Source: an optimization exercise on an open RTL-to-GDS flow (aim: small area). Production flows keep margins and buffers that such runs may drop. RTL that was checked went through simulation tests only; none was proved equivalent to the original. Not every run is shown, and edits may drop behaviour that the tests do not exercise. The RTL of run 2 was laid out without a check of its function. Power figures rest on the tool's default switching activity, not on a simulated workload.

$ cat design.v
module APB_UART(
input         PCLK            ,  
input         PRST_N          ,  
input         PSEL            , 
input         PENABLE         ,
input         PWRITE          ,
input  [31:0] PADDR           ,
input  [31:0] PWDATA          ,
output [31:0] PRDATA          ,
output        IRQ             ,
input         Rxd_i           ,
input         ExtClk_i        ,
output        Txd_o           
);
parameter    CTRL_ADDR    = 6'b000001;
parameter    STATUS_ADDR  = 6'b000010;
parameter    SCALER_ADDR  = 6'b000100;
parameter    RHOLD_ADDR   = 6'b001000;
parameter    THOLD_ADDR   = 6'b010000;
reg    [31:0]SCALER          ;
reg          RE              ;  
reg          TE              ;  
reg          PE              ;  
reg          PS              ;  
reg          ECE             ;  
reg          ExtClkQ         ;  
reg    [31:0]ScalerCnt       ;  
reg          iIRQ            ;  
wire   [31:0]ScalerCntNext = ScalerCnt - 1'b1;
wire         Tick          = ECE ? (ExtClk_i & ~ExtClkQ) : (((ScalerCnt[31] == 1'b0) && (ScalerCntNext[31] == 1'b1)) ? 1'b1 : 1'b0);
always @(posedge PCLK or negedge PRST_N) begin
    if (!PRST_N) begin
        SCALER <= 'b0         ; 
    end
    else if(PSEL && PENABLE && PWRITE && (PADDR[5:0] == SCALER_ADDR)) begin
        SCALER <= PWDATA      ;
    end
end
always @(posedge PCLK or negedge PRST_N) begin
    if (!PRST_N) begin
        RE     <= 'b0         ; 
        TE     <= 'b0         ; 
        PE     <= 'b0         ; 
        PS     <= 'b0         ; 
        ECE    <= 'b0         ; 
    end
    else if(PSEL && PENABLE && PWRITE && (PADDR[5:0] == CTRL_ADDR)) begin
        {RE,TE,PE,PS,ECE} <= PWDATA[4:0] ;
    end
end
always @(posedge PCLK or negedge PRST_N) begin
    if (!PRST_N) begin
        ExtClkQ <= 1'b0 ;
    end
    else begin
        ExtClkQ <= ExtClk_i ;
    end
end
always @(posedge PCLK or negedge PRST_N) begin
    if (!PRST_N) begin
        ScalerCnt <= 'b0;
    end 
    else if((ScalerCnt[31] == 1'b0) && (ScalerCntNext[31] == 1'b1) ) begin
        ScalerCnt <= SCALER        ;
    end
    else begin
        ScalerCnt <= ScalerCntNext ;
    end
end
reg          StateRxIdle     ;
reg          StateRxStart    ;
reg          StateRxData     ;
reg          StateRxParity   ;
reg          StateRxStop     ;
reg          Rxd             ;
reg          RxdQ            ;
reg    [ 2:0]RxTickCnt       ; 
reg          RxTick          ;
reg          BreakReceive    ;
reg          OverRun         ;
reg          ParityErr       ;
reg          FrmErr          ;
reg    [ 7:0]RHold[7:0]      ;  
reg    [ 7:0]RShift          ;  
reg          RSEmpty         ;
reg    [ 2:0]RRAddr          ; 
reg    [ 2:0]RWAddr          ; 
reg    [ 3:0]RCnt            ;
reg          RxDataParity    ;
wire         StartRxIdle     ;
wire         StartRxStart    ;
wire         StartRxData     ;
wire         StartRxParity   ;
wire         StartRxStop     ;
wire   [ 2:0]RxTickCntNext   ;
wire         StartToggle     ;
wire         iRFifoFull      ; 
wire         iRFifoHalfFull  ; 
wire         iDataReady      ; 
assign  iRFifoFull    = (RCnt == 8) ? 1'b1 : 1'b0 ;
assign  iRFifoHalfFull= RCnt[3] | RCnt[2] ;
assign  iDataReady    = |RCnt                     ;
assign  RxTickCntNext = RxTickCnt + 1'b1  ;
assign  StartToggle   = ~Rxd & RxdQ ;
assign  StartRxIdle   = (StateRxStart & RxTick & Rxd) | (StateRxStop & RxTick) ;
assign  StartRxStart  = RE & StateRxIdle & StartToggle  ;
assign  StartRxData   = StateRxStart & RxTick & ~Rxd ;
assign  StartRxParity = PE & StateRxData & RxTick & ~RShift[0] ;
assign  StartRxStop   = (~PE & StateRxData & RxTick & ~RShift[0]) | (StateRxParity & RxTick) ;
always @(posedge PCLK or negedge PRST_N) begin
    if (!PRST_N) begin
        RxTickCnt <= 'b0 ;
    end
    else if(StartRxStart) begin
        RxTickCnt <= 3'b100    ;
    end
    else if(Tick) begin
        RxTickCnt <= RxTickCntNext ;
    end
end
always @(posedge PCLK or negedge PRST_N) begin
    if (!PRST_N) begin
        RxTick  <= 1'b0 ;
    end
    else if(StartRxStart) begin
        RxTick  <= 1'b0 ;
    end
    else begin
        RxTick  <= ((RxTickCnt[2] == 1'b1) && (RxTickCntNext[2] == 1'b0) && Tick) ? 1'b1 : 1'b0;
    end
end
reg          RxdQ1            ;
reg          RxdQ2            ;
reg          RxdFilterQ1      ;
reg          RxdFilterQ2      ;
reg          RxdFilterQ3      ;
always @(posedge PCLK or negedge PRST_N) begin
    if (!PRST_N) begin
        RxdQ1       <= 1'b0 ;
        RxdQ2       <= 1'b0 ;
        RxdFilterQ1 <= 1'b0 ;
        RxdFilterQ2 <= 1'b0 ;
        RxdFilterQ3 <= 1'b0 ;
        Rxd         <= 1'b0 ;
        RxdQ        <= 1'b0 ;
    end
    else begin
        RxdQ1       <= Rxd_i ;
        RxdQ2       <= RxdQ1 ;
        if(Tick) begin
            RxdFilterQ1 <= RxdQ2       ;
            RxdFilterQ2 <= RxdFilterQ1 ;
            RxdFilterQ3 <= RxdFilterQ2 ;
        end
        Rxd         <= (RxdFilterQ3 & RxdFilterQ2) | (RxdFilterQ3 & RxdFilterQ1) | (RxdFilterQ2 & RxdFilterQ1) ;
        RxdQ        <= Rxd  ;
    end
end
always @(posedge PCLK or negedge PRST_N) begin
    if (!PRST_N) begin
        StateRxIdle    <= 1'b1  ;
        StateRxStart   <= 1'b0  ;
        StateRxData    <= 1'b0  ;
        StateRxParity  <= 1'b0  ;
        StateRxStop    <= 1'b0  ;
    end
    else begin
        if(StartRxStart)     StateRxIdle <= 1'b0  ;
        else if(StartRxIdle) StateRxIdle <= 1'b1  ;
        if(StartRxIdle | StartRxData) StateRxStart <= 1'b0  ;
        else if(StartRxStart)         StateRxStart <= 1'b1  ;
        if(StartRxParity | StartRxStop) StateRxData <= 1'b0 ;
        else if(StartRxData)            StateRxData <= 1'b1 ;
        if(StartRxStop)        StateRxParity <= 1'b0  ;
        else if(StartRxParity) StateRxParity <= 1'b1  ;
        if(StartRxIdle)        StateRxStop <= 1'b0 ;
        else if(StartRxStop)   StateRxStop <= 1'b1 ;
    end
end
integer      i               ;
always @(posedge PCLK or negedge PRST_N) begin
    if (!PRST_N) begin
        RWAddr     <= 3'b0 ;
        for(i = 0; i < 8; i = i + 1) begin
            RHold[i] <= 'b0;
        end
    end
    else if((StateRxIdle & ~RSEmpty & ~iRFifoFull) | (StateRxStop & RxTick & Rxd & ~RxDataParity & ~RSEmpty & ~iRFifoFull)) begin
        RHold[RWAddr] <= RShift  ;
        RWAddr      <= RWAddr + 1'b1 ;
    end
end
always @(posedge PCLK or negedge PRST_N) begin
    if (!PRST_N) begin
        RCnt <= 4'b0 ;
    end
    else if((StateRxIdle & ~RSEmpty & ~iRFifoFull) | (StateRxStop & RxTick & Rxd & ~RxDataParity & ~RSEmpty & ~iRFifoFull)) begin
        RCnt <= RCnt + 1'b1 ;
    end
    else if(PSEL && PENABLE && ~PWRITE && (PADDR[5:0] == RHOLD_ADDR) && (|RCnt)) begin
        RCnt <= RCnt - 1'b1 ;
    end
end
always @(posedge PCLK or negedge PRST_N) begin
    if (!PRST_N) begin
        RRAddr <= 'b0 ;
    end
    else if(PSEL && PENABLE && ~PWRITE && (PADDR[5:0] == RHOLD_ADDR) && (|RCnt)) begin
        RRAddr <= RRAddr + 1'b1 ;
    end
end
always @(posedge PCLK or negedge PRST_N) begin
    if (!PRST_N) begin
        RShift       <= 8'b0 ;
        RSEmpty      <= 1'b1 ;
        RxDataParity <= 1'b0;
    end
    else begin
        case({StateRxStop, StateRxParity, StateRxData, StateRxStart, StateRxIdle})
            5'b00001 : begin
                if(~RSEmpty & ~iRFifoFull) begin
                    RSEmpty      <= 1'b1 ;
                end
                if(StartRxStart) begin
                    RSEmpty      <= 1'b0  ;
                    RShift       <= 8'hFF ;
                    RxDataParity <= PS    ;
                end
            end
            5'b00010 : begin
                if(RxTick) begin
                    RShift <= {Rxd, RShift[7:1]} ;
                end
                if(StartRxIdle) begin
                    RSEmpty <= 1'b1 ;
                end
            end
            5'b00100 : begin
                if(RxTick) begin
                    RShift <= {Rxd, RShift[7:1]} ;
                    RxDataParity <= RxDataParity ^ Rxd ;
                end
            end
            5'b01000 : begin
                if(RxTick) begin
                    RxDataParity <= RxDataParity ^ Rxd ;
                end
            end
            5'b10000 : begin
                if(RxTick) begin
                    if(Rxd) begin
                        if(~RxDataParity & ~iRFifoFull) begin
                            RSEmpty <= 1'b1 ;
                        end
                    end
                    else begin
                        RSEmpty <= 1'b1 ;
                        RShift  <= 8'b0 ;
                    end
                end
            end
        endcase
    end
end
always @(posedge PCLK or negedge PRST_N) begin
    if (!PRST_N) begin
        FrmErr       <= 1'b0;
        BreakReceive <= 1'b0 ;
        OverRun      <= 1'b0;
        ParityErr    <= 1'b0;
    end
    else if(PSEL && PENABLE && PWRITE && (PADDR[5:0] == STATUS_ADDR)) begin
        {FrmErr, BreakReceive, OverRun, ParityErr} <= PWDATA[3:0] ;
    end
    else begin
        if((StateRxStop & RxTick & ~Rxd) & |RShift) begin
            FrmErr <= 1'b1 ;
        end
        if((StateRxStop & RxTick & ~Rxd) & ~(|RShift)) begin
            BreakReceive <= 1'b1 ;
        end
        if(StateRxIdle & StartToggle & ~RSEmpty) begin
            OverRun <= 1'b1 ;
        end
        if((StateRxStop & RxTick & Rxd) & (ParityErr | RxDataParity)) begin
            ParityErr <= 1'b1 ;
        end
    end
end
reg    [ 7:0]THold[7:0]      ;  
reg    [10:0]TShift          ;  
reg          TSEmpty         ;
reg          TxDataParity    ;
reg    [ 2:0]TWAddr          ; 
reg    [ 2:0]TRAddr          ; 
reg    [ 3:0]TCnt            ;
reg    [ 2:0]TxTickCnt       ; 
reg          TxTick          ;
reg          StateTxIdle     ;
reg          StateTxData     ;
reg          StateTxParity   ;
reg          StateTxStop     ;
wire         StartTxIdle     ;
wire         StartTxData     ;
wire         StartTxParity   ;
wire         StartTxStop     ;
wire   [ 2:0]TxTickCntNext   ;
wire         iTFifoHalfFull  ;
wire         iTFifoFull      ;
wire         iTHEmpty        ;
assign  TxTickCntNext  = TxTickCnt + 1'b1  ;
assign  iTFifoFull     = (TCnt == 8) ? 1'b1 : 1'b0 ;
assign  iTFifoHalfFull = TCnt[3] | TCnt[2] ;
assign  iTHEmpty       = ~(|TCnt)  ;
always @(posedge PCLK or negedge PRST_N) begin
    if (!PRST_N) begin
        TxTickCnt <= 'b0 ;
    end
    else if(StartTxData) begin
        TxTickCnt <= {2'b00,Tick} ;
    end
    else if(Tick) begin
        TxTickCnt <= TxTickCntNext ;
    end
end
always @(posedge PCLK or negedge PRST_N) begin
    if (!PRST_N) begin
        TxTick <= 1'b0 ;
    end
    else if(StartTxData) begin
        TxTick <= 1'b0 ;
    end
    else begin
        TxTick <= ((TxTickCnt[2] == 1'b1) && (TxTickCntNext[2] == 1'b0) && Tick) ? 1'b1 : 1'b0;
    end
end
assign       StartTxIdle   = (StateTxStop & TxTick) ? 1'b1 : 1'b0 ;
assign       StartTxData   = (StateTxIdle & TE & ~iTHEmpty & TxTick) ? 1'b1 : 1'b0 ;
assign       StartTxParity = (StateTxData && TShift[10:1] == 10'b11_1111_1110 && TxTick && PE) ? 1'b1 : 1'b0 ;
assign       StartTxStop   = ((StateTxData && TShift[10:1] == 10'b11_1111_1110 && TxTick && ~PE) | (StateTxParity & TxTick)) ? 1'b1 : 1'b0 ;
always @(posedge PCLK or negedge PRST_N) begin
    if (!PRST_N) begin
        StateTxIdle    <= 1'b1 ;
        StateTxData    <= 1'b0 ;
        StateTxParity  <= 1'b0 ;
        StateTxStop    <= 1'b0 ;
    end
    else begin
        if(StartTxData)       StateTxIdle <= 1'b0 ;
        else if(StartTxIdle)  StateTxIdle <= 1'b1 ;
        if(StartTxParity | StartTxStop) StateTxData <= 1'b0 ;
        else if(StartTxData)            StateTxData <= 1'b1 ;
        if(StartTxStop)       StateTxParity <= 1'b0 ;
        else if(StartTxParity)StateTxParity <= 1'b1 ;
        if(StartTxIdle)       StateTxStop   <= 1'b0 ;
        else if(StartTxStop)  StateTxStop   <= 1'b1 ;
    end
end
always @(posedge PCLK or negedge PRST_N) begin
    if (!PRST_N) begin
        TWAddr     <= 3'b0 ;
        for(i = 0; i < 8; i = i + 1)  begin
            THold[i] <= 8'b0 ;
        end
    end
    else if(PSEL && PENABLE && PWRITE && (PADDR[5:0] == THOLD_ADDR) && ~iTFifoFull) begin
        THold[TWAddr] <= PWDATA[7:0] ;
        TWAddr        <= TWAddr + 1'b1 ;
    end
end
always @(posedge PCLK or negedge PRST_N) begin
    if (!PRST_N) begin
        TRAddr <= 3'b0 ;
    end
    else if(StartTxData) begin
        TRAddr <= TRAddr + 1'b1 ;
    end
end
always @(posedge PCLK or negedge PRST_N) begin
    if (!PRST_N) begin
        TCnt <= 4'b0 ;
    end
    else if(PSEL && PENABLE && PWRITE && (PADDR[5:0] == THOLD_ADDR) && ~iTFifoFull) begin
        TCnt <= TCnt + 1'b1 ;
    end
    else if(StartTxData) begin
        TCnt <= TCnt - 1'b1 ;
    end
end
always @(posedge PCLK or negedge PRST_N) begin
    if (!PRST_N) begin
        TShift       <= 11'b111_1111_1111 ;
        TSEmpty      <= 1'b1 ;
        TxDataParity <= 1'b0 ;
    end
    else begin
        case({StateTxStop, StateTxParity, StateTxData, StateTxIdle})
            4'b0001 : begin
                TSEmpty      <= 1'b1 ;
                if(StartTxData) begin
                    TSEmpty      <= 1'b0 ;
                    TxDataParity <= PS ;
                    TShift       <= {2'b10,THold[TRAddr],1'b0} ;
                end
            end
            4'b0010 : begin
                if(TxTick) begin
                    TShift       <= {1'b1, TShift[10:1]} ;
                    TxDataParity <= TxDataParity ^ TShift[1];
                end
                if(StartTxParity) begin
                    TShift[0]    <= TxDataParity ;
                end
                else if(StartTxStop) begin
                    TShift[0]    <= 1'b1         ;
                end
            end
            4'b0100 : begin
                if(TxTick) begin
                    TShift       <= {1'b1, TShift[10:1]} ;
                end
            end
            4'b1000 : begin
                if(TxTick) begin
                    TShift       <= {1'b1, TShift[10:1]} ;
                end
            end
        endcase
    end
end
reg          Txd             ;
always @(posedge PCLK or negedge PRST_N) begin
    if (!PRST_N) begin
        Txd  <= 1'b0 ;
    end
    else begin
        Txd <= TShift[0] ;
    end
end
reg    [31:0]iPRDATA         ;
always @(*) begin
    iPRDATA = 32'b0 ;
    if(PSEL && PENABLE && ~PWRITE) begin
        case(PADDR[5:0])
            CTRL_ADDR   : begin 
                iPRDATA = {27'b0,RE,TE,PE,PS,ECE}  ;
            end
            STATUS_ADDR : begin 
                iPRDATA =  {28'b0, FrmErr, BreakReceive, OverRun, ParityErr}  ;
            end
            SCALER_ADDR : begin 
                iPRDATA = SCALER  ;
            end
            RHOLD_ADDR  : begin 
                iPRDATA = {24'b0, RHold[RRAddr]} ;
            end
            default     : begin
                iPRDATA = 32'b0 ;
            end
        endcase
    end
    else begin
        iPRDATA = 32'b0 ;
    end
end
always @(posedge PCLK or negedge PRST_N) begin
    if (!PRST_N) begin
        iIRQ <= 1'b0 ;
    end
    else begin
        iIRQ <= iRFifoFull | iTFifoFull | (StateRxStop & RxTick) ;
    end
end
assign       PRDATA = iPRDATA ;
assign       Txd_o  = Txd     ;
assign       IRQ    = iIRQ    ;
endmodule
$ cat run.sh
#!/bin/bash
# synth_recipe.tcl (not shown) runs the flow's synth.tcl, then flattens the netlist and writes it again
# the make line also repeats each setting of config.mk as NAME=value (left out here)
make -C /OpenROAD-flow-scripts/flow DESIGN_CONFIG=/design/flow/config.mk WORK_HOME=/design/flow/orfs CLKGATE_MAP_FILE= SYNTH_SCRIPT=/design/flow/synth_recipe.tcl finish
$ cat config.mk
export PLATFORM = sky130hd
export DESIGN_NAME = APB_UART
export DESIGN_NICKNAME = APB_UART
export VERILOG_FILES = /design/flow/design.v
export SDC_FILE = /design/flow/constraint.sdc
export NUM_CORES = 4
export LEC_CHECK = 0
export CAP_MARGIN = 20
export CORE_MARGIN = 2
export CORE_UTILIZATION = 40
export SLEW_MARGIN = 20
$ cat constraint.sdc
create_clock -name core_clock -period 10.0 [get_ports {PCLK}]
set_input_delay 2.0000 -clock core_clock [delete_from_list [all_inputs] [get_ports {PCLK}]]
set_output_delay 2.0000 -clock core_clock [all_outputs]
set_load 0.01 [all_outputs]
==> run_1/final_worst_path.png <==
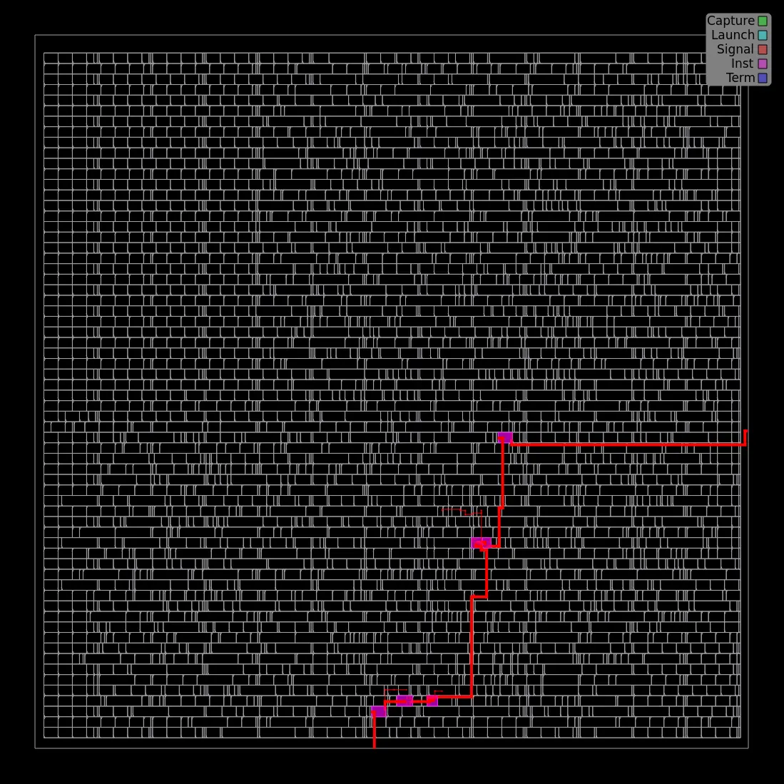
Fin Setup TNS: 0 ps
Final Non-Filler Cells: 1632
fin crit period: 6794 ps

==> run_1/density.png <==
(2 px per µm) 18 x 18 tiles, from white (low) to dark blue (high), 0 to 100% covered.
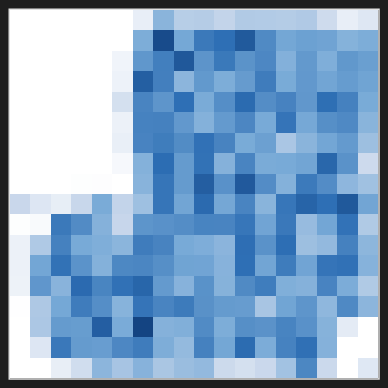
emptiest ninth of the die: upper left
fullest tile: 92%
mean over tiles: 43%
tiles over 75% full: 5.6%
nearly empty tiles: 18%

==> run_1/port_nets.png <==
(2 px per µm)
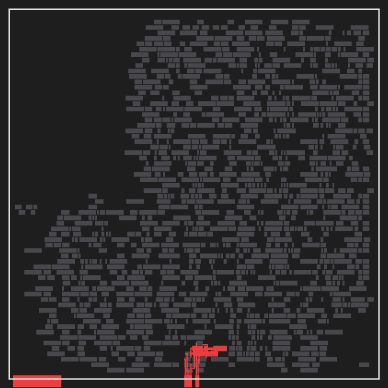
[red] PADDR | bits: 32 | direction: input | edge: bottom | end cells: 9 | buffers: 6 | wire: 142 µm
input/output buffers: 78
Ports: 105

run 1: cell families (layout without fill, tap and decap cells):
kind of cell	count (synthesis)	in the layout	share of synthesized area (%)
compound gates	182	182	9.695
mux	191	191	16.52
buf+inv	93	172	2.852
xor+xnor	43	43	2.901
flops	269	269	51.97
simple gates	302	302	12.31
fa+ha+maj	38	38	3.758
run 1: where the power goes:
group	internal, W	switching (W)	leakage, nW
clock	0.000688	0.000446	0.512
combinational	0.000112	0.000113	2.65
sequential	0.00117	0.0000813	3.59
total	0.00197	0.000641	6.75
run 1: flip-flops by register name (all words and copies together) (netlist names), 3 cells and up:
| register | flops |
|---|---|
| RCnt | 4 |
| RHold | 64 |
| RRAddr | 3 |
| RShift | 8 |
| RWAddr | 3 |
| RxTickCnt | 3 |
| SCALER | 32 |
| ScalerCnt | 32 |
| TCnt | 4 |
| THold | 64 |
| TRAddr | 3 |
| TShift | 10 |
| TWAddr | 3 |
| TxTickCnt | 3 |
run 1: metal layers:
metal  vias to the layer above  GRT usage (%)
met5                         -              0
li1                       4135              -
met1                      4359          24.23
met4                         0          4.544
met2                       164          30.10
met3                        45          2.312
==> flow_metrics.py, run 1 <==
metrics = {
    "critical_path": {
        "cpLargestDelayFamily": "simple AND/OR/NAND/NOR gates",
        "startpoint": "PADDR[3]",
        "crit_path_start_kind": "input port",
        "crit_path_end_kind": "primary output",
        "crit_arrival_ps": 4790,
        "r2r_slack_ps": 5950,
        "critPathMaxStageDelay_ps": 690,
        "cp-endpoint": "PRDATA[2]",
        "r2r.worst_path.cells": 10,
        "cp.required_ps": 8000,
        "path_depth": 6,
        "crit_slowest_cell": "nor3b_1",
    },
    "route": {
        "via_count": 8703,
        "vias_per_cell": 5.333,
        "ant_nets": 0,
        "route.met2.wl_um": 14230,
        "post_drt_wl_per_cell_um": 18.29,
        "drc": 0,
        "drt_first_pass_iters": 8,
    },
    "grt": {
        "antenna_found_initial": 0,
        "grt_max_degree": 163,
        "grt_pass1_wl_um": 48160,
    },
    "placement": {
        "placed_cells": 1576,
        "post_dp_cell_area_um2": 14130,
        "post-place-ws_ps": 3244,
        "gp_congestion": 0.7630,
    },
    "synth": {
        "synth_common_cells": "dfrtp_1 (256), mux2_2 (186), nand2_1 (115)",
        "seq_area_frac_synth_pct": 51.97,
        "synth-edff-count": 0,
        "synthArstFlopShare_pct": 100.0,
        "netlist_area_um2": 12980,
        "ys_types": 70,
        "yosys_warnings": 3,
        "synth_seq_cells": 269,
    },
    "layout": {
        "multi_input_area_um2": 5868,
        "regArea_um2": 6748,
        "finalNetCount": 1281,
        "clock_area_share_pct": 6.784,
        "final_core_util_pct": 47.67,
        "seq_cells": 269,
        "synthToLayoutAreaGrowth_pct": 16.76,
        "insertedDiodeCount": 0,
        "sh_seq_area_pct": 44.51,
        "final_common_cell": "dfrtp_1",
        "clockBufferCount": 45,
    },
    "sta": {
        "tightest_slew_ps": 1027,
        "setup_violations": 0,
        "finalClockSkew_ps": 23.70,
        "fmax_ghz": 0.1472,
        "drv_slew": 0,
        "period_share_pct": 67.94,
        "whs_ps": 353.2,
        "relSlewSlack_pct": 31.38,
    },
    "clock_network": {
        "cts_inserted_buffers": 30,
        "path_clk_slew_ps": 60,
        "clockRootBuffer": "clkbuf_16",
        "cts_buffer_depth": 3,
        "hold_buffers": 0,
        "clock-sinks": 269,
        "cts_tree": "yes",
        "cts_post_setup_buffers_inserted": 0,
        "clkLatencyLatePin_ps": 560,
    },
    "floorplan": {
        "rows": 65,
        "fp.coreArea_um2": 31800,
        "num_tap_cells": 435,
        "start_util_pct": 40.83,
        "dieArea_um2": 33920,
    },
    "power_and_ir_drop": {
        "powerDensity_nw_per_um2": 172.5,
        "irDropWorstVdd_mv": 0.1453,
    },
    "status": {
        "outcome": "timing/DRC/antenna clean",
    },
    "hold_path": {
        "holdPathStages": 0,
        "hp-class": "reg -> reg",
    },
}
==> run_1/clock_map.png <==
(3 px per µm)
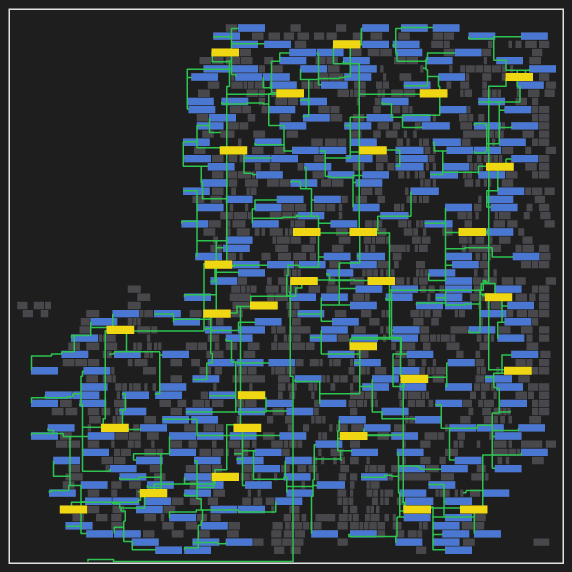

==> run 2: a larger rewrite; changed files in full <==
==> design.v <==
module APB_UART(
input         PCLK            ,  
input         PRST_N          ,  
input         PSEL            ,
input         PENABLE         ,
input         PWRITE          ,
input  [31:0] PADDR           ,
input  [31:0] PWDATA          ,
output [31:0] PRDATA          ,
output        IRQ             ,
input         Rxd_i           ,
input         ExtClk_i        ,
output        Txd_o
);
parameter    CTRL_ADDR    = 6'b000001;
parameter    STATUS_ADDR  = 6'b000010;
parameter    SCALER_ADDR  = 6'b000100;
parameter    RHOLD_ADDR   = 6'b001000;
parameter    THOLD_ADDR   = 6'b010000;
wire         Wr   = PSEL & PENABLE &  PWRITE;
wire         Rd   = PSEL & PENABLE & ~PWRITE;
wire         WrCtrl   = Wr & (PADDR[5:0] == CTRL_ADDR);
wire         WrStatus = Wr & (PADDR[5:0] == STATUS_ADDR);
wire         WrScaler = Wr & (PADDR[5:0] == SCALER_ADDR);
wire         WrThold  = Wr & (PADDR[5:0] == THOLD_ADDR);
wire         RdRhold  = Rd & (PADDR[5:0] == RHOLD_ADDR);
reg          RE, TE, PE, PS, ECE;
always @(posedge PCLK or negedge PRST_N) begin
    if (!PRST_N)
        {RE,TE,PE,PS,ECE} <= 5'b0;
    else if (WrCtrl)
        {RE,TE,PE,PS,ECE} <= PWDATA[4:0];
end
reg    [31:0]SCALER;
reg          ScVld;
reg    [31:0]ScalerCnt;
reg          CntVld;
reg          ExtClkQ;
always @(posedge PCLK) begin
    if (WrScaler) SCALER <= PWDATA;
end
always @(posedge PCLK or negedge PRST_N) begin
    if (!PRST_N)       ScVld <= 1'b0;
    else if (WrScaler) ScVld <= 1'b1;
end
wire         CntZero = ~CntVld | (ScalerCnt == 32'b0);
always @(posedge PCLK) begin
    if (CntZero) ScalerCnt <= SCALER;
    else         ScalerCnt <= ScalerCnt - 1'b1;
end
always @(posedge PCLK or negedge PRST_N) begin
    if (!PRST_N)      CntVld <= 1'b0;
    else if (CntZero) CntVld <= ScVld;
end
always @(posedge PCLK or negedge PRST_N) begin
    if (!PRST_N) ExtClkQ <= 1'b0;
    else         ExtClkQ <= ExtClk_i;
end
wire         Tick = ECE ? (ExtClk_i & ~ExtClkQ) : CntZero;
reg          StateRxIdle, StateRxStart, StateRxData, StateRxParity, StateRxStop;
reg          RxdQ1, RxdQ2, RxdFilterQ1, RxdFilterQ2, RxdFilterQ3, Rxd, RxdQ;
reg    [ 2:0]RxTickCnt;
reg          RxTick;
reg          BreakReceive, OverRun, ParityErr, FrmErr;
reg    [ 7:0]RShift;
reg          RSEmpty;
reg          RxDataParity;
reg    [ 2:0]RRAddr, RWAddr;
reg          RWrap;
reg    [ 3:0]RCnt;
reg    [ 7:0]RHold[0:7];
wire         iRFifoFull  = RCnt[3];
wire         StartToggle = ~Rxd & RxdQ;
wire         StartRxIdle   = (StateRxStart & RxTick & Rxd) | (StateRxStop & RxTick);
wire         StartRxStart  = RE & StateRxIdle & StartToggle;
wire         StartRxData   = StateRxStart & RxTick & ~Rxd;
wire         StartRxParity = PE & StateRxData & RxTick & ~RShift[0];
wire         StartRxStop   = (~PE & StateRxData & RxTick & ~RShift[0]) | (StateRxParity & RxTick);
wire         StopTick  = StateRxStop & RxTick;
wire         RWrite    = ~RSEmpty & ~iRFifoFull & (StateRxIdle | (StopTick & Rxd & ~RxDataParity));
wire         RRead     = RdRhold & (|RCnt);
always @(posedge PCLK) begin
    if (StartRxStart) begin
        RxTickCnt <= 3'b100;
        RxTick    <= 1'b0;
    end
    else begin
        if (Tick) RxTickCnt <= RxTickCnt + 1'b1;
        RxTick <= (&RxTickCnt) & Tick;
    end
end
always @(posedge PCLK or negedge PRST_N) begin
    if (!PRST_N) begin
        RxdQ1       <= 1'b0;
        RxdQ2       <= 1'b0;
        RxdFilterQ1 <= 1'b0;
        RxdFilterQ2 <= 1'b0;
        RxdFilterQ3 <= 1'b0;
        Rxd         <= 1'b0;
        RxdQ        <= 1'b0;
    end
    else begin
        RxdQ1 <= Rxd_i;
        RxdQ2 <= RxdQ1;
        if (Tick) begin
            RxdFilterQ1 <= RxdQ2;
            RxdFilterQ2 <= RxdFilterQ1;
            RxdFilterQ3 <= RxdFilterQ2;
        end
        Rxd  <= (RxdFilterQ3 & RxdFilterQ2) | (RxdFilterQ3 & RxdFilterQ1) | (RxdFilterQ2 & RxdFilterQ1);
        RxdQ <= Rxd;
    end
end
always @(posedge PCLK or negedge PRST_N) begin
    if (!PRST_N) begin
        StateRxIdle   <= 1'b1;
        StateRxStart  <= 1'b0;
        StateRxData   <= 1'b0;
        StateRxParity <= 1'b0;
        StateRxStop   <= 1'b0;
    end
    else begin
        if (StartRxStart)     StateRxIdle <= 1'b0;
        else if (StartRxIdle) StateRxIdle <= 1'b1;
        if (StartRxIdle | StartRxData) StateRxStart <= 1'b0;
        else if (StartRxStart)         StateRxStart <= 1'b1;
        if (StartRxParity | StartRxStop) StateRxData <= 1'b0;
        else if (StartRxData)            StateRxData <= 1'b1;
        if (StartRxStop)        StateRxParity <= 1'b0;
        else if (StartRxParity) StateRxParity <= 1'b1;
        if (StartRxIdle)        StateRxStop <= 1'b0;
        else if (StartRxStop)   StateRxStop <= 1'b1;
    end
end
always @(posedge PCLK) begin
    if (StartRxStart) begin
        RShift       <= 8'hFF;
        RxDataParity <= PS;
    end
    else if (RxTick) begin
        if (StateRxStart | StateRxData)
            RShift <= {Rxd, RShift[7:1]};
        if (StateRxData | StateRxParity)
            RxDataParity <= RxDataParity ^ Rxd;
        if (StateRxStop & ~Rxd)
            RShift <= 8'b0;
    end
end
always @(posedge PCLK or negedge PRST_N) begin
    if (!PRST_N)
        RSEmpty <= 1'b1;
    else if (StartRxStart)
        RSEmpty <= 1'b0;
    else if ((StateRxIdle & ~iRFifoFull) | (StateRxStart & StartRxIdle) |
             (StopTick & (~Rxd | (~RxDataParity & ~iRFifoFull))))
        RSEmpty <= 1'b1;
end
always @(posedge PCLK) begin
    if (RWrite) RHold[RWAddr] <= RShift;
end
always @(posedge PCLK or negedge PRST_N) begin
    if (!PRST_N) begin
        RWAddr <= 3'b0;
        RWrap  <= 1'b0;
    end
    else if (RWrite) begin
        RWAddr <= RWAddr + 1'b1;
        if (&RWAddr) RWrap <= 1'b1;
    end
end
always @(posedge PCLK or negedge PRST_N) begin
    if (!PRST_N)     RCnt <= 4'b0;
    else if (RWrite) RCnt <= RCnt + 1'b1;
    else if (RRead)  RCnt <= RCnt - 1'b1;
end
always @(posedge PCLK or negedge PRST_N) begin
    if (!PRST_N)    RRAddr <= 3'b0;
    else if (RRead) RRAddr <= RRAddr + 1'b1;
end
wire         RHoldVld = RWrap | (RRAddr < RWAddr);
always @(posedge PCLK or negedge PRST_N) begin
    if (!PRST_N) begin
        FrmErr       <= 1'b0;
        BreakReceive <= 1'b0;
        OverRun      <= 1'b0;
        ParityErr    <= 1'b0;
    end
    else if (WrStatus) begin
        {FrmErr, BreakReceive, OverRun, ParityErr} <= PWDATA[3:0];
    end
    else begin
        if (StopTick & ~Rxd &  (|RShift)) FrmErr       <= 1'b1;
        if (StopTick & ~Rxd & ~(|RShift)) BreakReceive <= 1'b1;
        if (StateRxIdle & StartToggle & ~RSEmpty) OverRun <= 1'b1;
        if (StopTick & Rxd & RxDataParity) ParityErr <= 1'b1;
    end
end
reg    [ 7:0]THold[0:7];
reg    [ 9:1]TShift;            
reg          TShift0;
reg          TxDataParity;
reg    [ 2:0]TWAddr, TRAddr;
reg          TWrap;
reg    [ 3:0]TCnt;
reg    [ 2:0]TxTickCnt;
reg          TxTick;
reg          StateTxIdle, StateTxData, StateTxParity, StateTxStop;
wire         iTFifoFull = TCnt[3];
wire         iTHEmpty   = ~(|TCnt);
wire         TWrite     = WrThold & ~iTFifoFull;
wire         TLast         = (&TShift[9:2]) & ~TShift[1];
wire         StartTxIdle   = StateTxStop & TxTick;
wire         StartTxData   = StateTxIdle & TE & ~iTHEmpty & TxTick;
wire         StartTxParity = StateTxData & TLast & TxTick & PE;
wire         StartTxStop   = (StateTxData & TLast & TxTick & ~PE) | (StateTxParity & TxTick);
always @(posedge PCLK or negedge PRST_N) begin
    if (!PRST_N)
        TxTickCnt <= 3'b0;
    else if (StartTxData)
        TxTickCnt <= {2'b00, Tick};
    else if (Tick)
        TxTickCnt <= TxTickCnt + 1'b1;
end
always @(posedge PCLK or negedge PRST_N) begin
    if (!PRST_N)
        TxTick <= 1'b0;
    else
        TxTick <= ~StartTxData & (&TxTickCnt) & Tick;
end
always @(posedge PCLK or negedge PRST_N) begin
    if (!PRST_N) begin
        StateTxIdle   <= 1'b1;
        StateTxData   <= 1'b0;
        StateTxParity <= 1'b0;
        StateTxStop   <= 1'b0;
    end
    else begin
        if (StartTxData)      StateTxIdle <= 1'b0;
        else if (StartTxIdle) StateTxIdle <= 1'b1;
        if (StartTxParity | StartTxStop) StateTxData <= 1'b0;
        else if (StartTxData)            StateTxData <= 1'b1;
        if (StartTxStop)        StateTxParity <= 1'b0;
        else if (StartTxParity) StateTxParity <= 1'b1;
        if (StartTxIdle)        StateTxStop <= 1'b0;
        else if (StartTxStop)   StateTxStop <= 1'b1;
    end
end
always @(posedge PCLK) begin
    if (TWrite) THold[TWAddr] <= PWDATA[7:0];
end
always @(posedge PCLK or negedge PRST_N) begin
    if (!PRST_N) begin
        TWAddr <= 3'b0;
        TWrap  <= 1'b0;
    end
    else if (TWrite) begin
        TWAddr <= TWAddr + 1'b1;
        if (&TWAddr) TWrap <= 1'b1;
    end
end
always @(posedge PCLK or negedge PRST_N) begin
    if (!PRST_N)          TRAddr <= 3'b0;
    else if (StartTxData) TRAddr <= TRAddr + 1'b1;
end
always @(posedge PCLK or negedge PRST_N) begin
    if (!PRST_N)          TCnt <= 4'b0;
    else if (TWrite)      TCnt <= TCnt + 1'b1;
    else if (StartTxData) TCnt <= TCnt - 1'b1;
end
wire   [ 7:0]THead = (TWrap | (TRAddr < TWAddr)) ? THold[TRAddr] : 8'b0;
always @(posedge PCLK) begin
    if (StartTxData) begin
        TShift       <= {1'b0, THead};
        TxDataParity <= PS;
    end
    else if (TxTick & ~StateTxIdle) begin
        TShift <= {1'b1, TShift[9:2]};
        if (StateTxData) TxDataParity <= TxDataParity ^ TShift[1];
    end
end
always @(posedge PCLK or negedge PRST_N) begin
    if (!PRST_N)
        TShift0 <= 1'b1;
    else if (StartTxData)
        TShift0 <= 1'b0;
    else if (StartTxParity)
        TShift0 <= TxDataParity;
    else if (StartTxStop)
        TShift0 <= 1'b1;
    else if (TxTick & ~StateTxIdle)
        TShift0 <= TShift[1];
end
reg          Txd;
always @(posedge PCLK or negedge PRST_N) begin
    if (!PRST_N) Txd <= 1'b0;
    else         Txd <= TShift0;
end
reg          iIRQ;
always @(posedge PCLK or negedge PRST_N) begin
    if (!PRST_N) iIRQ <= 1'b0;
    else         iIRQ <= iRFifoFull | iTFifoFull | StopTick;
end
wire         RdSel = Rd;
assign PRDATA[31:8] = (RdSel & (PADDR[5:0] == SCALER_ADDR) & ScVld) ? SCALER[31:8] : 24'b0;
assign PRDATA[7:0]  = ((RdSel & (PADDR[5:0] == SCALER_ADDR) & ScVld) ? SCALER[7:0] : 8'b0) |
                      ((RdSel & (PADDR[5:0] == RHOLD_ADDR) & RHoldVld) ? RHold[RRAddr] : 8'b0) |
                      ((RdSel & (PADDR[5:0] == CTRL_ADDR)) ? {3'b0,RE,TE,PE,PS,ECE} : 8'b0) |
                      ((RdSel & (PADDR[5:0] == STATUS_ADDR)) ? {4'b0,FrmErr,BreakReceive,OverRun,ParityErr} : 8'b0);
assign IRQ   = iIRQ;
assign Txd_o = Txd;
endmodule
==> run_2/clock_map.png <==
(3 px per µm)
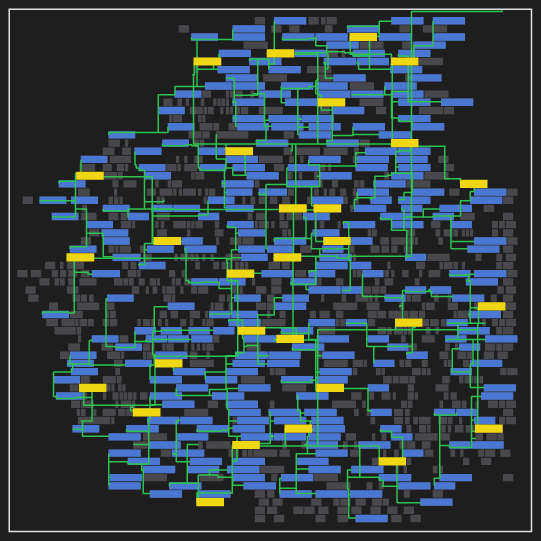
[yellow] cells driving clock nets | count: 29
[green] clock wires | length: 3360 µm
[blue] flip-flops | count: 273
routed clock nets: 30

==> run_2/final_worst_path.png <==
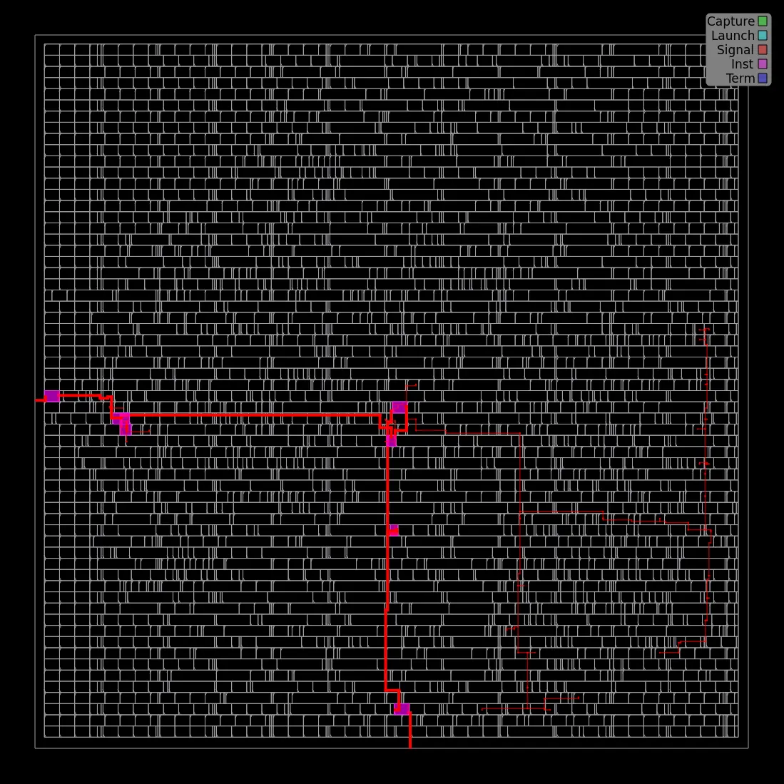
fin crit period: 7671 ps
post-layout util: 47.94%
final worst slack: 2329 ps

==> run 2 against run 1 <==
  * Still clean on timing, DRC and antenna
  * Combinational power grew 35%
  * Clock-buffer cell count shrank 4
  * Non-clock buffer count is the same
  * Clock power shrank 6%
  * Cell count shrank 19%
  * Via count shrank 22%
  * Routed wire length shrank 20%
  * Design area shrank 10%
  * Sequential power grew 13%
  * Area after synthesis shrank 11%
  * Total power grew 6.5%
  * Critical endpoint is now PRDATA[0]
==> flow_metrics.py, run 2 <==
metrics = {
    "critical_path": {
        "path_cells": "clkdlybuf4s50_1 -> or4_4 -> nor3b_1 -> and3_1 -> a222oi_1 -> o21ai_0 -> clkdlybuf4s50_1",
        "path_depth": 7,
        "crit_arrival_ps": 5670,
        "crit_fanout": 32,
        "cp-endpoint": "PRDATA[0]",
        "cpLargestDelayFamily": "simple AND/OR/NAND/NOR gates",
        "path_class": "in -> out",
        "r2r_slack_ps": 7010,
        "path_buf_inv": 2,
        "r2r_end": "RHold[6][6]",
        "cp.required_ps": 8000,
        "critPathMaxStageDelay_ps": 920,
        "startpoint": "PADDR[1]",
        "crit_path_start_kind": "input port",
        "cp_common_cell": "clkdlybuf4s50_1",
        "crit_slowest_cell": "and3_1",
        "rr_startpoint": "RxTick",
        "r2r.worst_path.cells": 5,
        "crit_path_end_kind": "primary output",
    },
    "route": {
        "drt_iter0_drc": 489,
        "wl_met3_um": 1039,
        "post_drt_wl_per_cell_um": 17.99,
        "vias_per_cell": 5.146,
        "ant_nets": 0,
        "via_count": 6793,
        "top_layer": "met4",
        "drt_first_pass_iters": 4,
        "drc": 0,
        "route.met2.wl_um": 10980,
        "wl_met1_um": 11130,
        "routed_wl_um": 23750,
    },
    "clock_network": {
        "clkLatencyLatePin_ps": 550,
        "hold_buffers": 0,
        "cts_inserted_buffers": 29,
        "cts_post_setup_buffers_inserted": 0,
        "cts-resized-gates": 0,
        "path_clk_slew_ps": 60,
        "htree_num_levels": 1,
        "cts_buffer_depth": 3,
        "clock-sinks": 273,
        "cts_tree": "yes",
        "clockRootBuffer": "clkbuf_16",
    },
    "synth": {
        "yosys-top-cells-area": "edfxtp_1 (44%), dfrtp_1 (12%), dfxtp_1 (7.8%)",
        "syn_nets": 920,
        "ys_types": 63,
        "seq_area_frac_synth_pct": 64.88,
        "netlist_area_um2": 11500,
        "synth_common_cells": "edfxtp_1 (170), nand2_1 (100), dfrtp_1 (54)",
        "synth_seq_cells": 273,
        "yosys_warnings": 1,
        "post-synth-top-count-cell": "edfxtp_1",
        "synth_ff_type": "edfxtp_1",
        "synth-edff-count": 170,
        "synth_area_per_cell_um2": 13.87,
        "netlist_instances": 829,
        "synthArstFlopShare_pct": 21.25,
        "yosys.area.top_type": "edfxtp_1",
        "synth_top_area_share_pct": 44.39,
    },
    "floorplan": {
        "start_util_pct": 40.40,
        "fp.coreArea_um2": 28470,
        "dieArea_um2": 30120,
        "ioPinCount": 105,
        "fp.dieH_um": 173.6,
        "die_w_um": 173.6,
        "rows": 62,
    },
    "grt": {
        "gr-total-overflow": 0,
        "grt_pass1_wl_um": 37940,
        "antenna_found_initial": 0,
        "grt_util_all_layers_pct": 15.83,
        "grt_pass1_vias": 6846,
        "grt_max_degree": 63,
    },
    "status": {
        "outcome": "timing/DRC/antenna clean",
    },
    "layout": {
        "design_area_um2": 13650,
        "synthToLayoutAreaGrowth_pct": 18.67,
        "finalNetCount": 1004,
        "reg_top3": "RHold x64, THold x64",
        "insertedDiodeCount": 0,
        "final_common_cell": "edfxtp_1",
        "fin_cells": 1320,
        "final_cell_mix": "edfxtp_1 (170), nand2_1 (100), clkdlybuf4s50_1 (77)",
        "drive_gt1_share_pct": 13.14,
    },
    "sta": {
        "fmax_ghz": 0.1304,
        "setup_violations": 0,
        "final-hold-violation-count": 0,
        "finalClockSkew_ps": 19.36,
        "setup-tns-final_ps": 0,
        "period_share_pct": 76.71,
        "relSlewSlack_pct": 33.56,
        "tightest_slew_ps": 992.9,
        "whs_ps": 351.4,
        "rsz0062_at_grt": "false",
        "drv_slew": 0,
    },
    "hold_path": {
        "hp-class": "reg -> reg",
        "holdPathEnd": "RxdQ2",
        "min_from": "RxdQ1",
        "holdPathStages": 0,
    },
    "placement": {
        "io_buffers": 78,
        "post-place-ws_ps": 2382,
        "post_dp_cell_area_um2": 12690,
        "placed_cells": 1266,
        "dpl.hpwl_um": 15950,
        "gp_congestion": 0.7510,
    },
    "power_and_ir_drop": {
        "powerDensity_nw_per_um2": 204.1,
        "power.total_w": 0.002786,
        "leakagePower_nw": 4.888,
        "irDropWorstVdd_mv": 0.1451,
    },
    "run": {
        "cap_viol_max_count": 0,
    },
}
run 2: changes by cell type after synthesis, sizes merged, moves of 18 or more:
cell    before  now
dfrtp      256   54
mux2       186   14
edfxtp       0  170
dfxtp        0   45
mux4         0   32
clkbuf      47   16
mux2i        5   23
run 2: final cells by class:
cell class                 instances  area, µm²
clock inverter                    13      132.6
fill                            2528      14820
sequential                       273       7462
timing repair buffer              86      835.8
tap                              384      480.5
clock buffer                      41      820.8
inverter                          17      63.81
multi-input combinational        506       3852
run 2: kinds of logic after synthesis:
kind of cell | count (synthesis) | synth area share [%]
compound gates | 114 | 6.049
mux | 69 | 9.704
simple gates | 259 | 11.87
xor+xnor | 43 | 3.275
flops | 273 | 64.88
fa+ha+maj | 21 | 2.393
buf+inv | 50 | 1.828
run 2: metal layers:
metal	GRT usage [%]	vias up
li1	-	3264
met1	22.53	3354
met2	25.08	133
met3	2.610	42
met4	4.767	0
met5	0	-
run 2: power breakdown:
part           total, W  internal [W]  leakage (nW)  switching, W
Combinational  0.000304      0.000159          1.62      0.000145
Clock           0.00106      0.000624         0.473      0.000434
Sequential      0.00142       0.00130          2.79      0.000121
==> run_2/registers.png <==
(2 px per µm) Other sequential cells in the stronger gray, the rest of the logic in the fainter gray.
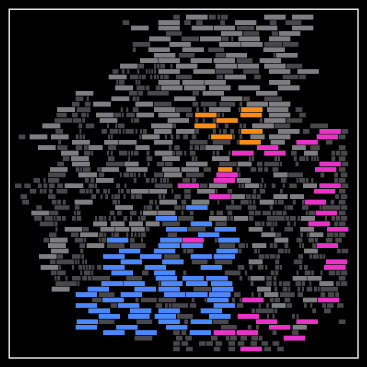

==> run 3: changes to the inputs <==
--- a/design.v
+++ b/design.v
@@ -45,6 +45,14 @@
 end
-wire         CntZero = ~CntVld | (ScalerCnt == 32'b0);
+wire   [32:0]Borrow;
+assign Borrow[0] = 1'b1;
+genvar gi;
+generate
+    for (gi = 0; gi < 32; gi = gi + 1) begin : g_borrow
+        assign Borrow[gi+1] = Borrow[gi] & ~ScalerCnt[gi];
+    end
+endgenerate
+wire         CntZero = ~CntVld | Borrow[32];
 always @(posedge PCLK) begin
     if (CntZero) ScalerCnt <= SCALER;
-    else         ScalerCnt <= ScalerCnt - 1'b1;
+    else         ScalerCnt <= ScalerCnt ^ Borrow[31:0];
 end
@@ -113,22 +121,23 @@
 end
+reg    [ 2:0]RxState;
+always @(*) begin
+    StateRxIdle   = (RxState == 3'b000);
+    StateRxStart  = ~RxState[1] & RxState[0];
+    StateRxData   = RxState[1] & ~RxState[0];
+    StateRxParity = RxState[1] & RxState[0];
+    StateRxStop   = RxState[2];
+end
 always @(posedge PCLK or negedge PRST_N) begin
-    if (!PRST_N) begin
-        StateRxIdle   <= 1'b1;
-        StateRxStart  <= 1'b0;
-        StateRxData   <= 1'b0;
-        StateRxParity <= 1'b0;
-        StateRxStop   <= 1'b0;
-    end
-    else begin
-        if (StartRxStart)     StateRxIdle <= 1'b0;
-        else if (StartRxIdle) StateRxIdle <= 1'b1;
-        if (StartRxIdle | StartRxData) StateRxStart <= 1'b0;
-        else if (StartRxStart)         StateRxStart <= 1'b1;
-        if (StartRxParity | StartRxStop) StateRxData <= 1'b0;
-        else if (StartRxData)            StateRxData <= 1'b1;
-        if (StartRxStop)        StateRxParity <= 1'b0;
-        else if (StartRxParity) StateRxParity <= 1'b1;
-        if (StartRxIdle)        StateRxStop <= 1'b0;
-        else if (StartRxStop)   StateRxStop <= 1'b1;
-    end
+    if (!PRST_N)
+        RxState <= 3'b000;
+    else if (StartRxStart)
+        RxState <= 3'b001;
+    else if (StartRxIdle)
+        RxState <= 3'b000;
+    else if (StartRxData)
+        RxState <= 3'b010;
+    else if (StartRxParity)
+        RxState <= 3'b011;
+    else if (StartRxStop)
+        RxState <= 3'b100;
 end
@@ -144,4 +153,2 @@
             RxDataParity <= RxDataParity ^ Rxd;
-        if (StateRxStop & ~Rxd)
-            RShift <= 8'b0;
     end
@@ -229,19 +236,20 @@
 end
+reg    [ 1:0]TxState;
+always @(*) begin
+    StateTxIdle   = (TxState == 2'b00);
+    StateTxData   = (TxState == 2'b01);
+    StateTxParity = (TxState == 2'b10);
+    StateTxStop   = (TxState == 2'b11);
+end
 always @(posedge PCLK or negedge PRST_N) begin
-    if (!PRST_N) begin
-        StateTxIdle   <= 1'b1;
-        StateTxData   <= 1'b0;
-        StateTxParity <= 1'b0;
-        StateTxStop   <= 1'b0;
-    end
-    else begin
-        if (StartTxData)      StateTxIdle <= 1'b0;
-        else if (StartTxIdle) StateTxIdle <= 1'b1;
-        if (StartTxParity | StartTxStop) StateTxData <= 1'b0;
-        else if (StartTxData)            StateTxData <= 1'b1;
-        if (StartTxStop)        StateTxParity <= 1'b0;
-        else if (StartTxParity) StateTxParity <= 1'b1;
-        if (StartTxIdle)        StateTxStop <= 1'b0;
-        else if (StartTxStop)   StateTxStop <= 1'b1;
-    end
+    if (!PRST_N)
+        TxState <= 2'b00;
+    else if (StartTxData)
+        TxState <= 2'b01;
+    else if (StartTxParity)
+        TxState <= 2'b10;
+    else if (StartTxStop)
+        TxState <= 2'b11;
+    else if (StartTxIdle)
+        TxState <= 2'b00;
 end
==> flow/run.sh (new file) <==
#!/bin/bash
# Standard ORFS layout (standard.sh, unchanged synthesis), with
# buf_1 port buffers and a clock tree of clustered clkbuf_4 buffers.
set -o pipefail
export BUFFER_PORTS_ARGS="-buffer_cell sky130_fd_sc_hd__buf_1"
export CTS_ARGS="-sink_clustering_enable -repair_clock_nets -buf_list sky130_fd_sc_hd__clkbuf_4 -dont_use_dummy_load -sink_clustering_size 10 -sink_clustering_max_diameter 60"
bash standard.sh > standard.log 2>&1
==> standard.sh (new file) <==
#!/bin/bash
# synth_recipe.tcl (not shown) runs the flow's synth.tcl, then flattens the netlist and writes it again
# the make line also repeats each setting of config.mk as NAME=value (left out here)
make -C /OpenROAD-flow-scripts/flow DESIGN_CONFIG=/design/flow/config.mk WORK_HOME=/design/flow/orfs CLKGATE_MAP_FILE= SYNTH_SCRIPT=/design/flow/synth_recipe.tcl "${@:-finish}"
--- a/config.mk
+++ b/config.mk
@@ -9,3 +9,3 @@
 export CORE_MARGIN = 2
-export CORE_UTILIZATION = 40
+export CORE_UTILIZATION = 65
 export SLEW_MARGIN = 20
removed: run.sh
==> run_3/registers.png <==
(3 px per µm) Other sequential cells in the stronger gray, the rest of the logic in the fainter gray.
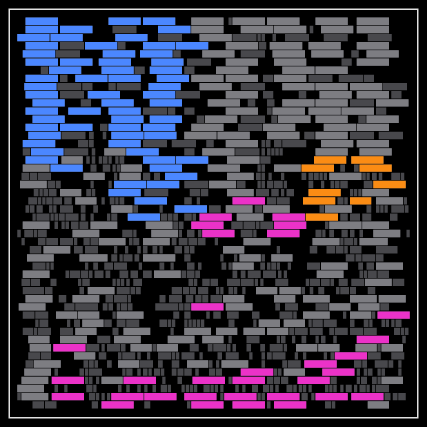
[orange] TShift | placed flops: 9 | where: middle right
[blue] RHold | placed flops: 64
[magenta] SCALER | placed flops: 32
not colored: 164

==> run_3/clock_map.png <==
(4 px per µm)
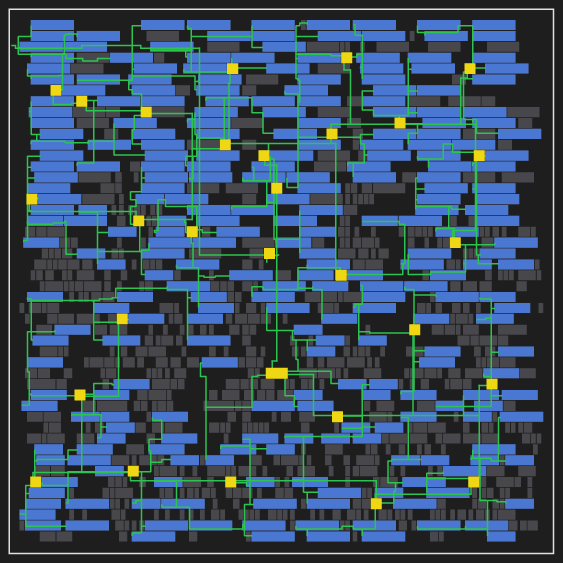
[yellow] cells driving clock nets | count: 30
[blue] flip-flops | count: 269
[green] clock wires | length: 2740 µm
flops lie: widely spread
clock power share: 19.6%
skew final: 89.57 ps
clk latency of the worst-skew pair: 690 ps

==> run 3 against run 2 <==
  * Area after synthesis shrank 2.0%
  * Sequential power grew 4%
  * Via count fell by 4.9%
  * Critical path depth is 28 higher
  * Clock skew rose by 70 ps
  * Synthesized cell count decreased by 3.1%
==> flow_metrics.py, run 3 <==
metrics = {
    "synth": {
        "netlist_area_um2": 11270,
        "synth_seq_cells": 269,
        "synth_ff_type": "edfxtp_1",
        "yosys.area.top_type": "edfxtp_1",
        "post-synth-top-count-cell": "edfxtp_1",
        "synth_top_family_by_area": "simple AND/OR/NAND/NOR gates",
        "synth-edff-count": 170,
        "netlist_instances": 803,
        "synth_area_per_cell_um2": 14.04,
        "synth-compound-area-share_pct": 5.006,
        "synthArstFlopShare_pct": 20.07,
        "yosys-top-cells-area": "edfxtp_1 (45%), dfrtp_1 (12%), dfxtp_1 (8.0%)",
        "synth_common_cells": "edfxtp_1 (170), nand2_1 (101), o21ai_0 (54)",
        "seq_area_frac_synth_pct": 65.29,
        "synthMuxAreaShare_pct": 9.668,
        "synthAdderAreaFrac_pct": 6.105,
        "ys_types": 58,
        "syn_nets": 927,
        "synthSimpleGateAreaFrac_pct": 10.02,
        "yosys_warnings": 1,
        "synth_xor_area_share_pct": 1.321,
        "synth_top_area_share_pct": 45.29,
    },
    "layout": {
        "reg_top3": "RHold x64, THold x64",
        "drive_gt1_share_pct": 11.56,
        "multi_input_area_um2": 3642,
        "nFillCells": 1215,
        "design_area_um2": 12060,
        "synthToLayoutAreaGrowth_pct": 6.993,
        "fin_cells": 1117,
        "finalNetCount": 1017,
        "final_core_util_pct": 70.46,
        "final_common_cell": "edfxtp_1",
        "regArea_um2": 7360,
        "final_cell_mix": "edfxtp_1 (170), nand2_1 (101), buf_1 (77)",
    },
    "sta": {
        "fmax_ghz": 0.1275,
        "setup_violations": 0,
        "whs_ps": 361.9,
        "setup-tns-final_ps": 0,
        "relSlewSlack_pct": 33.22,
        "final-hold-violation-count": 0,
        "tightest_slew_ps": 1002,
        "rsz0062_at_grt": "false",
        "drv_slew": 0,
        "setup_slack_ps": 2157,
        "fin_crit_ps": 7843,
        "period_share_pct": 78.43,
    },
    "route": {
        "drt_first_pass_iters": 5,
        "drc": 0,
        "drt_iter0_drc": 387,
        "vias_per_cell": 5.782,
        "routed_wl_um": 21060,
        "via_count": 6459,
        "post_drt_wl_per_cell_um": 18.85,
        "ant_nets": 0,
    },
    "power_and_ir_drop": {
        "power-top-group": "registers",
        "irDropWorstVdd_mv": 0.1427,
        "p_switching_w": 0.0006281,
        "switching_share_pct": 27.28,
        "leakagePower_nw": 4.436,
        "pg_comb_w": 0.000383,
        "pwr-share-seq_pct": 63.8,
        "internal_power_w": 0.001674,
        "seq_power_w": 0.00147,
        "power.total_w": 0.002302,
        "power_clock_w": 0.000451,
        "powerDensity_nw_per_um2": 190.9,
        "combPwrFrac_pct": 16.6,
    },
    "critical_path": {
        "crit_arrival_ps": 8340,
        "path_class": "reg -> reg",
        "crit_path_end_kind": "flop",
        "r2r.worst_path.cells": 35,
        "crit_path_start_kind": "flop",
        "cp_common_cell": "ha_1",
        "crit_slowest_cell": "mux2_2",
        "r2r_slack_ps": 2160,
        "crit_fanout": 66,
        "r2r_end": "RxdFilterQ2",
        "rr_startpoint": "ScalerCnt[0]",
        "critPathMaxStageDelay_ps": 670,
        "cp.required_ps": 10490,
    },
    "clock_network": {
        "htree_num_levels": 1,
        "cts_tree": "yes",
        "cts_post_setup_buffers_inserted": 0,
        "cts_inserted_buffers": 30,
        "clock-sinks": 269,
        "hold_buffers": 0,
        "cts_buffer_depth": 3,
        "path_clk_slew_ps": 120,
        "cts-resized-gates": 0,
        "clockRootBuffer": "clkbuf_4",
    },
    "placement": {
        "gp_congestion": 0.8725,
        "dpl.hpwl_um": 14610,
        "placed_cells": 1086,
        "post_dp_cell_area_um2": 11830,
        "io_buffers": 78,
        "post-place-ws_ps": 2153,
    },
    "floorplan": {
        "dieArea_um2": 18410,
        "fp.coreArea_um2": 17120,
        "ioPinCount": 105,
        "start_util_pct": 65.86,
        "rows": 48,
        "fp.dieH_um": 135.7,
        "die_w_um": 135.7,
    },
    "grt": {
        "grt_pass1_vias": 6639,
        "antenna_found_initial": 1,
        "grt_pass1_wl_um": 34050,
        "grt_max_degree": 67,
        "grt_util_all_layers_pct": 24.25,
        "gr-total-overflow": 0,
    },
    "hold_path": {
        "holdPathEnd": "RxdQ2",
        "hp-class": "reg -> reg",
        "min_from": "RxdQ1",
        "holdPathStages": 0,
    },
    "run": {
        "cap_viol_max_count": 0,
    },
    "status": {
        "outcome": "timing/DRC/antenna clean",
    },
}
## run 3: layout make-up
cell class / instances / area share (%)
clock buffers: 30 / 1.867
repair buffers: 90 / 3.185
well taps: 225 / 2.334
flip-flops and latches: 269 / 61.02
multi-input cells: 458 / 30.20
inverters: 44 / 1.369
diodes: 1 / 0.02075
## run 3: layer usage
metal | track usage (%) | vias up | part of all wire [%]
li1 | - | 3098 | -
met1 | 31.40 | 3175 | 42
met2 | 42.12 | 139 | 51
met3 | 4.340 | 47 | 4.4
met4 | 7.465 | 0 | 2.5
met5 | 0 | - | 0
## run 3: critical path: cells and delay by family, from the launching register on
family | cells | cell delay [ps]
DFF | 1 | 340
and+or+nand+nor | 1 | 650
muxes | 2 | 990
adders and majority gates | 31 | 5700
buffers and inverters | 1 | 40
## run 3: worst max path at each step
stage          depth (start not counted)     endpoint    startpoint
4_1_cts                               35  RxdFilterQ2  ScalerCnt[0]
3_3_place_gp                          35  RxdFilterQ3  ScalerCnt[0]
6_report                              35  RxdFilterQ2  ScalerCnt[0]
2_1_floorplan                         36  RxdFilterQ1  ScalerCnt[0]
3_5_place_dp                          35  RxdFilterQ1  ScalerCnt[0]
5_1_grt                               35  RxdFilterQ2  ScalerCnt[0]
==> run_3/final_worst_path.png <==
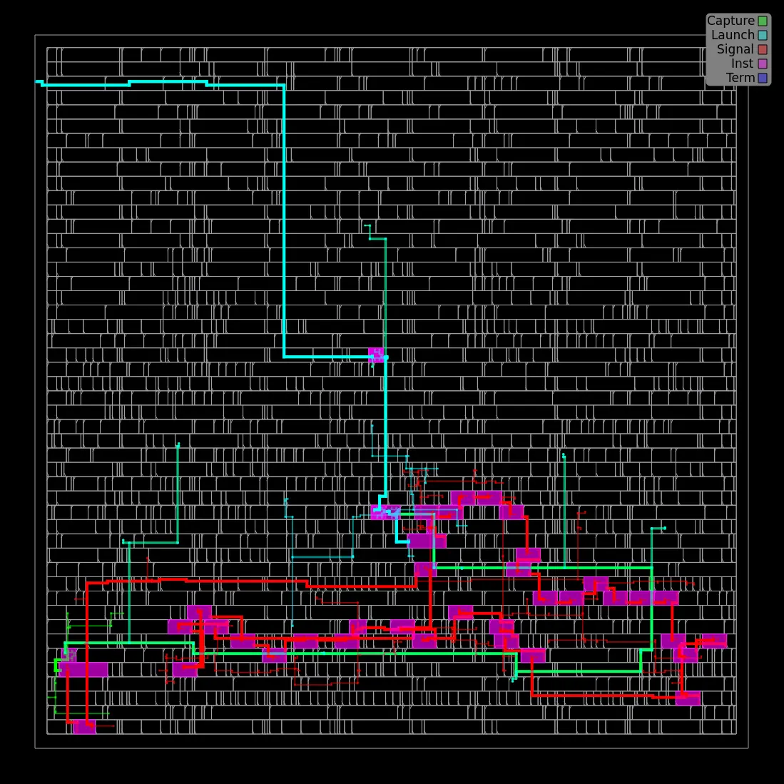

==> run 4: changes to the inputs <==
--- a/config.mk
+++ b/config.mk
@@ -9,3 +9,3 @@
 export CORE_MARGIN = 2
-export CORE_UTILIZATION = 65
+export CORE_UTILIZATION = 40
 export SLEW_MARGIN = 20
==> run_4/final_worst_path.png <==
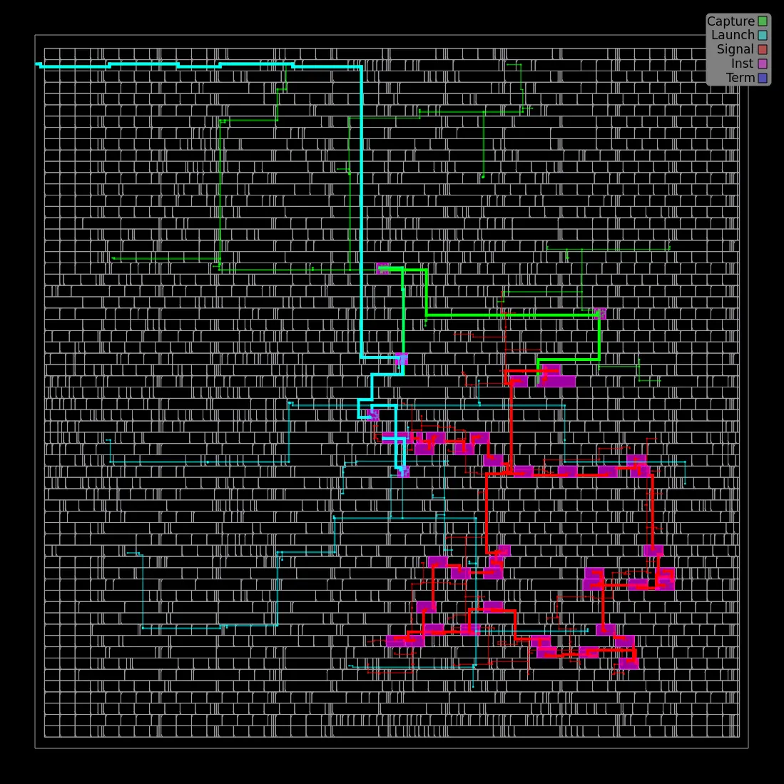
Final Non-Filler Cells: 1274
post-layout util: 44.20%

==> run_4/density.png <==
(2 px per µm) 17 x 17 tiles, from white (low) to dark blue (high), 0 to 100% covered.
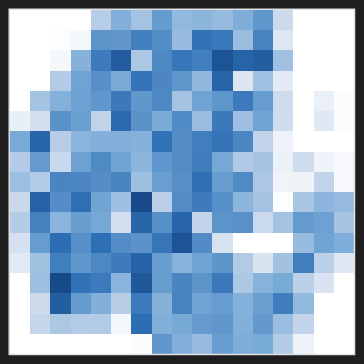
mean over tiles: 40%
emptiest ninth of the die: upper right
tiles over 75% full: 6.2%
nearly empty tiles: 17%
Core Region: 27780 µm²
Initial Util: 40.57%

==> run 4 against run 3 <==
  * Total power grew 1.1%
  * Worst setup slack gained 390 ps
  * Still clean on timing, DRC and antenna
  * Sequential share of layout area shrank 1.1 points
  * Critical path type unchanged
  * Sequential power is essentially flat
  * Design area grew 1.8%
  * Hold slack gained 19 ps
  * Clock-buffer cell count grew 1
  * Register-to-register slack gained 390 ps
  * Via count shrank 0.36%
  * Routed wire length grew 6.1%
  * Area after synthesis is the same
  * Highest routed layer unchanged
  * Fmax grew 5.3%
==> flow_metrics.py, run 4 <==
metrics = {
    "clock_network": {
        "cts-resized-gates": 0,
        "clockRootBuffer": "clkbuf_4",
        "hold_buffers": 0,
        "cts_post_setup_buffers_inserted": 0,
        "htree_num_levels": 1,
        "clock-sinks": 269,
        "path_clk_slew_ps": 120,
        "cts_inserted_buffers": 31,
        "clkLatencyLatePin_ps": 740,
    },
    "critical_path": {
        "cp_common_cell": "ha_1",
        "crit_fanout": 66,
        "crit_arrival_ps": 8010,
        "path_buf_inv": 2,
        "path_class": "reg -> reg",
        "cpLargestDelayFamily": "adder cells",
        "r2r_end": "RxdFilterQ1",
        "crit_path_end_kind": "flop",
        "crit_slowest_cell": "mux2_2",
        "r2r_slack_ps": 2550,
        "crit_path_start_kind": "flop",
        "critPathMaxStageDelay_ps": 460,
        "rr_startpoint": "ScalerCnt[0]",
        "cp.required_ps": 10560,
        "r2r.worst_path.cells": 36,
    },
    "route": {
        "via_count": 6436,
        "route.met2.wl_um": 10200,
        "top_layer": "met4",
        "drt_iter0_drc": 453,
        "ant_nets": 0,
        "drc": 0,
        "routed_wl_um": 22350,
        "wl_met3_um": 1165,
        "drt_first_pass_iters": 5,
        "post_drt_wl_per_cell_um": 17.54,
        "wl_met1_um": 10670,
        "vias_per_cell": 5.052,
    },
    "floorplan": {
        "ioPinCount": 105,
        "die_w_um": 171.9,
        "rows": 61,
        "fp.dieH_um": 171.9,
    },
    "placement": {
        "placed_cells": 1241,
        "post_dp_cell_area_um2": 12040,
        "gp_congestion": 0.7696,
        "dpl.hpwl_um": 14810,
        "io_buffers": 78,
        "post-place-ws_ps": 2582,
    },
    "power_and_ir_drop": {
        "clock_power_share_pct": 20.6,
        "seq_power_w": 0.00147,
        "power_clock_w": 0.000479,
        "p_switching_w": 0.0006493,
        "powerDensity_nw_per_um2": 189.5,
        "combPwrFrac_pct": 16.4,
        "switching_share_pct": 27.90,
        "pg_comb_w": 0.000381,
        "power-top-group": "registers",
        "internal_power_w": 0.001678,
    },
    "sta": {
        "period_share_pct": 74.50,
        "setup-tns-final_ps": 0,
        "tightest_slew_ps": 956.6,
        "setup_slack_ps": 2550,
        "fin_crit_ps": 7450,
        "drv_slew": 0,
        "finalClockSkew_ps": 99.94,
        "whs_ps": 380.8,
        "fmax_ghz": 0.1342,
        "relSlewSlack_pct": 35.68,
        "final-hold-violation-count": 0,
    },
    "synth": {
        "synth-edff-count": 170,
        "post-synth-top-count-cell": "edfxtp_1",
        "netlist_area_um2": 11270,
        "syn_nets": 927,
        "synth_top_area_share_pct": 45.29,
        "synth_common_cells": "edfxtp_1 (170), nand2_1 (101), o21ai_0 (54)",
        "synthArstFlopShare_pct": 20.07,
        "yosys_warnings": 1,
        "yosys.area.top_type": "edfxtp_1",
        "yosys-top-cells-area": "edfxtp_1 (45%), dfrtp_1 (12%), dfxtp_1 (8.0%)",
        "synth_seq_cells": 269,
        "ys_types": 58,
        "synth_area_per_cell_um2": 14.04,
        "synth_ff_type": "edfxtp_1",
    },
    "layout": {
        "finalNetCount": 1021,
        "design_area_um2": 12280,
        "drive_gt1_share_pct": 11.96,
        "final_common_cell": "edfxtp_1",
        "nFillCells": 2554,
        "reg_top3": "RHold x64, THold x64",
        "synthToLayoutAreaGrowth_pct": 8.936,
    },
    "grt": {
        "grt-busiest-layer": "met2",
        "grt_pass1_wl_um": 34900,
        "gr-total-overflow": 0,
        "grt_pass1_vias": 6389,
        "grt_util_all_layers_pct": 15.42,
        "antenna_found_initial": 1,
        "grt_max_degree": 67,
        "globalRouteMet3Util_pct": 2.495,
    },
    "status": {
        "outcome": "timing/DRC/antenna clean",
    },
    "hold_path": {
        "min_from": "RxdQ1",
        "holdPathEnd": "RxdQ2",
        "holdPathStages": 0,
        "hp-class": "reg -> reg",
    },
    "run": {
        "cap_viol_max_count": 0,
    },
}
[run 4: cells by family after synthesis]
group | Yosys count | share of synthesized area, %
xor gates and xnor gates | 17 | 1.321
and+or+nand+nor | 226 | 10.02
adders and majority gates | 54 | 6.105
DFF | 269 | 65.29
muxes | 67 | 9.668
AOI/OAI and AO/OA | 94 | 5.006
buffers and inverters | 76 | 2.586
[run 4: layout make-up]
| class | instances | area (µm²) | area share, % |
|---|---|---|---|
| diodes | 1 | 2.502 | 0.02038 |
| flip-flops and latches | 269 | 7360 | 59.93 |
| repair buffers | 93 | 404.1 | 3.291 |
| clock buffers | 31 | 232.7 | 1.895 |
| well taps | 378 | 473.0 | 3.852 |
| inverters | 44 | 165.2 | 1.345 |
| multi-input cells | 458 | 3642 | 29.66 |
[run 4: worst max-delay path by stage]
stage	startpoint	to	slack [ps]	cells past startpoint
final	ScalerCnt[0]	RxdFilterQ1	2550	36
after CTS	ScalerCnt[0]	TxTickCnt[2]	2480	37
after floorplan	ScalerCnt[0]	RxdFilterQ1	3250	36
after detailed placement	ScalerCnt[0]	RxdFilterQ2	2580	36
after global routing	ScalerCnt[0]	TxTickCnt[2]	2110	37
after global placement	ScalerCnt[0]	RxdFilterQ3	2640	36
==> run_4/registers.png <==
(2 px per µm) Other sequential cells in the stronger gray, the rest of the logic in the fainter gray.
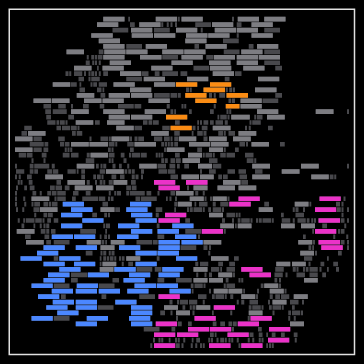

==> run 5: changes to the inputs <==
--- a/design.v
+++ b/design.v
@@ -78,3 +78,2 @@
 reg    [ 3:0]RCnt;
-reg    [ 7:0]RHold[0:7];
 wire         iRFifoFull  = RCnt[3];
@@ -145,3 +144,2 @@
     if (StartRxStart) begin
-        RShift       <= 8'hFF;
         RxDataParity <= PS;
@@ -149,3 +147,5 @@
     else if (RxTick) begin
-        if (StateRxStart | StateRxData)
+        if (StateRxStart)
+            RShift <= {Rxd, 7'h7F};
+        if (StateRxData)
             RShift <= {Rxd, RShift[7:1]};
@@ -164,5 +164,28 @@
 end
-always @(posedge PCLK) begin
-    if (RWrite) RHold[RWAddr] <= RShift;
+reg    [63:0]RRing;
+reg    [ 2:0]RPh;
+reg          RPend;
+wire   [ 2:0]RWEntry = RPend ? RWAddr - 1'b1 : RWAddr;
+wire   [ 2:0]RWStage = RWEntry + RPh;
+wire         RWrNow  = (RWrite | RPend) & (&RWStage[1:0]);
+always @(posedge PCLK or negedge PRST_N) begin
+    if (!PRST_N) begin
+        RPh   <= 3'b0;
+        RPend <= 1'b0;
+    end
+    else begin
+        RPh   <= RPh + 1'b1;
+        RPend <= (RWrite | RPend) & ~RWrNow;
+    end
 end
+always @(posedge PCLK) begin
+    RRing[ 7: 0] <= (RWrNow &  RWStage[2]) ? RShift : RRing[63:56];
+    RRing[31: 8] <= RRing[23: 0];
+    RRing[39:32] <= (RWrNow & ~RWStage[2]) ? RShift : RRing[31:24];
+    RRing[63:40] <= RRing[55:32];
+end
+wire   [ 2:0]RRStage = RRAddr + RPh;
+wire   [ 7:0]RRingOut = RRing[RRStage*8 +: 8];
+wire         RBypass  = RPend & (RRAddr == RWAddr - 1'b1);
+wire   [ 7:0]RHoldOut = RBypass ? RShift : RRingOut;
 always @(posedge PCLK or negedge PRST_N) begin
@@ -313,3 +336,3 @@
 assign PRDATA[7:0]  = ((RdSel & (PADDR[5:0] == SCALER_ADDR) & ScVld) ? SCALER[7:0] : 8'b0) |
-                      ((RdSel & (PADDR[5:0] == RHOLD_ADDR) & RHoldVld) ? RHold[RRAddr] : 8'b0) |
+                      ((RdSel & (PADDR[5:0] == RHOLD_ADDR) & RHoldVld) ? RHoldOut : 8'b0) |
                       ((RdSel & (PADDR[5:0] == CTRL_ADDR)) ? {3'b0,RE,TE,PE,PS,ECE} : 8'b0) |
==> flow/run.sh (replaced) <==
#!/bin/bash
# Standard ORFS layout (standard.sh, unchanged synthesis), with
# buf_1 port buffers, a clock tree of clustered clkbuf_4 buffers and
# power recovery (downsizing of cells off the critical paths) after
# global routing.
set -o pipefail
export BUFFER_PORTS_ARGS="-buffer_cell sky130_fd_sc_hd__buf_1"
export CTS_ARGS="-sink_clustering_enable -repair_clock_nets -buf_list sky130_fd_sc_hd__clkbuf_4 -dont_use_dummy_load -sink_clustering_size 10 -sink_clustering_max_diameter 60"
export RECOVER_POWER=100
bash standard.sh > standard.log 2>&1
--- a/config.mk
+++ b/config.mk
@@ -9,3 +9,3 @@
 export CORE_MARGIN = 2
-export CORE_UTILIZATION = 40
+export CORE_UTILIZATION = 65
 export SLEW_MARGIN = 20
==> run_5/registers.png <==
(3 px per µm) Other sequential cells in the stronger gray, the rest of the logic in the fainter gray.
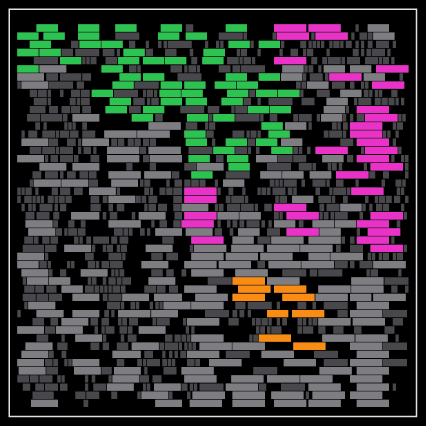
[magenta] SCALER | placed flops: 32
[green] RRing | placed flops: 64
[orange] TShift | placed flops: 9
Sequential cell area: 6900 µm²
post-layout util: 71.03%
Seq/total area: 58.17%

==> run_5/density.png <==
(3 px per µm) 14 x 14 tiles, from white (low) to dark blue (high), 0 to 100% covered.
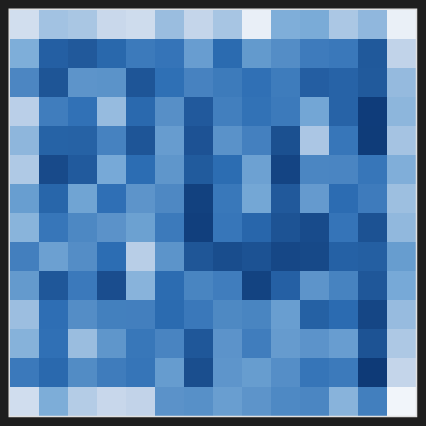
fullest tile: 96%
mean over tiles: 63%
tiles over 75% full: 30%

==> run 5 against run 4 <==
  * Now fails the layout checks on max-capacitance violations, max-slew violations
  * Total power down 3.8%
  * Critical endpoint unchanged
  * Die area down 38%
  * Highest routed layer unchanged
  * Combinational power rose by 3%
  * Fmax decreased by 1.8%
  * Largest cell class unchanged
  * Utilization increased by 27 points
==> flow_metrics.py, run 5 <==
metrics = {
    "route": {
        "top_layer": "met4",
        "routed_wl_um": 21060,
        "wl_met1_um": 9284,
        "route.met2.wl_um": 10180,
        "post_drt_wl_per_cell_um": 18.33,
        "drt_first_pass_iters": 5,
        "wl_met3_um": 1009,
        "vias_per_cell": 5.828,
        "via_count": 6696,
        "drt_iter0_drc": 406,
        "ant_nets": 0,
        "drc": 0,
    },
    "layout": {
        "finalNetCount": 1062,
        "nFillCells": 1194,
        "design_area_um2": 11860,
        "drive_gt1_share_pct": 10.66,
        "fin_cells": 1149,
        "insertedDiodeCount": 0,
        "multi_input_area_um2": 3958,
        "reg_top3": "RRing x64, THold x64",
        "final_common_cell": "edfxtp_1",
        "synthToLayoutAreaGrowth_pct": 6.004,
    },
    "grt": {
        "grt_max_degree": 67,
        "grt-busiest-layer": "met2",
        "antenna_found_initial": 0,
        "gr-total-overflow": 0,
        "grt_pass1_vias": 6939,
        "grt_pass1_wl_um": 34120,
        "globalRouteMet3Util_pct": 3.442,
        "grt_util_all_layers_pct": 23.77,
    },
    "synth": {
        "synth_seq_cells": 273,
        "syn_nets": 978,
        "synth_area_per_cell_um2": 13.21,
        "yosys_warnings": 1,
        "post-synth-top-count-cell": "edfxtp_1",
        "synth_common_cells": "edfxtp_1 (114), dfxtp_1 (101), nand2_1 (99)",
        "netlist_area_um2": 11190,
        "synth_top_area_share_pct": 30.59,
        "yosys-top-cells-area": "edfxtp_1 (31%), dfxtp_1 (18%), dfrtp_1 (13%)",
        "synth-edff-count": 114,
        "seq_area_frac_synth_pct": 61.65,
        "synthArstFlopShare_pct": 21.25,
        "yosys.area.top_type": "edfxtp_1",
        "synth_ff_type": "edfxtp_1",
        "netlist_instances": 847,
        "ys_types": 59,
    },
    "clock_network": {
        "clock-sinks": 273,
        "clkLatencyLatePin_ps": 700,
        "cts-resized-gates": 0,
        "cts_post_setup_buffers_inserted": 0,
        "path_clk_slew_ps": 110,
        "htree_num_levels": 1,
        "hold_buffers": 0,
        "clockRootBuffer": "clkbuf_4",
        "cts_tree": "yes",
        "cts_inserted_buffers": 31,
    },
    "power_and_ir_drop": {
        "clock_power_share_pct": 21.0,
        "p_switching_w": 0.0006136,
        "powerDensity_nw_per_um2": 188.7,
        "irDropWorstVdd_mv": 0.1341,
        "switching_share_pct": 27.42,
        "combPwrFrac_pct": 17.6,
        "internal_power_w": 0.001625,
    },
    "sta": {
        "relSlewSlack_pct": -107.8,
        "fin_crit_ps": 7585,
        "final-hold-violation-count": 0,
        "period_share_pct": 75.85,
        "finalClockSkew_ps": 67.89,
        "whs_ps": 348.7,
        "fmax_ghz": 0.1318,
        "setup_slack_ps": 2415,
        "tightest_slew_ps": 3116,
        "drv_slew": 102,
        "setup-tns-final_ps": 0,
    },
    "floorplan": {
        "rows": 47,
        "fp.coreArea_um2": 16700,
        "start_util_pct": 67.01,
        "die_w_um": 135.2,
        "fp.dieH_um": 135.2,
        "ioPinCount": 105,
    },
    "critical_path": {
        "r2r_slack_ps": 2420,
        "crit_path_end_kind": "flop",
        "cp-endpoint": "RxdFilterQ1",
        "r2r.worst_path.cells": 36,
        "crit_slowest_cell": "mux2_2",
        "crit_path_start_kind": "flop",
        "path_depth": 36,
        "startpoint": "ScalerCnt[0]",
        "cp.required_ps": 10580,
        "crit_arrival_ps": 8160,
        "crit_fanout": 66,
        "r2r_end": "RxdFilterQ1",
        "path_buf_inv": 1,
        "path_class": "reg -> reg",
        "rr_startpoint": "ScalerCnt[0]",
        "cp_common_cell": "ha_1",
        "cpLargestDelayFamily": "adder cells",
        "critPathMaxStageDelay_ps": 410,
    },
    "hold_path": {
        "min_from": "RRing[11]",
        "hp-class": "reg -> reg",
        "holdPathStages": 0,
        "holdPathEnd": "RRing[19]",
    },
    "placement": {
        "io_buffers": 78,
        "post_dp_cell_area_um2": 11670,
        "post-place-ws_ps": 2196,
        "dpl.hpwl_um": 14760,
        "placed_cells": 1118,
        "gp_congestion": 0.8919,
    },
    "run": {
        "cap_viol_max_count": 3,
    },
    "status": {
        "violatedChecks": "max-capacitance violations, max-slew violations",
        "outcome": "finished with violations",
    },
}
==> run 5: cell types whose count changed after synthesis, moves of 7 or more <==
cell      before  now
edfxtp_1     170  114
xnor2_1       12   19
nor2_1        25   33
mux2i_1       20   12
inv_1         44   51
nand3_1       17    3
dfxtp_1       45  101
and3_1         4   14
mux2_2        15   29
==> run 5: cell type report <==
class,count,share of cell area [%]
Sequential cell,273,58.17
Multi-Input combinational cell,493,33.36
Timing Repair Buffer,81,2.574
Tap cell,220,2.320
Clock buffer,31,1.962
Inverter,51,1.614
==> run 5: power by group through the flow <==
stage               registers [W]  clock network [W]  logic (W)
finish                    0.00137           0.000470   0.000394
global route              0.00139           0.000520   0.000459
CTS                       0.00138           0.000485   0.000407
detailed placement        0.00140                  0   0.000405
global placement          0.00139                  0   0.000369
floorplan                 0.00137                  0   0.000320
==> run 5: kinds of logic (layout without fill, tap and decap cells) <==
family                   count (synthesis)  count (layout)  share of synthesized area [%]
buffers and inverters                   81             163                          2.818
multiplexers                            73              73                          10.43
AND/OR/NAND/NOR                        225             225                          10.07
AO/OA/AOI/OAI                          107             107                          5.848
flip-flops                             273             273                          61.65
XOR/XNOR                                27              27                          2.113
adder cells (fa/ha/maj)                 61              61                          7.066
==> run_5/final_worst_path.png <==
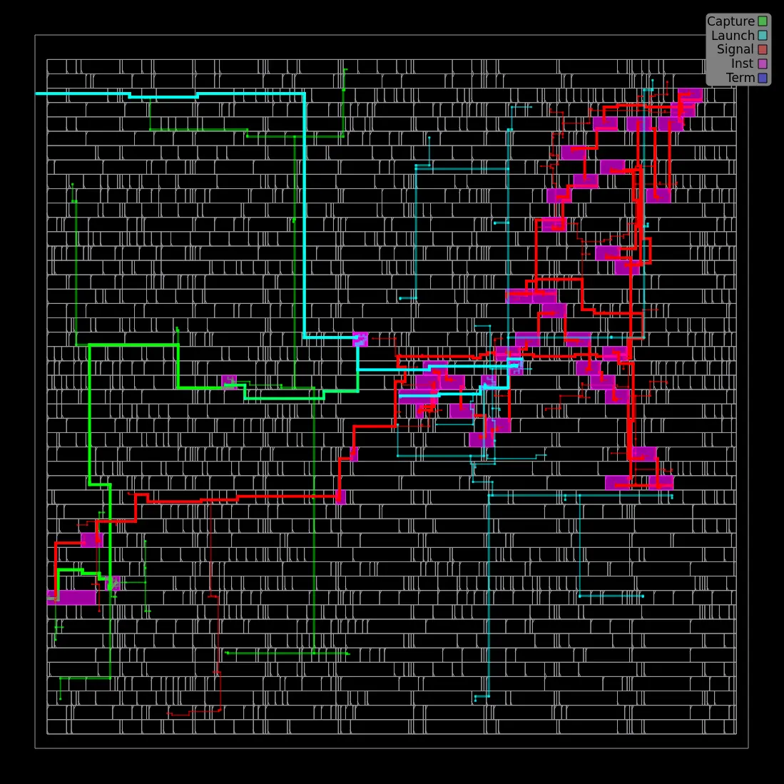

==> run 6: changes to the inputs <==
--- a/design.v
+++ b/design.v
@@ -35,3 +35,2 @@
 reg          ScVld;
-reg    [31:0]ScalerCnt;
 reg          CntVld;
@@ -45,14 +44,15 @@
 end
-wire   [32:0]Borrow;
-assign Borrow[0] = 1'b1;
+reg    [31:0]NCnt;
+wire   [32:0]Carry;
+assign Carry[0] = 1'b1;
 genvar gi;
 generate
-    for (gi = 0; gi < 32; gi = gi + 1) begin : g_borrow
-        assign Borrow[gi+1] = Borrow[gi] & ~ScalerCnt[gi];
+    for (gi = 0; gi < 32; gi = gi + 1) begin : g_carry
+        assign Carry[gi+1] = Carry[gi] & NCnt[gi];
     end
 endgenerate
-wire         CntZero = ~CntVld | Borrow[32];
+wire         CntZero = ~CntVld | Carry[32];
 always @(posedge PCLK) begin
-    if (CntZero) ScalerCnt <= SCALER;
-    else         ScalerCnt <= ScalerCnt ^ Borrow[31:0];
+    if (CntZero) NCnt <= ~SCALER;
+    else         NCnt <= NCnt ^ Carry[31:0];
 end
--- a/config.mk
+++ b/config.mk
@@ -10,2 +10,3 @@
 export CORE_UTILIZATION = 65
+export GPL_TIMING_DRIVEN = 0
 export SLEW_MARGIN = 20
==> run_6/final_worst_path.png <==
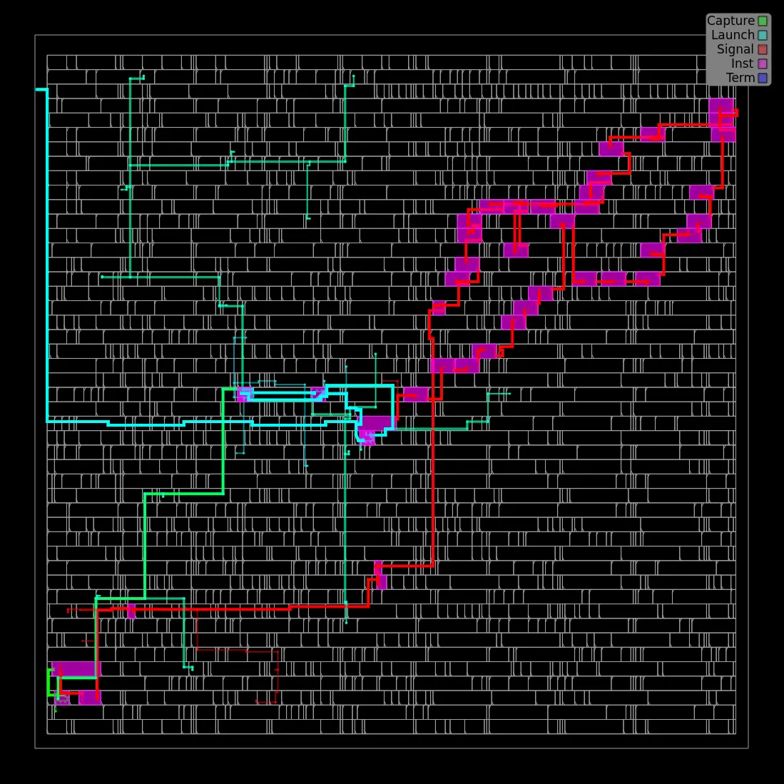
fin crit period: 7217 ps
final worst slack: 2783 ps
Final Non-Filler Cells: 1140

==> run 6 against run 5 <==
  * Still fails the layout checks on max-capacitance violations, max-slew violations
  * Clock skew is 5.8 ps lower
  * Clock power hardly changed
  * Worst setup slack better by 370 ps
  * First-iteration DRC count is 3.0% lower
  * Non-clock buffer count is 27 higher
  * Via count is 0.78% lower
  * Die area is 1.2% lower
  * Synthesized cell count is 4.7% lower
  * Total power is 1.1% higher
  * Critical endpoint unchanged
==> flow_metrics.py, run 6 <==
metrics = {
    "critical_path": {
        "crit_path_start_kind": "flop",
        "r2r_slack_ps": 2780,
        "r2r.worst_path.cells": 36,
        "crit_path_end_kind": "flop",
        "crit_slowest_cell": "mux2_2",
        "cpLargestDelayFamily": "adder cells",
        "crit_fanout": 10,
        "critPathMaxStageDelay_ps": 360,
        "crit_arrival_ps": 7760,
        "r2r_end": "RxdFilterQ1",
        "path_class": "reg -> reg",
        "path_buf_inv": 1,
        "rr_startpoint": "NCnt[0]",
        "cp.required_ps": 10540,
    },
    "synth": {
        "synth_common_cells": "edfxtp_1 (114), dfxtp_1 (101), nand2_1 (68)",
        "synth_seq_cells": 273,
        "ys_types": 60,
        "post-synth-top-count-cell": "edfxtp_1",
        "synth_ff_type": "edfxtp_1",
        "netlist_instances": 807,
        "synthArstFlopShare_pct": 21.25,
        "synth_area_per_cell_um2": 13.69,
        "synth_top_area_share_pct": 30.99,
        "yosys.area.top_type": "edfxtp_1",
        "synth-edff-count": 114,
        "yosys-top-cells-area": "edfxtp_1 (31%), dfxtp_1 (18%), dfrtp_1 (13%)",
        "syn_nets": 938,
        "yosys_warnings": 1,
        "seq_area_frac_synth_pct": 62.45,
    },
    "layout": {
        "seq_cells": 273,
        "final_core_util_pct": 71.33,
        "sh_seq_area_pct": 58.32,
        "final_common_cell": "edfxtp_1",
        "inv_count": 19,
        "drive_gt1_share_pct": 11.22,
        "finalNetCount": 1051,
        "clock_area_share_pct": 1.967,
        "nFillCells": 1188,
        "clockBufferCount": 31,
        "reg_top3": "RRing x64, THold x64",
        "multi_input_comb_cells": 487,
        "final_cell_mix": "edfxtp_1 (114), dfxtp_1 (101), buf_1 (71)",
        "multi_input_area_share_pct": 33.23,
        "synthToLayoutAreaGrowth_pct": 7.066,
        "insertedDiodeCount": 2,
        "multi_input_area_um2": 3931,
        "largest_class": "registers",
        "nonClkBufAreaFrac_pct": 3.501,
    },
    "run": {
        "cap_viol_max_count": 4,
    },
    "sta": {
        "final-hold-violation-count": 0,
        "tightest_slew_ps": 1664,
        "drv_slew": 100,
        "relSlewSlack_pct": -10.97,
        "period_share_pct": 72.17,
        "setup-tns-final_ps": 0,
        "finalClockSkew_ps": 62.09,
        "fmax_ghz": 0.1386,
        "rsz0062_at_grt": "false",
    },
    "floorplan": {
        "rows": 47,
        "ioPinCount": 105,
        "fp.coreArea_um2": 16580,
        "num_tap_cells": 220,
        "start_util_pct": 66.62,
        "die_w_um": 134.4,
    },
    "grt": {
        "gr-total-overflow": 0,
        "grt_pass1_wl_um": 35050,
        "antenna_found_initial": 1,
        "grt_util_all_layers_pct": 24.86,
        "grt_max_degree": 33,
        "grt_pass1_vias": 6901,
    },
    "route": {
        "drt_iter0_drc": 394,
        "drc": 0,
        "wl_met3_um": 1047,
        "top_layer": "met4",
        "ant_nets": 0,
        "vias_per_cell": 5.828,
        "wl_met1_um": 9375,
        "route.met2.wl_um": 10940,
        "post_drt_wl_per_cell_um": 19.13,
        "routed_wl_um": 21810,
        "drt_first_pass_iters": 5,
    },
    "clock_network": {
        "htree_num_levels": 1,
        "path_clk_slew_ps": 100,
        "cts_tree": "yes",
        "clock-sinks": 273,
        "cts_inserted_buffers": 31,
        "cts_post_setup_buffers_inserted": 0,
        "cts-resized-gates": 0,
        "clockRootBuffer": "clkbuf_4",
        "clkLatencyLatePin_ps": 720,
    },
    "power_and_ir_drop": {
        "internal_power_w": 0.001641,
        "clock_power_share_pct": 20.7,
        "switching_share_pct": 27.46,
        "leakagePower_nw": 4.519,
        "seq_power_w": 0.00137,
        "combPwrFrac_pct": 18.7,
        "p_switching_w": 0.0006210,
        "power_clock_w": 0.000467,
        "pwr-share-seq_pct": 60.7,
        "irDropWorstVdd_mv": 0.1372,
        "powerDensity_nw_per_um2": 191.2,
    },
    "placement": {
        "dpl.hpwl_um": 15480,
        "gp_congestion": 0.8224,
        "post-place-ws_ps": 2844,
        "io_buffers": 78,
        "placed_cells": 1107,
    },
    "hold_path": {
        "holdPathEnd": "RRing[24]",
        "hp-class": "reg -> reg",
        "min_from": "RRing[16]",
        "holdPathStages": 0,
    },
    "status": {
        "violatedChecks": "max-capacitance violations, max-slew violations",
        "outcome": "finished with violations",
    },
}
==> run_6/port_nets.png <==
(4 px per µm)
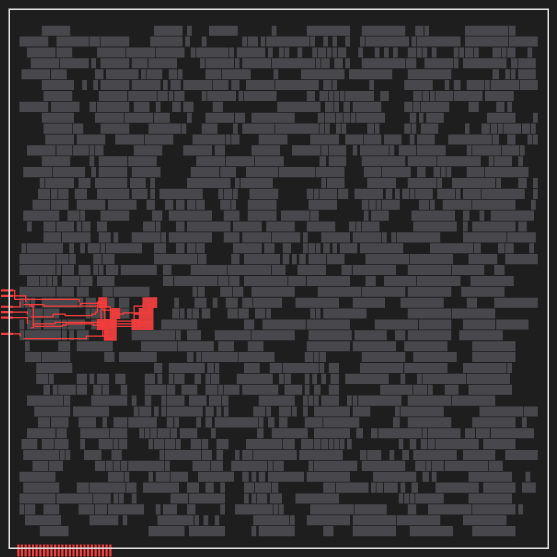
[red] PADDR | bits: 32 | direction: input | edge: 26 bottom, 6 left | end cells: 9 | buffers: 6 | wire: 245 µm

==> run 6: changes by cell type after synthesis, sizes merged, moves of 3 or more <==
cell   previous run  this run
buf              12         9
o21ai            57        24
inv              51        19
nand2            99        68
nor2             35        63
a21oi            13        44
==> run 6: cells by family after synthesis <==
logic type,synth area share [%]
DFF,62.45
and+or+nand+nor,10.06
AOI/OAI and AO/OA,5.855
muxes,10.66
adders and majority gates,7.157
buffers and inverters,1.687
xor gates and xnor gates,2.140
==> run 6: through the flow <==
stage	area (µm²)	power, W	hold WS, ps
6_report	11830	0.002262	339.8
5_1_grt	11830	0.002390	356.0
4_1_cts	11900	0.002292	324.6
3_5_place_dp	11670	0.001829	333.1
3_3_place_gp	11620	0.001785	330.7
2_1_floorplan	11050	0.001708	325.9
==> run 6: worst max-delay path by stage <==
stage          cells past startpoint     endpoint  startpoint  slack, ps
6_report                          36  RxdFilterQ1     NCnt[0]       2780
5_1_grt                           36  RxdFilterQ1     NCnt[0]       2420
4_1_cts                           36  RxdFilterQ1     NCnt[0]       2750
3_5_place_dp                      36  RxdFilterQ1     NCnt[1]       2840
3_3_place_gp                      36  RxdFilterQ1     NCnt[0]       2900
2_1_floorplan                     36  RxdFilterQ1     NCnt[1]       3450
==> run_6/density.png <==
(3 px per µm) 13 x 13 tiles, from white (low) to dark blue (high), 0 to 100% covered.
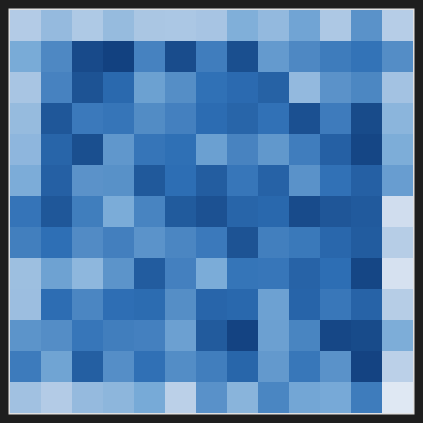

==> run 7: changes to the inputs <==
==> flow/run.sh (replaced) <==
#!/bin/bash
# Standard ORFS layout (standard.sh, unchanged synthesis), with
# buf_1 port buffers and a clock tree of clustered clkbuf_4 buffers.
set -o pipefail
export BUFFER_PORTS_ARGS="-buffer_cell sky130_fd_sc_hd__buf_1"
export CTS_ARGS="-sink_clustering_enable -repair_clock_nets -buf_list sky130_fd_sc_hd__clkbuf_4 -dont_use_dummy_load -sink_clustering_size 10 -sink_clustering_max_diameter 60"
bash standard.sh > standard.log 2>&1
--- a/config.mk
+++ b/config.mk
@@ -10,3 +10,2 @@
 export CORE_UTILIZATION = 65
-export GPL_TIMING_DRIVEN = 0
 export SLEW_MARGIN = 20
==> run_7/density.png <==
(3 px per µm) 13 x 13 tiles, from white (low) to dark blue (high), 0 to 100% covered.
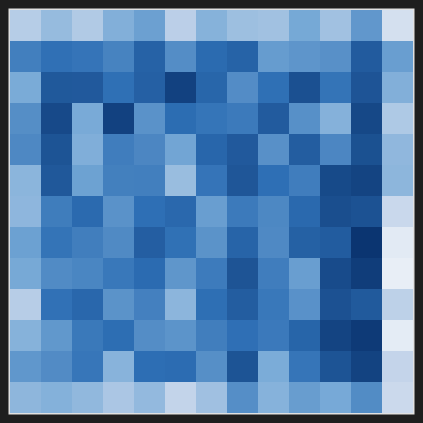
mean over tiles: 64%
fullest tile: 98%
tiles over 75% full: 31%

==> run 7 against run 6 <==
  * Now clean on timing, DRC and antenna
  * Combinational power decreased by 3%
  * Sequential power about the same
  * Largest cell class unchanged
  * Clock-buffer cell count stayed put
  * Area after synthesis did not move
  * Clock power hardly changed
  * Highest routed layer unchanged
==> flow_metrics.py, run 7 <==
metrics = {
    "route": {
        "routed_wl_um": 20960,
        "drt_first_pass_iters": 5,
        "ant_nets": 0,
        "vias_per_cell": 5.865,
    },
    "hold_path": {
        "holdPathEnd": "RRing[45]",
        "hp-class": "reg -> reg",
        "holdPathStages": 0,
        "min_from": "RRing[37]",
    },
    "grt": {
        "grt_pass1_vias": 6594,
        "grt_util_all_layers_pct": 23.86,
        "grt_pass1_wl_um": 33900,
        "gr-total-overflow": 0,
    },
    "layout": {
        "multi_input_comb_cells": 487,
        "final_cell_mix": "edfxtp_1 (114), dfxtp_1 (101), buf_1 (77)",
        "nonClkBufAreaFrac_pct": 2.876,
        "inv_count": 19,
        "final_core_util_pct": 71.09,
        "seq_cells": 273,
        "synthToLayoutAreaGrowth_pct": 6.704,
        "largest_class": "registers",
        "multi_input_area_share_pct": 33.66,
        "insertedDiodeCount": 1,
        "drive_gt1_share_pct": 12.53,
        "nFillCells": 1180,
    },
    "sta": {
        "finalClockSkew_ps": 88.05,
        "tightest_slew_ps": 937.6,
        "period_share_pct": 70.34,
        "relSlewSlack_pct": 37.26,
        "fmax_ghz": 0.1422,
    },
    "synth": {
        "synthArstFlopShare_pct": 21.25,
        "synth_seq_cells": 273,
        "syn_nets": 938,
        "synthMuxAreaShare_pct": 10.66,
        "synthAdderAreaFrac_pct": 7.157,
        "yosys.area.top_type": "edfxtp_1",
        "synthSimpleGateAreaFrac_pct": 10.06,
        "yosys_warnings": 1,
        "synth_top_area_share_pct": 30.99,
        "netlist_instances": 807,
        "synth_ff_type": "edfxtp_1",
        "yosys-top-cells-area": "edfxtp_1 (31%), dfxtp_1 (18%), dfrtp_1 (13%)",
        "synth_area_per_cell_um2": 13.69,
        "synth-compound-area-share_pct": 5.855,
        "post-synth-top-count-cell": "edfxtp_1",
        "ys_types": 60,
        "synth-edff-count": 114,
        "synth_xor_area_share_pct": 2.140,
        "seq_area_frac_synth_pct": 62.45,
        "synth_top_family_by_area": "multiplexers",
    },
    "critical_path": {
        "cpLargestDelayFamily": "adder cells",
        "path_buf_inv": 1,
        "crit_path_end_kind": "flop",
        "crit_path_start_kind": "flop",
        "r2r_slack_ps": 2970,
        "r2r_end": "RxdFilterQ2",
        "crit_slowest_cell": "dfxtp_1",
        "cp-endpoint": "RxdFilterQ2",
        "rr_startpoint": "NCnt[0]",
        "crit_arrival_ps": 7500,
        "path_depth": 36,
        "cp.required_ps": 10470,
        "startpoint": "NCnt[0]",
        "critPathMaxStageDelay_ps": 330,
    },
    "clock_network": {
        "cts-resized-gates": 0,
        "clock-sinks": 273,
        "htree_num_levels": 1,
        "clockRootBuffer": "clkbuf_4",
        "cts_tree": "yes",
    },
    "placement": {
        "io_buffers": 78,
        "dpl.hpwl_um": 14420,
        "gp_congestion": 0.8814,
        "post-place-ws_ps": 3012,
    },
    "status": {
        "outcome": "timing/DRC/antenna clean",
    },
    "power_and_ir_drop": {
        "switching_share_pct": 27.19,
        "clock_power_share_pct": 20.6,
        "powerDensity_nw_per_um2": 191.1,
        "internal_power_w": 0.001640,
        "power_clock_w": 0.000464,
        "p_switching_w": 0.0006125,
        "seq_power_w": 0.00138,
        "irDropWorstVdd_mv": 0.1298,
    },
    "floorplan": {
        "ioPinCount": 105,
        "start_util_pct": 66.62,
        "rows": 47,
    },
    "run": {
        "cap_viol_max_count": 0,
    },
}
==> run_7/port_nets.png <==
(4 px per µm)
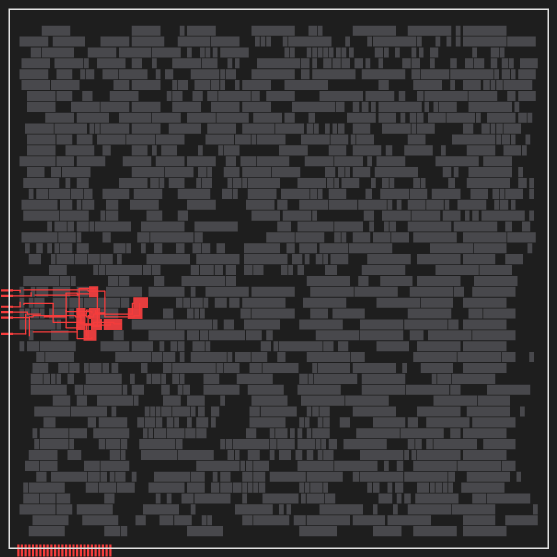
[red] PADDR | bits: 32 | direction: input | edge: 26 bottom, 6 left | end cells: 9 | buffers: 6 | wire: 245 µm

## run 7: per-stage QoR
| stage | std cells | area (µm²) | total power [W] | hold slack (ps) |
|---|---|---|---|---|
| 6_report | 1115 | 11790 | 0.002253 | 320.5 |
| 5_1_grt | 1115 | 11790 | 0.002394 | 326.7 |
| 4_1_cts | 1114 | 11780 | 0.002271 | 312.3 |
| 3_5_place_dp | 1083 | 11550 | 0.001816 | 333.9 |
| 3_3_place_gp | 1083 | 11550 | 0.001775 | 329.3 |
| 2_1_floorplan | 807 | 11050 | 0.001708 | 325.9 |
## run 7: metal layers
| metal | wire length, µm | track usage (%) |
|---|---|---|
| met1 | 9082 | 33.22 |
| met2 | 10370 | 39.97 |
| met3 | 1075 | 3.779 |
| met4 | 431 | 5.965 |
| met5 | 0 | 0 |
## run 7: worst register-to-register path, delay by kind of cell (launching register included)
family,cells,cell delay [ps]
AOI/OAI and AO/OA,1,60
adders and majority gates,31,5680
buffers and inverters,1,200
DFF,1,330
and+or+nand+nor,2,290
muxes,1,280
==> run_7/final_worst_path.png <==
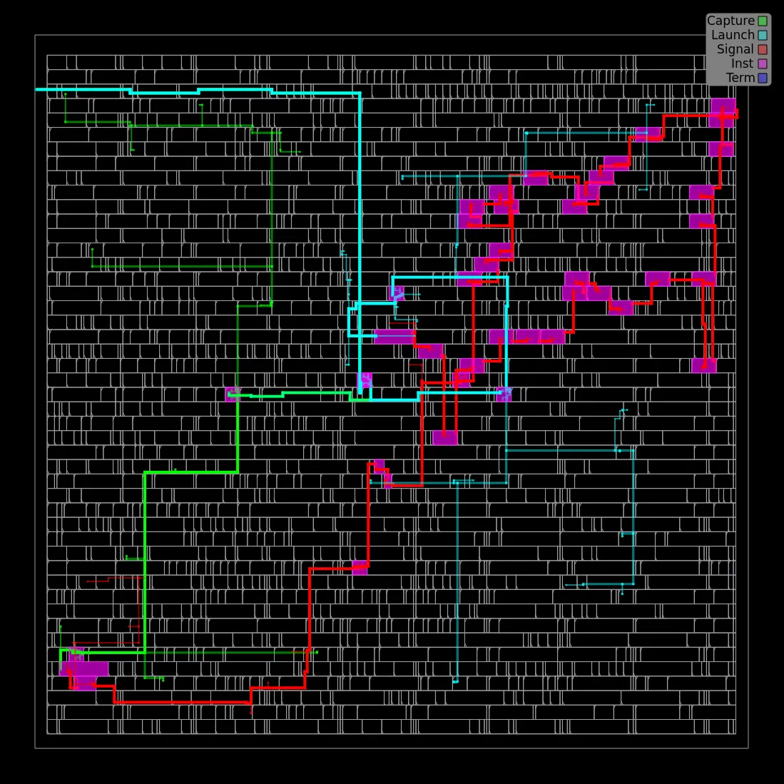

==> run 8: changes to the inputs <==
--- a/design.v
+++ b/design.v
@@ -75,2 +75,3 @@
 reg          RxDataParity;
+reg          RxFirst;
 reg    [ 2:0]RRAddr, RWAddr;
@@ -83,4 +84,5 @@
 wire         StartRxData   = StateRxStart & RxTick & ~Rxd;
-wire         StartRxParity = PE & StateRxData & RxTick & ~RShift[0];
-wire         StartRxStop   = (~PE & StateRxData & RxTick & ~RShift[0]) | (StateRxParity & RxTick);
+wire         RxLast        = ~RShift[0] & ~RxFirst;
+wire         StartRxParity = PE & StateRxData & RxTick & RxLast;
+wire         StartRxStop   = (~PE & StateRxData & RxTick & RxLast) | (StateRxParity & RxTick);
 wire         StopTick  = StateRxStop & RxTick;
@@ -143,2 +145,8 @@
 always @(posedge PCLK) begin
+    if (StartRxData)
+        RxFirst <= 1'b1;
+    else if (StateRxData & RxTick)
+        RxFirst <= 1'b0;
+end
+always @(posedge PCLK) begin
     if (StartRxStart) begin
@@ -147,6 +155,4 @@
     else if (RxTick) begin
-        if (StateRxStart)
-            RShift <= {Rxd, 7'h7F};
         if (StateRxData)
-            RShift <= {Rxd, RShift[7:1]};
+            RShift <= RxFirst ? {Rxd, 7'h3F} : {Rxd, RShift[7:1]};
         if (StateRxData | StateRxParity)
@@ -167,5 +173,4 @@
 reg          RPend;
-wire   [ 2:0]RWEntry = RPend ? RWAddr - 1'b1 : RWAddr;
-wire   [ 2:0]RWStage = RWEntry + RPh;
-wire         RWrNow  = (RWrite | RPend) & (&RWStage[1:0]);
+wire   [ 2:0]RWStage = RWAddr + RPh;
+wire         RWrNow  = (RWrite | RPend) & (&RWStage);
 always @(posedge PCLK or negedge PRST_N) begin
@@ -181,6 +186,4 @@
 always @(posedge PCLK) begin
-    RRing[ 7: 0] <= (RWrNow &  RWStage[2]) ? RShift : RRing[63:56];
-    RRing[31: 8] <= RRing[23: 0];
-    RRing[39:32] <= (RWrNow & ~RWStage[2]) ? RShift : RRing[31:24];
-    RRing[63:40] <= RRing[55:32];
+    RRing[ 7: 0] <= RWrNow ? RShift : RRing[63:56];
+    RRing[63: 8] <= RRing[55: 0];
 end
@@ -188,3 +191,3 @@
 wire   [ 7:0]RRingOut = RRing[RRStage*8 +: 8];
-wire         RBypass  = RPend & (RRAddr == RWAddr - 1'b1);
+wire         RBypass  = RPend & (RRAddr == RWAddr);
 wire   [ 7:0]RHoldOut = RBypass ? RShift : RRingOut;
@@ -195,3 +198,3 @@
     end
-    else if (RWrite) begin
+    else if (RWrNow) begin
         RWAddr <= RWAddr + 1'b1;
@@ -209,3 +212,3 @@
 end
-wire         RHoldVld = RWrap | (RRAddr < RWAddr);
+wire         RHoldVld = RWrap | (RRAddr < RWAddr) | RBypass;
 always @(posedge PCLK or negedge PRST_N) begin
@@ -248,4 +251,2 @@
         TxTickCnt <= 3'b0;
-    else if (StartTxData)
-        TxTickCnt <= {2'b00, Tick};
     else if (Tick)
@@ -257,3 +258,3 @@
     else
-        TxTick <= ~StartTxData & (&TxTickCnt) & Tick;
+        TxTick <= (&TxTickCnt) & Tick;
 end
--- a/config.mk
+++ b/config.mk
@@ -7,5 +7,6 @@
 export LEC_CHECK = 0
-export CAP_MARGIN = 20
+export CAP_MARGIN = 5
 export CORE_MARGIN = 2
 export CORE_UTILIZATION = 65
-export SLEW_MARGIN = 20
+export GPL_TIMING_DRIVEN = 0
+export SLEW_MARGIN = 5
==> run_8/final_worst_path.png <==
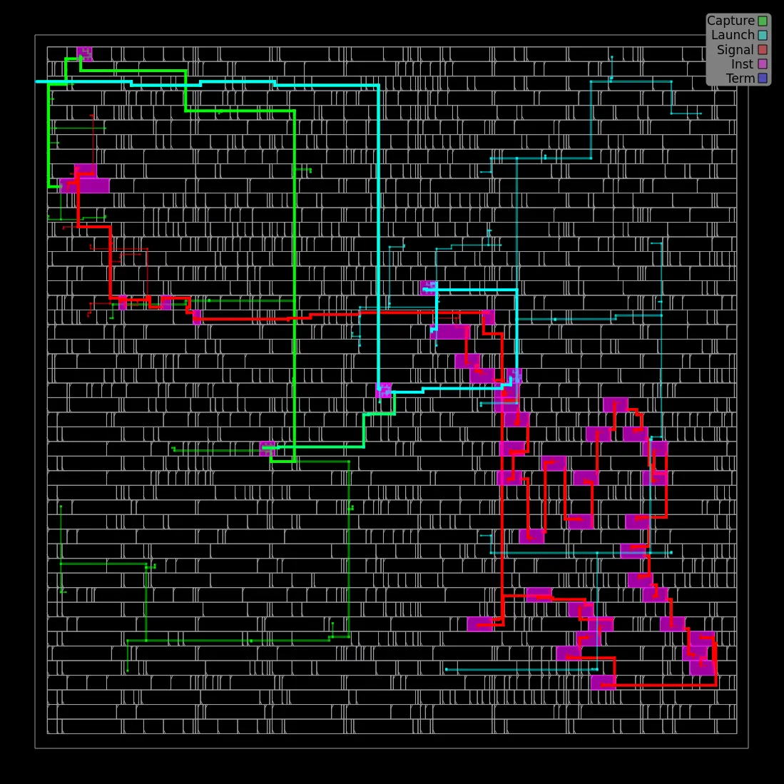
Final Non-Filler Cells: 1101
post-layout util: 71.19%

==> run 8 against run 7 <==
  * Total power fell by 7.7%
  * Area after synthesis decreased by 2.4%
  * Cell count fell by 1.3%
  * Synthesized cell count is 5.3% lower
  * Largest cell class unchanged
  * Hold slack better by 32 ps
  * First-iteration DRC count is 23% lower
  * Flip-flop and latch count grew 1
  * Via count down 3.5%
  * Clock-buffer cell count unchanged
==> flow_metrics.py, run 8 <==
metrics = {
    "status": {
        "outcome": "timing/DRC/antenna clean",
    },
    "synth": {
        "synth_area_per_cell_um2": 14.11,
        "synth-edff-count": 114,
        "synth_top_area_share_pct": 31.75,
        "synthMuxAreaShare_pct": 10.96,
        "synth_ff_type": "edfxtp_1",
        "yosys.area.top_type": "edfxtp_1",
        "synth_top_family_by_area": "multiplexers",
        "netlist_instances": 764,
        "seq_area_frac_synth_pct": 64.18,
        "synthAdderAreaFrac_pct": 6.755,
        "synth-compound-area-share_pct": 6.047,
        "synth_xor_area_share_pct": 1.706,
        "ys_types": 58,
        "yosys_warnings": 1,
        "synth_common_cells": "edfxtp_1 (114), dfxtp_1 (102), dfrtp_1 (56)",
        "post-synth-top-count-cell": "edfxtp_1",
        "synthArstFlopShare_pct": 21.17,
        "synth_seq_cells": 274,
        "syn_nets": 890,
        "netlist_area_um2": 10780,
        "yosys-top-cells-area": "edfxtp_1 (32%), dfxtp_1 (19%), dfrtp_1 (13%)",
        "synthSimpleGateAreaFrac_pct": 8.809,
    },
    "placement": {
        "post_dp_cell_area_um2": 11420,
        "io_buffers": 78,
        "placed_cells": 1068,
        "gp_congestion": 0.8630,
        "dpl.hpwl_um": 14710,
        "post-place-ws_ps": 2823,
    },
    "clock_network": {
        "hold_buffers": 0,
        "cts_post_setup_buffers_inserted": 0,
        "cts_buffer_depth": 3,
        "clkLatencyLatePin_ps": 680,
        "clock-sinks": 274,
        "clockRootBuffer": "clkbuf_4",
        "cts_tree": "yes",
        "cts_inserted_buffers": 31,
        "htree_num_levels": 1,
        "cts-resized-gates": 0,
        "path_clk_slew_ps": 110,
    },
    "sta": {
        "setup_violations": 0,
        "rsz0062_at_grt": "false",
        "setup-tns-final_ps": 0,
        "setup_slack_ps": 2818,
        "finalClockSkew_ps": 45.24,
        "whs_ps": 352.7,
        "fin_crit_ps": 7182,
        "drv_slew": 0,
        "tightest_slew_ps": 1235,
        "final-hold-violation-count": 0,
        "relSlewSlack_pct": 17.02,
        "fmax_ghz": 0.1392,
        "period_share_pct": 71.82,
    },
    "route": {
        "ant_nets": 0,
        "drt_first_pass_iters": 5,
        "drc": 0,
        "via_count": 6310,
        "vias_per_cell": 5.731,
        "drt_iter0_drc": 400,
        "routed_wl_um": 20330,
        "post_drt_wl_per_cell_um": 18.46,
    },
    "critical_path": {
        "cp_common_cell": "ha_1",
        "cpLargestDelayFamily": "adder cells",
        "cp.required_ps": 10560,
        "path_buf_inv": 1,
        "startpoint": "NCnt[0]",
        "crit_arrival_ps": 7740,
        "r2r_slack_ps": 2820,
        "crit_fanout": 10,
        "rr_startpoint": "NCnt[0]",
        "r2r_end": "RxdFilterQ3",
        "crit_path_end_kind": "flop",
        "r2r.worst_path.cells": 36,
        "path_depth": 36,
        "crit_path_start_kind": "flop",
        "path_class": "reg -> reg",
        "critPathMaxStageDelay_ps": 340,
        "crit_slowest_cell": "mux2_2",
        "cp-endpoint": "RxdFilterQ3",
    },
    "floorplan": {
        "fp.dieH_um": 132.8,
        "ioPinCount": 105,
        "fp.coreArea_um2": 16410,
        "die_w_um": 132.8,
        "dieArea_um2": 17630,
        "start_util_pct": 65.71,
        "rows": 47,
    },
    "hold_path": {
        "hp-class": "reg -> reg",
        "holdPathEnd": "RRing[12]",
        "min_from": "RRing[4]",
        "holdPathStages": 0,
    },
    "layout": {
        "regArea_um2": 6919,
        "design_area_um2": 11680,
        "synthToLayoutAreaGrowth_pct": 8.345,
        "final_common_cell": "edfxtp_1",
        "final_cell_mix": "edfxtp_1 (114), dfxtp_1 (102), buf_1 (81)",
        "nFillCells": 1134,
        "reg_top3": "RRing x64, THold x64",
        "finalNetCount": 1008,
        "multi_input_area_um2": 3727,
        "drive_gt1_share_pct": 13.41,
    },
    "power_and_ir_drop": {
        "internal_power_w": 0.001545,
        "leakagePower_nw": 4.453,
        "clock_power_share_pct": 22.3,
        "powerDensity_nw_per_um2": 177.9,
        "switching_share_pct": 25.65,
        "pwr-share-seq_pct": 64.1,
        "p_switching_w": 0.0005331,
        "power.total_w": 0.002078,
        "irDropWorstVdd_mv": 0.1209,
        "combPwrFrac_pct": 13.6,
    },
    "run": {
        "cap_viol_max_count": 0,
    },
    "grt": {
        "grt_max_degree": 39,
        "grt_pass1_wl_um": 33220,
        "antenna_found_initial": 1,
        "grt_pass1_vias": 6611,
        "grt_util_all_layers_pct": 23.72,
        "gr-total-overflow": 0,
    },
}
==> run_8/density.png <==
(3 px per µm) 13 x 13 tiles, from white (low) to dark blue (high), 0 to 100% covered.
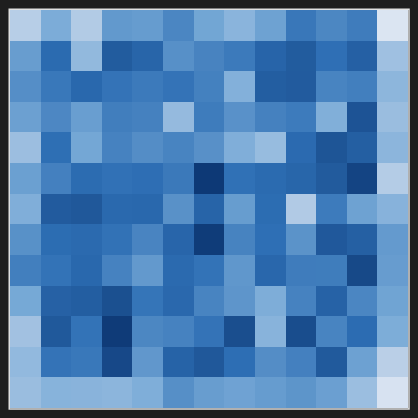
tiles over 75% full: 29%
fullest tile: 96%
mean over tiles: 65%

## run 8: changes by cell type after synthesis, sizes merged, moves of 6 or more
cell    before  now
and3        12    5
mux2i       13   19
nand2       68   48
nand2b      13    6
nor2        63   54
o21ai       24   33
or2          1    7
## run 8: layout make-up
type,instances,area share [%]
inverters,16,0.5142
clock buffers,31,1.992
repair buffers,85,3.053
flip-flops and latches,274,59.24
well taps,220,2.357
multi-input cells,447,31.91
diodes,1,0.02142
plain buffers,27,0.9105
## run 8: cell families after synthesis
logic type / count (synthesis)
AO/OA/AOI/OAI: 108
multiplexers: 75
flip-flops: 274
buffers and inverters: 43
XOR/XNOR: 21
AND/OR/NAND/NOR: 187
adder cells (fa/ha/maj): 56
## run 8: layer usage
layer	global-route usage, %	part of all wire [%]	vias to the layer above
met3	3.793	4.9	31
met5	0	0	-
met2	40.39	50	151
li1	-	-	3029
met4	5.436	1.7	0
met1	32.63	44	3099
## run 8: power groups by stage
stage	clock network, W	logic [W]	registers (W)
after CTS	0.000479	0.000286	0.00133
final	0.000464	0.000283	0.00133
after global placement	0	0.000260	0.00135
after floorplan	0	0.000214	0.00134
after global routing	0.000516	0.000333	0.00134
after detailed placement	0	0.000283	0.00136
==> run_8/clock_map.png <==
(4 px per µm)
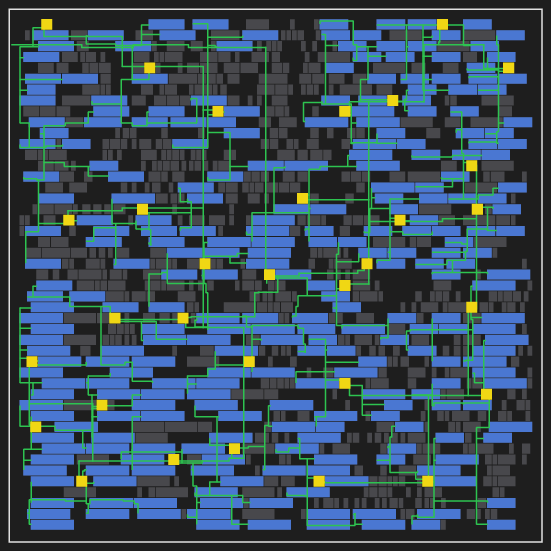

==> run 9: changes to the inputs <==
--- a/config.mk
+++ b/config.mk
@@ -7,6 +7,5 @@
 export LEC_CHECK = 0
-export CAP_MARGIN = 5
+export CAP_MARGIN = 20
 export CORE_MARGIN = 2
 export CORE_UTILIZATION = 65
-export GPL_TIMING_DRIVEN = 0
-export SLEW_MARGIN = 5
+export SLEW_MARGIN = 20
==> run_9/clock_map.png <==
(4 px per µm)
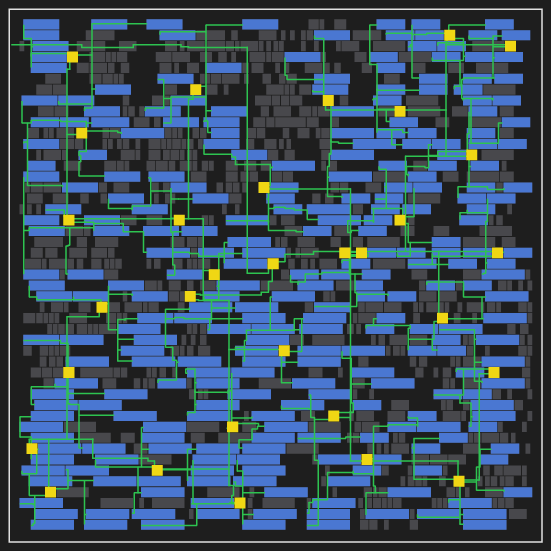
[yellow] cells driving clock nets | count: 31
[green] clock wires | length: 2840 µm
[blue] flip-flops | count: 274
flops lie: widely spread
skew final: 49.84 ps
clock power share: 22.5%
clk latency of the worst-skew pair: 670 ps
clk pwr: 0.000466 W

==> run_9/final_worst_path.png <==
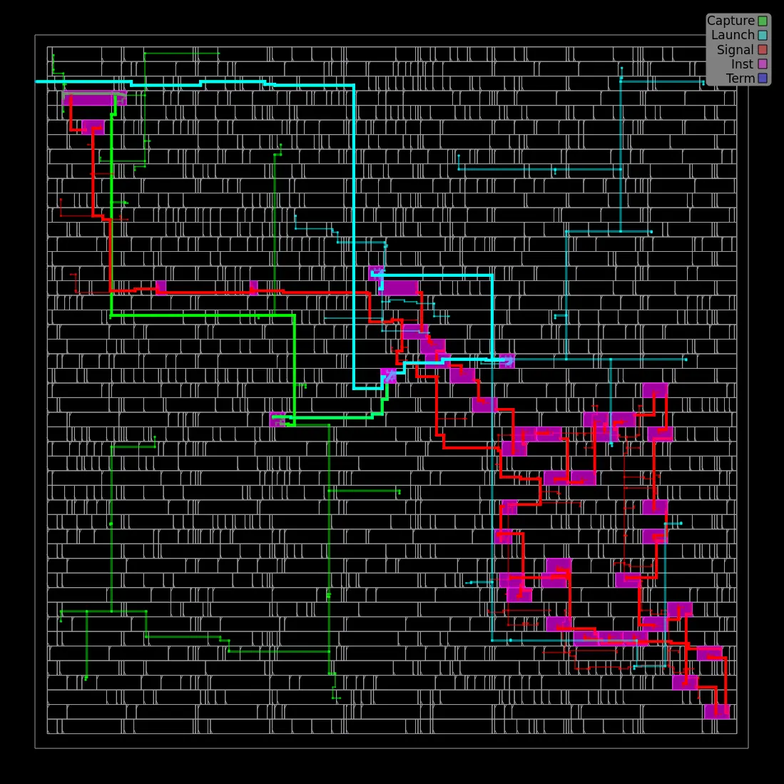
post-layout util: 70.69%
fin crit period: 7362 ps

==> run 9 against run 8 <==
  * Non-clock buffer count fell by 22
  * Fmax decreased by 2.4%
  * Cell count fell by 2.0%
  * Largest cell class unchanged
  * Still clean
  * Die area is the same
==> flow_metrics.py, run 9 <==
metrics = {
    "status": {
        "outcome": "timing/DRC/antenna clean",
    },
    "route": {
        "routed_wl_um": 19760,
        "drt_iter0_drc": 432,
        "ant_nets": 0,
        "vias_per_cell": 5.816,
        "route.met2.wl_um": 9608,
        "drt_first_pass_iters": 4,
        "via_count": 6276,
        "top_layer": "met4",
        "post_drt_wl_per_cell_um": 18.32,
        "drc": 0,
    },
    "synth": {
        "synth_top_area_share_pct": 31.75,
        "seq_area_frac_synth_pct": 64.18,
        "synth_seq_cells": 274,
        "syn_nets": 890,
        "yosys.area.top_type": "edfxtp_1",
        "yosys-top-cells-area": "edfxtp_1 (32%), dfxtp_1 (19%), dfrtp_1 (13%)",
        "synth_common_cells": "edfxtp_1 (114), dfxtp_1 (102), dfrtp_1 (56)",
        "yosys_warnings": 1,
        "synth-edff-count": 114,
        "synthArstFlopShare_pct": 21.17,
        "synth_area_per_cell_um2": 14.11,
        "synth_ff_type": "edfxtp_1",
        "netlist_area_um2": 10780,
        "ys_types": 58,
        "post-synth-top-count-cell": "edfxtp_1",
    },
    "critical_path": {
        "path_depth": 36,
        "crit_fanout": 65,
        "cp_common_cell": "ha_1",
        "path_buf_inv": 1,
        "crit_slowest_cell": "mux2_2",
        "r2r_slack_ps": 2640,
        "r2r.worst_path.cells": 36,
        "cpLargestDelayFamily": "adder cells",
        "rr_startpoint": "NCnt[1]",
        "crit_path_start_kind": "flop",
        "cp-endpoint": "RxdFilterQ3",
        "cp.required_ps": 10560,
        "crit_arrival_ps": 7920,
        "critPathMaxStageDelay_ps": 370,
        "crit_path_end_kind": "flop",
        "path_class": "reg -> reg",
        "r2r_end": "RxdFilterQ3",
    },
    "grt": {
        "grt-busiest-layer": "met2",
        "grt_util_met1_pct": 31.98,
        "grt_max_degree": 66,
        "grt_util_all_layers_pct": 23.26,
        "antenna_found_initial": 1,
        "grt_util_met2_pct": 38.89,
        "grt_pass1_vias": 6452,
        "globalRouteMet3Util_pct": 3.525,
    },
    "sta": {
        "relSlewSlack_pct": 32.85,
        "setup-tns-final_ps": 0,
        "setup_violations": 0,
        "tightest_slew_ps": 1007,
        "period_share_pct": 73.62,
        "fmax_ghz": 0.1358,
        "drv_slew": 0,
        "final-hold-violation-count": 0,
        "rsz0062_at_grt": "false",
    },
    "power_and_ir_drop": {
        "seq_power_w": 0.00133,
        "combPwrFrac_pct": 13.3,
        "pg_comb_w": 0.000275,
        "switching_share_pct": 25.58,
        "leakagePower_nw": 4.432,
        "irDropWorstVdd_mv": 0.1503,
        "internal_power_w": 0.001544,
        "powerDensity_nw_per_um2": 178.9,
        "pwr-share-seq_pct": 64.3,
        "power-top-group": "registers",
        "p_switching_w": 0.0005306,
    },
    "hold_path": {
        "hp-class": "reg -> reg",
        "min_from": "RRing[39]",
        "holdPathEnd": "RRing[47]",
        "holdPathStages": 0,
    },
    "layout": {
        "reg_top3": "RRing x64, THold x64",
        "finalNetCount": 986,
        "fin_cells": 1079,
        "final_cell_mix": "edfxtp_1 (114), dfxtp_1 (102), buf_1 (77)",
        "drive_gt1_share_pct": 13.64,
        "design_area_um2": 11600,
    },
    "floorplan": {
        "die_w_um": 132.8,
        "fp.coreArea_um2": 16410,
        "rows": 47,
        "start_util_pct": 65.71,
        "ioPinCount": 105,
        "fp.dieH_um": 132.8,
        "dieArea_um2": 17630,
    },
    "clock_network": {
        "cts_post_setup_buffers_inserted": 0,
        "cts_buffer_depth": 3,
        "cts_tree": "yes",
        "clockRootBuffer": "clkbuf_4",
        "htree_num_levels": 1,
        "path_clk_slew_ps": 110,
        "hold_buffers": 0,
        "cts-resized-gates": 0,
        "cts_inserted_buffers": 31,
        "clock-sinks": 274,
    },
    "placement": {
        "io_buffers": 78,
        "gp_congestion": 0.8201,
        "dpl.hpwl_um": 13830,
        "placed_cells": 1046,
        "post_dp_cell_area_um2": 11350,
    },
    "run": {
        "cap_viol_max_count": 0,
    },
}
run 9: through the flow:
stage | hold slack, ps | setup slack (ps) | utilization (%) | total power [W]
4_1_cts | 353.1 | 2615 | 70.60 | 0.002092
5_1_grt | 353.5 | 2255 | 70.69 | 0.002188
6_report | 348.3 | 2638 | 70.69 | 0.002074
3_5_place_dp | 333.5 | 2650 | 69.18 | 0.001638
2_1_floorplan | 325.9 | 3470 | - | 0.001554
3_3_place_gp | 330.2 | 2793 | 69.18 | 0.001607
run 9: cell families (layout without fill, tap and decap cells):
family,Yosys count,in the layout,share of synthesized area (%)
DFF,274,274,64.18
xor gates and xnor gates,21,21,1.706
muxes,75,75,10.96
adders and majority gates,56,56,6.755
and+or+nand+nor,187,187,8.809
AOI/OAI and AO/OA,108,108,6.047
buffers and inverters,43,137,1.544
other,0,1,0
run 9: layout make-up:
cell class / instances / area, µm²
Timing Repair Buffer: 90 / 387.9
Inverter: 16 / 60.06
Multi-Input combinational cell: 447 / 3720
Tap cell: 220 / 275.3
Sequential cell: 274 / 6919
Antenna cell: 1 / 2.502
Fill cell: 1153 / 4810
Clock buffer: 31 / 232.7
==> run_9/density.png <==
(3 px per µm) 13 x 13 tiles, from white (low) to dark blue (high), 0 to 100% covered.
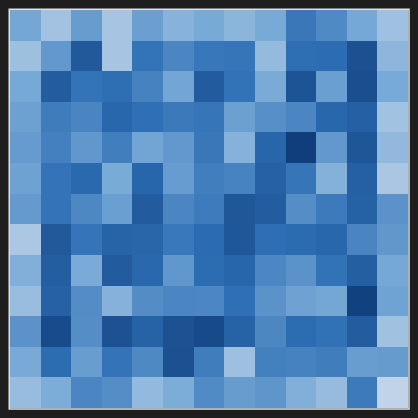

==> run 10: changes to the inputs <==
--- a/config.mk
+++ b/config.mk
@@ -9,3 +9,3 @@
 export CORE_MARGIN = 2
-export CORE_UTILIZATION = 65
+export CORE_UTILIZATION = 80
 export SLEW_MARGIN = 20
==> run_10/density.png <==
(3 px per µm) 12 x 12 tiles, from white (low) to dark blue (high), 0 to 100% covered.
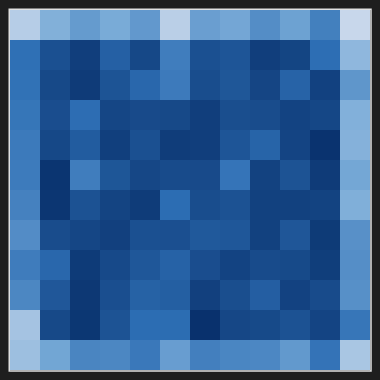
fullest tile: 99%
mean over tiles: 78%
tiles over 75% full: 67%
Initial Util: 81.73%
Core Region: 13190 µm²
post-layout util: 87.36%

==> run 10 against run 9 <==
  * Hold slack better by 0.51 ps
  * Sequential power barely moved
  * Global-route usage grew 6.9 points
  * Routed wire length rose by 6.9%
  * Clock skew increased by 5.3 ps
  * Worst setup slack improved by 30 ps
  * Area after synthesis stayed put
  * Cell count decreased by 4.6%
  * Still clean on timing, DRC and antenna
  * Critical endpoint is now TxTickCnt[2]
  * Utilization rose by 17 points
  * Via count grew 3.9%
  * Sequential share of layout area rose by 0.39 points
==> flow_metrics.py, run 10 <==
metrics = {
    "critical_path": {
        "path_class": "reg -> reg",
        "cp_common_cell": "ha_1",
        "critPathMaxStageDelay_ps": 440,
        "crit_path_start_kind": "flop",
        "path_buf_inv": 0,
    },
    "placement": {
        "placed_cells": 997,
        "post-place-ws_ps": 2246,
        "post_dp_cell_area_um2": 11270,
        "dpl.hpwl_um": 14690,
        "io_buffers": 78,
    },
    "status": {
        "outcome": "timing/DRC/antenna clean",
    },
    "sta": {
        "drv_slew": 0,
        "setup_violations": 0,
        "rsz0062_at_grt": "false",
        "finalClockSkew_ps": 55.14,
        "fin_crit_ps": 7332,
        "tightest_slew_ps": 1026,
        "relSlewSlack_pct": 31.58,
        "period_share_pct": 73.32,
    },
    "route": {
        "vias_per_cell": 6.337,
        "post_drt_wl_per_cell_um": 20.53,
        "drt_first_pass_iters": 5,
        "routed_wl_um": 21120,
        "drt_iter0_drc": 666,
        "drc": 0,
    },
    "synth": {
        "synth_ff_type": "edfxtp_1",
        "syn_nets": 890,
        "yosys_warnings": 1,
        "ys_types": 58,
        "synthArstFlopShare_pct": 21.17,
        "post-synth-top-count-cell": "edfxtp_1",
        "synth-edff-count": 114,
        "netlist_area_um2": 10780,
        "synth_area_per_cell_um2": 14.11,
        "yosys.area.top_type": "edfxtp_1",
    },
    "layout": {
        "clock_area_share_pct": 2.020,
        "seq_cells": 274,
        "final_cell_mix": "edfxtp_1 (114), dfxtp_1 (102), buf_1 (77)",
        "multi_input_area_share_pct": 32.49,
        "nFillCells": 589,
        "regArea_um2": 6920,
        "nonClkBufAreaFrac_pct": 3.008,
        "insertedDiodeCount": 0,
        "multi_input_area_um2": 3744,
        "drive_gt1_share_pct": 13.72,
    },
    "power_and_ir_drop": {
        "leakagePower_nw": 4.406,
        "switching_share_pct": 26.00,
        "pg_comb_w": 0.000285,
        "p_switching_w": 0.0005427,
        "seq_power_w": 0.00134,
        "clock_power_share_pct": 22.1,
        "powerDensity_nw_per_um2": 181.1,
        "power.total_w": 0.002087,
        "combPwrFrac_pct": 13.7,
        "power-top-group": "registers",
    },
    "floorplan": {
        "fp.dieH_um": 120.1,
        "num_tap_cells": 176,
    },
    "clock_network": {
        "htree_num_levels": 1,
        "cts_inserted_buffers": 31,
        "cts_post_setup_buffers_inserted": 0,
        "cts_tree": "yes",
        "cts_buffer_depth": 3,
        "clkLatencyLatePin_ps": 690,
    },
    "grt": {
        "grt_pass1_vias": 6781,
        "grt_util_all_layers_pct": 30.19,
    },
}
==> run_10/final_worst_path.png <==
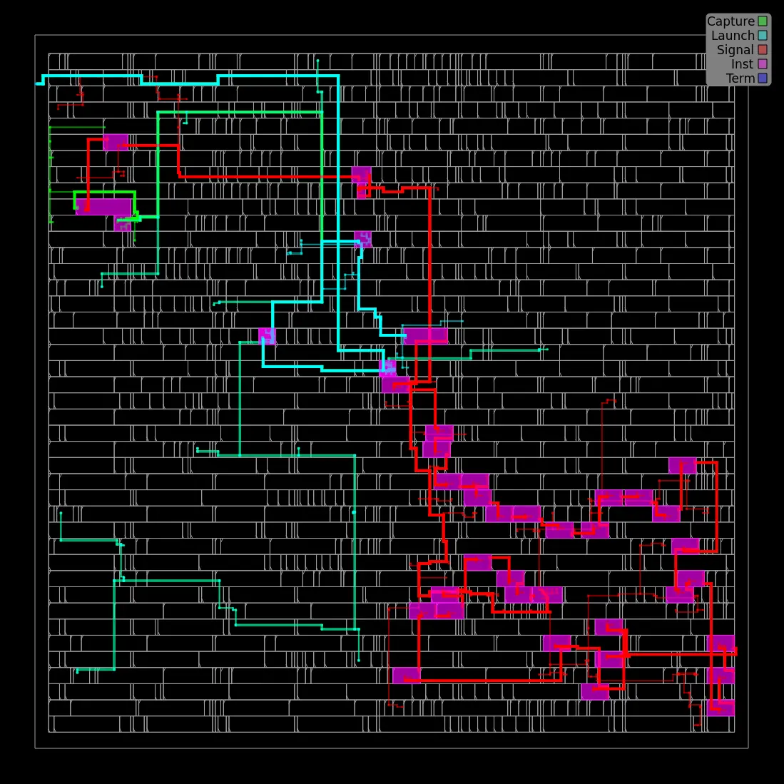
Final Non-Filler Cells: 1029
final worst slack: 2668 ps

[run 10: path summary, 6_finish.rpt]
| check | depth (start not counted) | end | slack [ps] | start |
|---|---|---|---|---|
| min in group asynchronous | 2 | ScVld | 1450 | PRST_N |
| min | 0 | RRing[44] | 350 | RRing[36] |
| min reg2reg | 0 | RRing[44] | 350 | RRing[36] |
| max reg2reg | 35 | TxTickCnt[2] | 2670 | NCnt[0] |
| max | 35 | TxTickCnt[2] | 2670 | NCnt[0] |
| max in group asynchronous | 2 | CntVld | 8030 | PRST_N |
[run 10: kinds of logic after synthesis]
family | Yosys count | synth area share [%]
flip-flops | 274 | 64.18
AND/OR/NAND/NOR | 187 | 8.809
AO/OA/AOI/OAI | 108 | 6.047
multiplexers | 75 | 10.96
adder cells (fa/ha/maj) | 56 | 6.755
buffers and inverters | 43 | 1.544
XOR/XNOR | 21 | 1.706
[run 10: metal layers]
layer  up-vias  global-route usage [%]  wire length [µm]
li1       2980                       -                 -
met1      3181                   39.74              8241
met2       296                   51.99             10810
met3        64                   4.658              1442
met4         0                   10.37               630
met5         -                       0                 0

## port drivers added, routing unchanged
Ports are ideal in the flow. The routed layouts listed here were re-timed in OpenROAD. Step 1 sets driving cells, clkbuf_16 on the clock port and buf_2 on the other inputs (assumed; they add their load-dependent delay and slew). Step 2 moves the port delays by t, midway between the first and last clock arrival at a register: inputs arrive t later, outputs are due t later. That takes back most of the time a late clock gives input paths. Three values: no drivers, after step 1, after step 2; two values: the first two.
run | t, ns | slack for setup (ns) | clock arrival spread, ns | slew at the worst register clock pin (ns) | worst slew at a driven data input, ns
run 1 | 0.595 | 3.206 / 3.183 / 3.183 | 0.025 / 0.026 | 0.06 / 0.06 | 0.06
run 2 | 0.587 | 2.329 / 2.309 / 2.309 | 0.019 / 0.019 | 0.06 / 0.06 | 0.05
run 3 | 0.684 | 2.157 / 2.157 / 2.157 | 0.089 / 0.089 | 0.12 / 0.12 | 0.05
run 4 | 0.727 | 2.550 / 2.550 / 2.550 | 0.118 / 0.119 | 0.12 / 0.12 | 0.04
run 5 | 0.705 | 2.415 / 2.415 / 2.415 | 0.068 / 0.069 | 0.12 / 0.12 | 0.04
run 6 | 0.726 | 2.783 / 2.783 / 2.783 | 0.062 / 0.063 | 0.11 / 0.11 | 0.05
run 7 | 0.668 | 2.966 / 2.966 / 2.966 | 0.090 / 0.091 | 0.11 / 0.11 | 0.05
run 8 | 0.697 | 2.818 / 2.818 / 2.818 | 0.046 / 0.046 | 0.11 / 0.11 | 0.05
run 9 | 0.695 | 2.638 / 2.638 / 2.638 | 0.067 / 0.068 | 0.11 / 0.11 | 0.05
run 10 | 0.701 | 2.668 / 2.668 / 2.668 | 0.056 / 0.055 | 0.12 / 0.12 | 0.05
The setup slack of run 1, which loses most, moves by -0.023 ns with the drivers and by -0.023 ns with both steps.
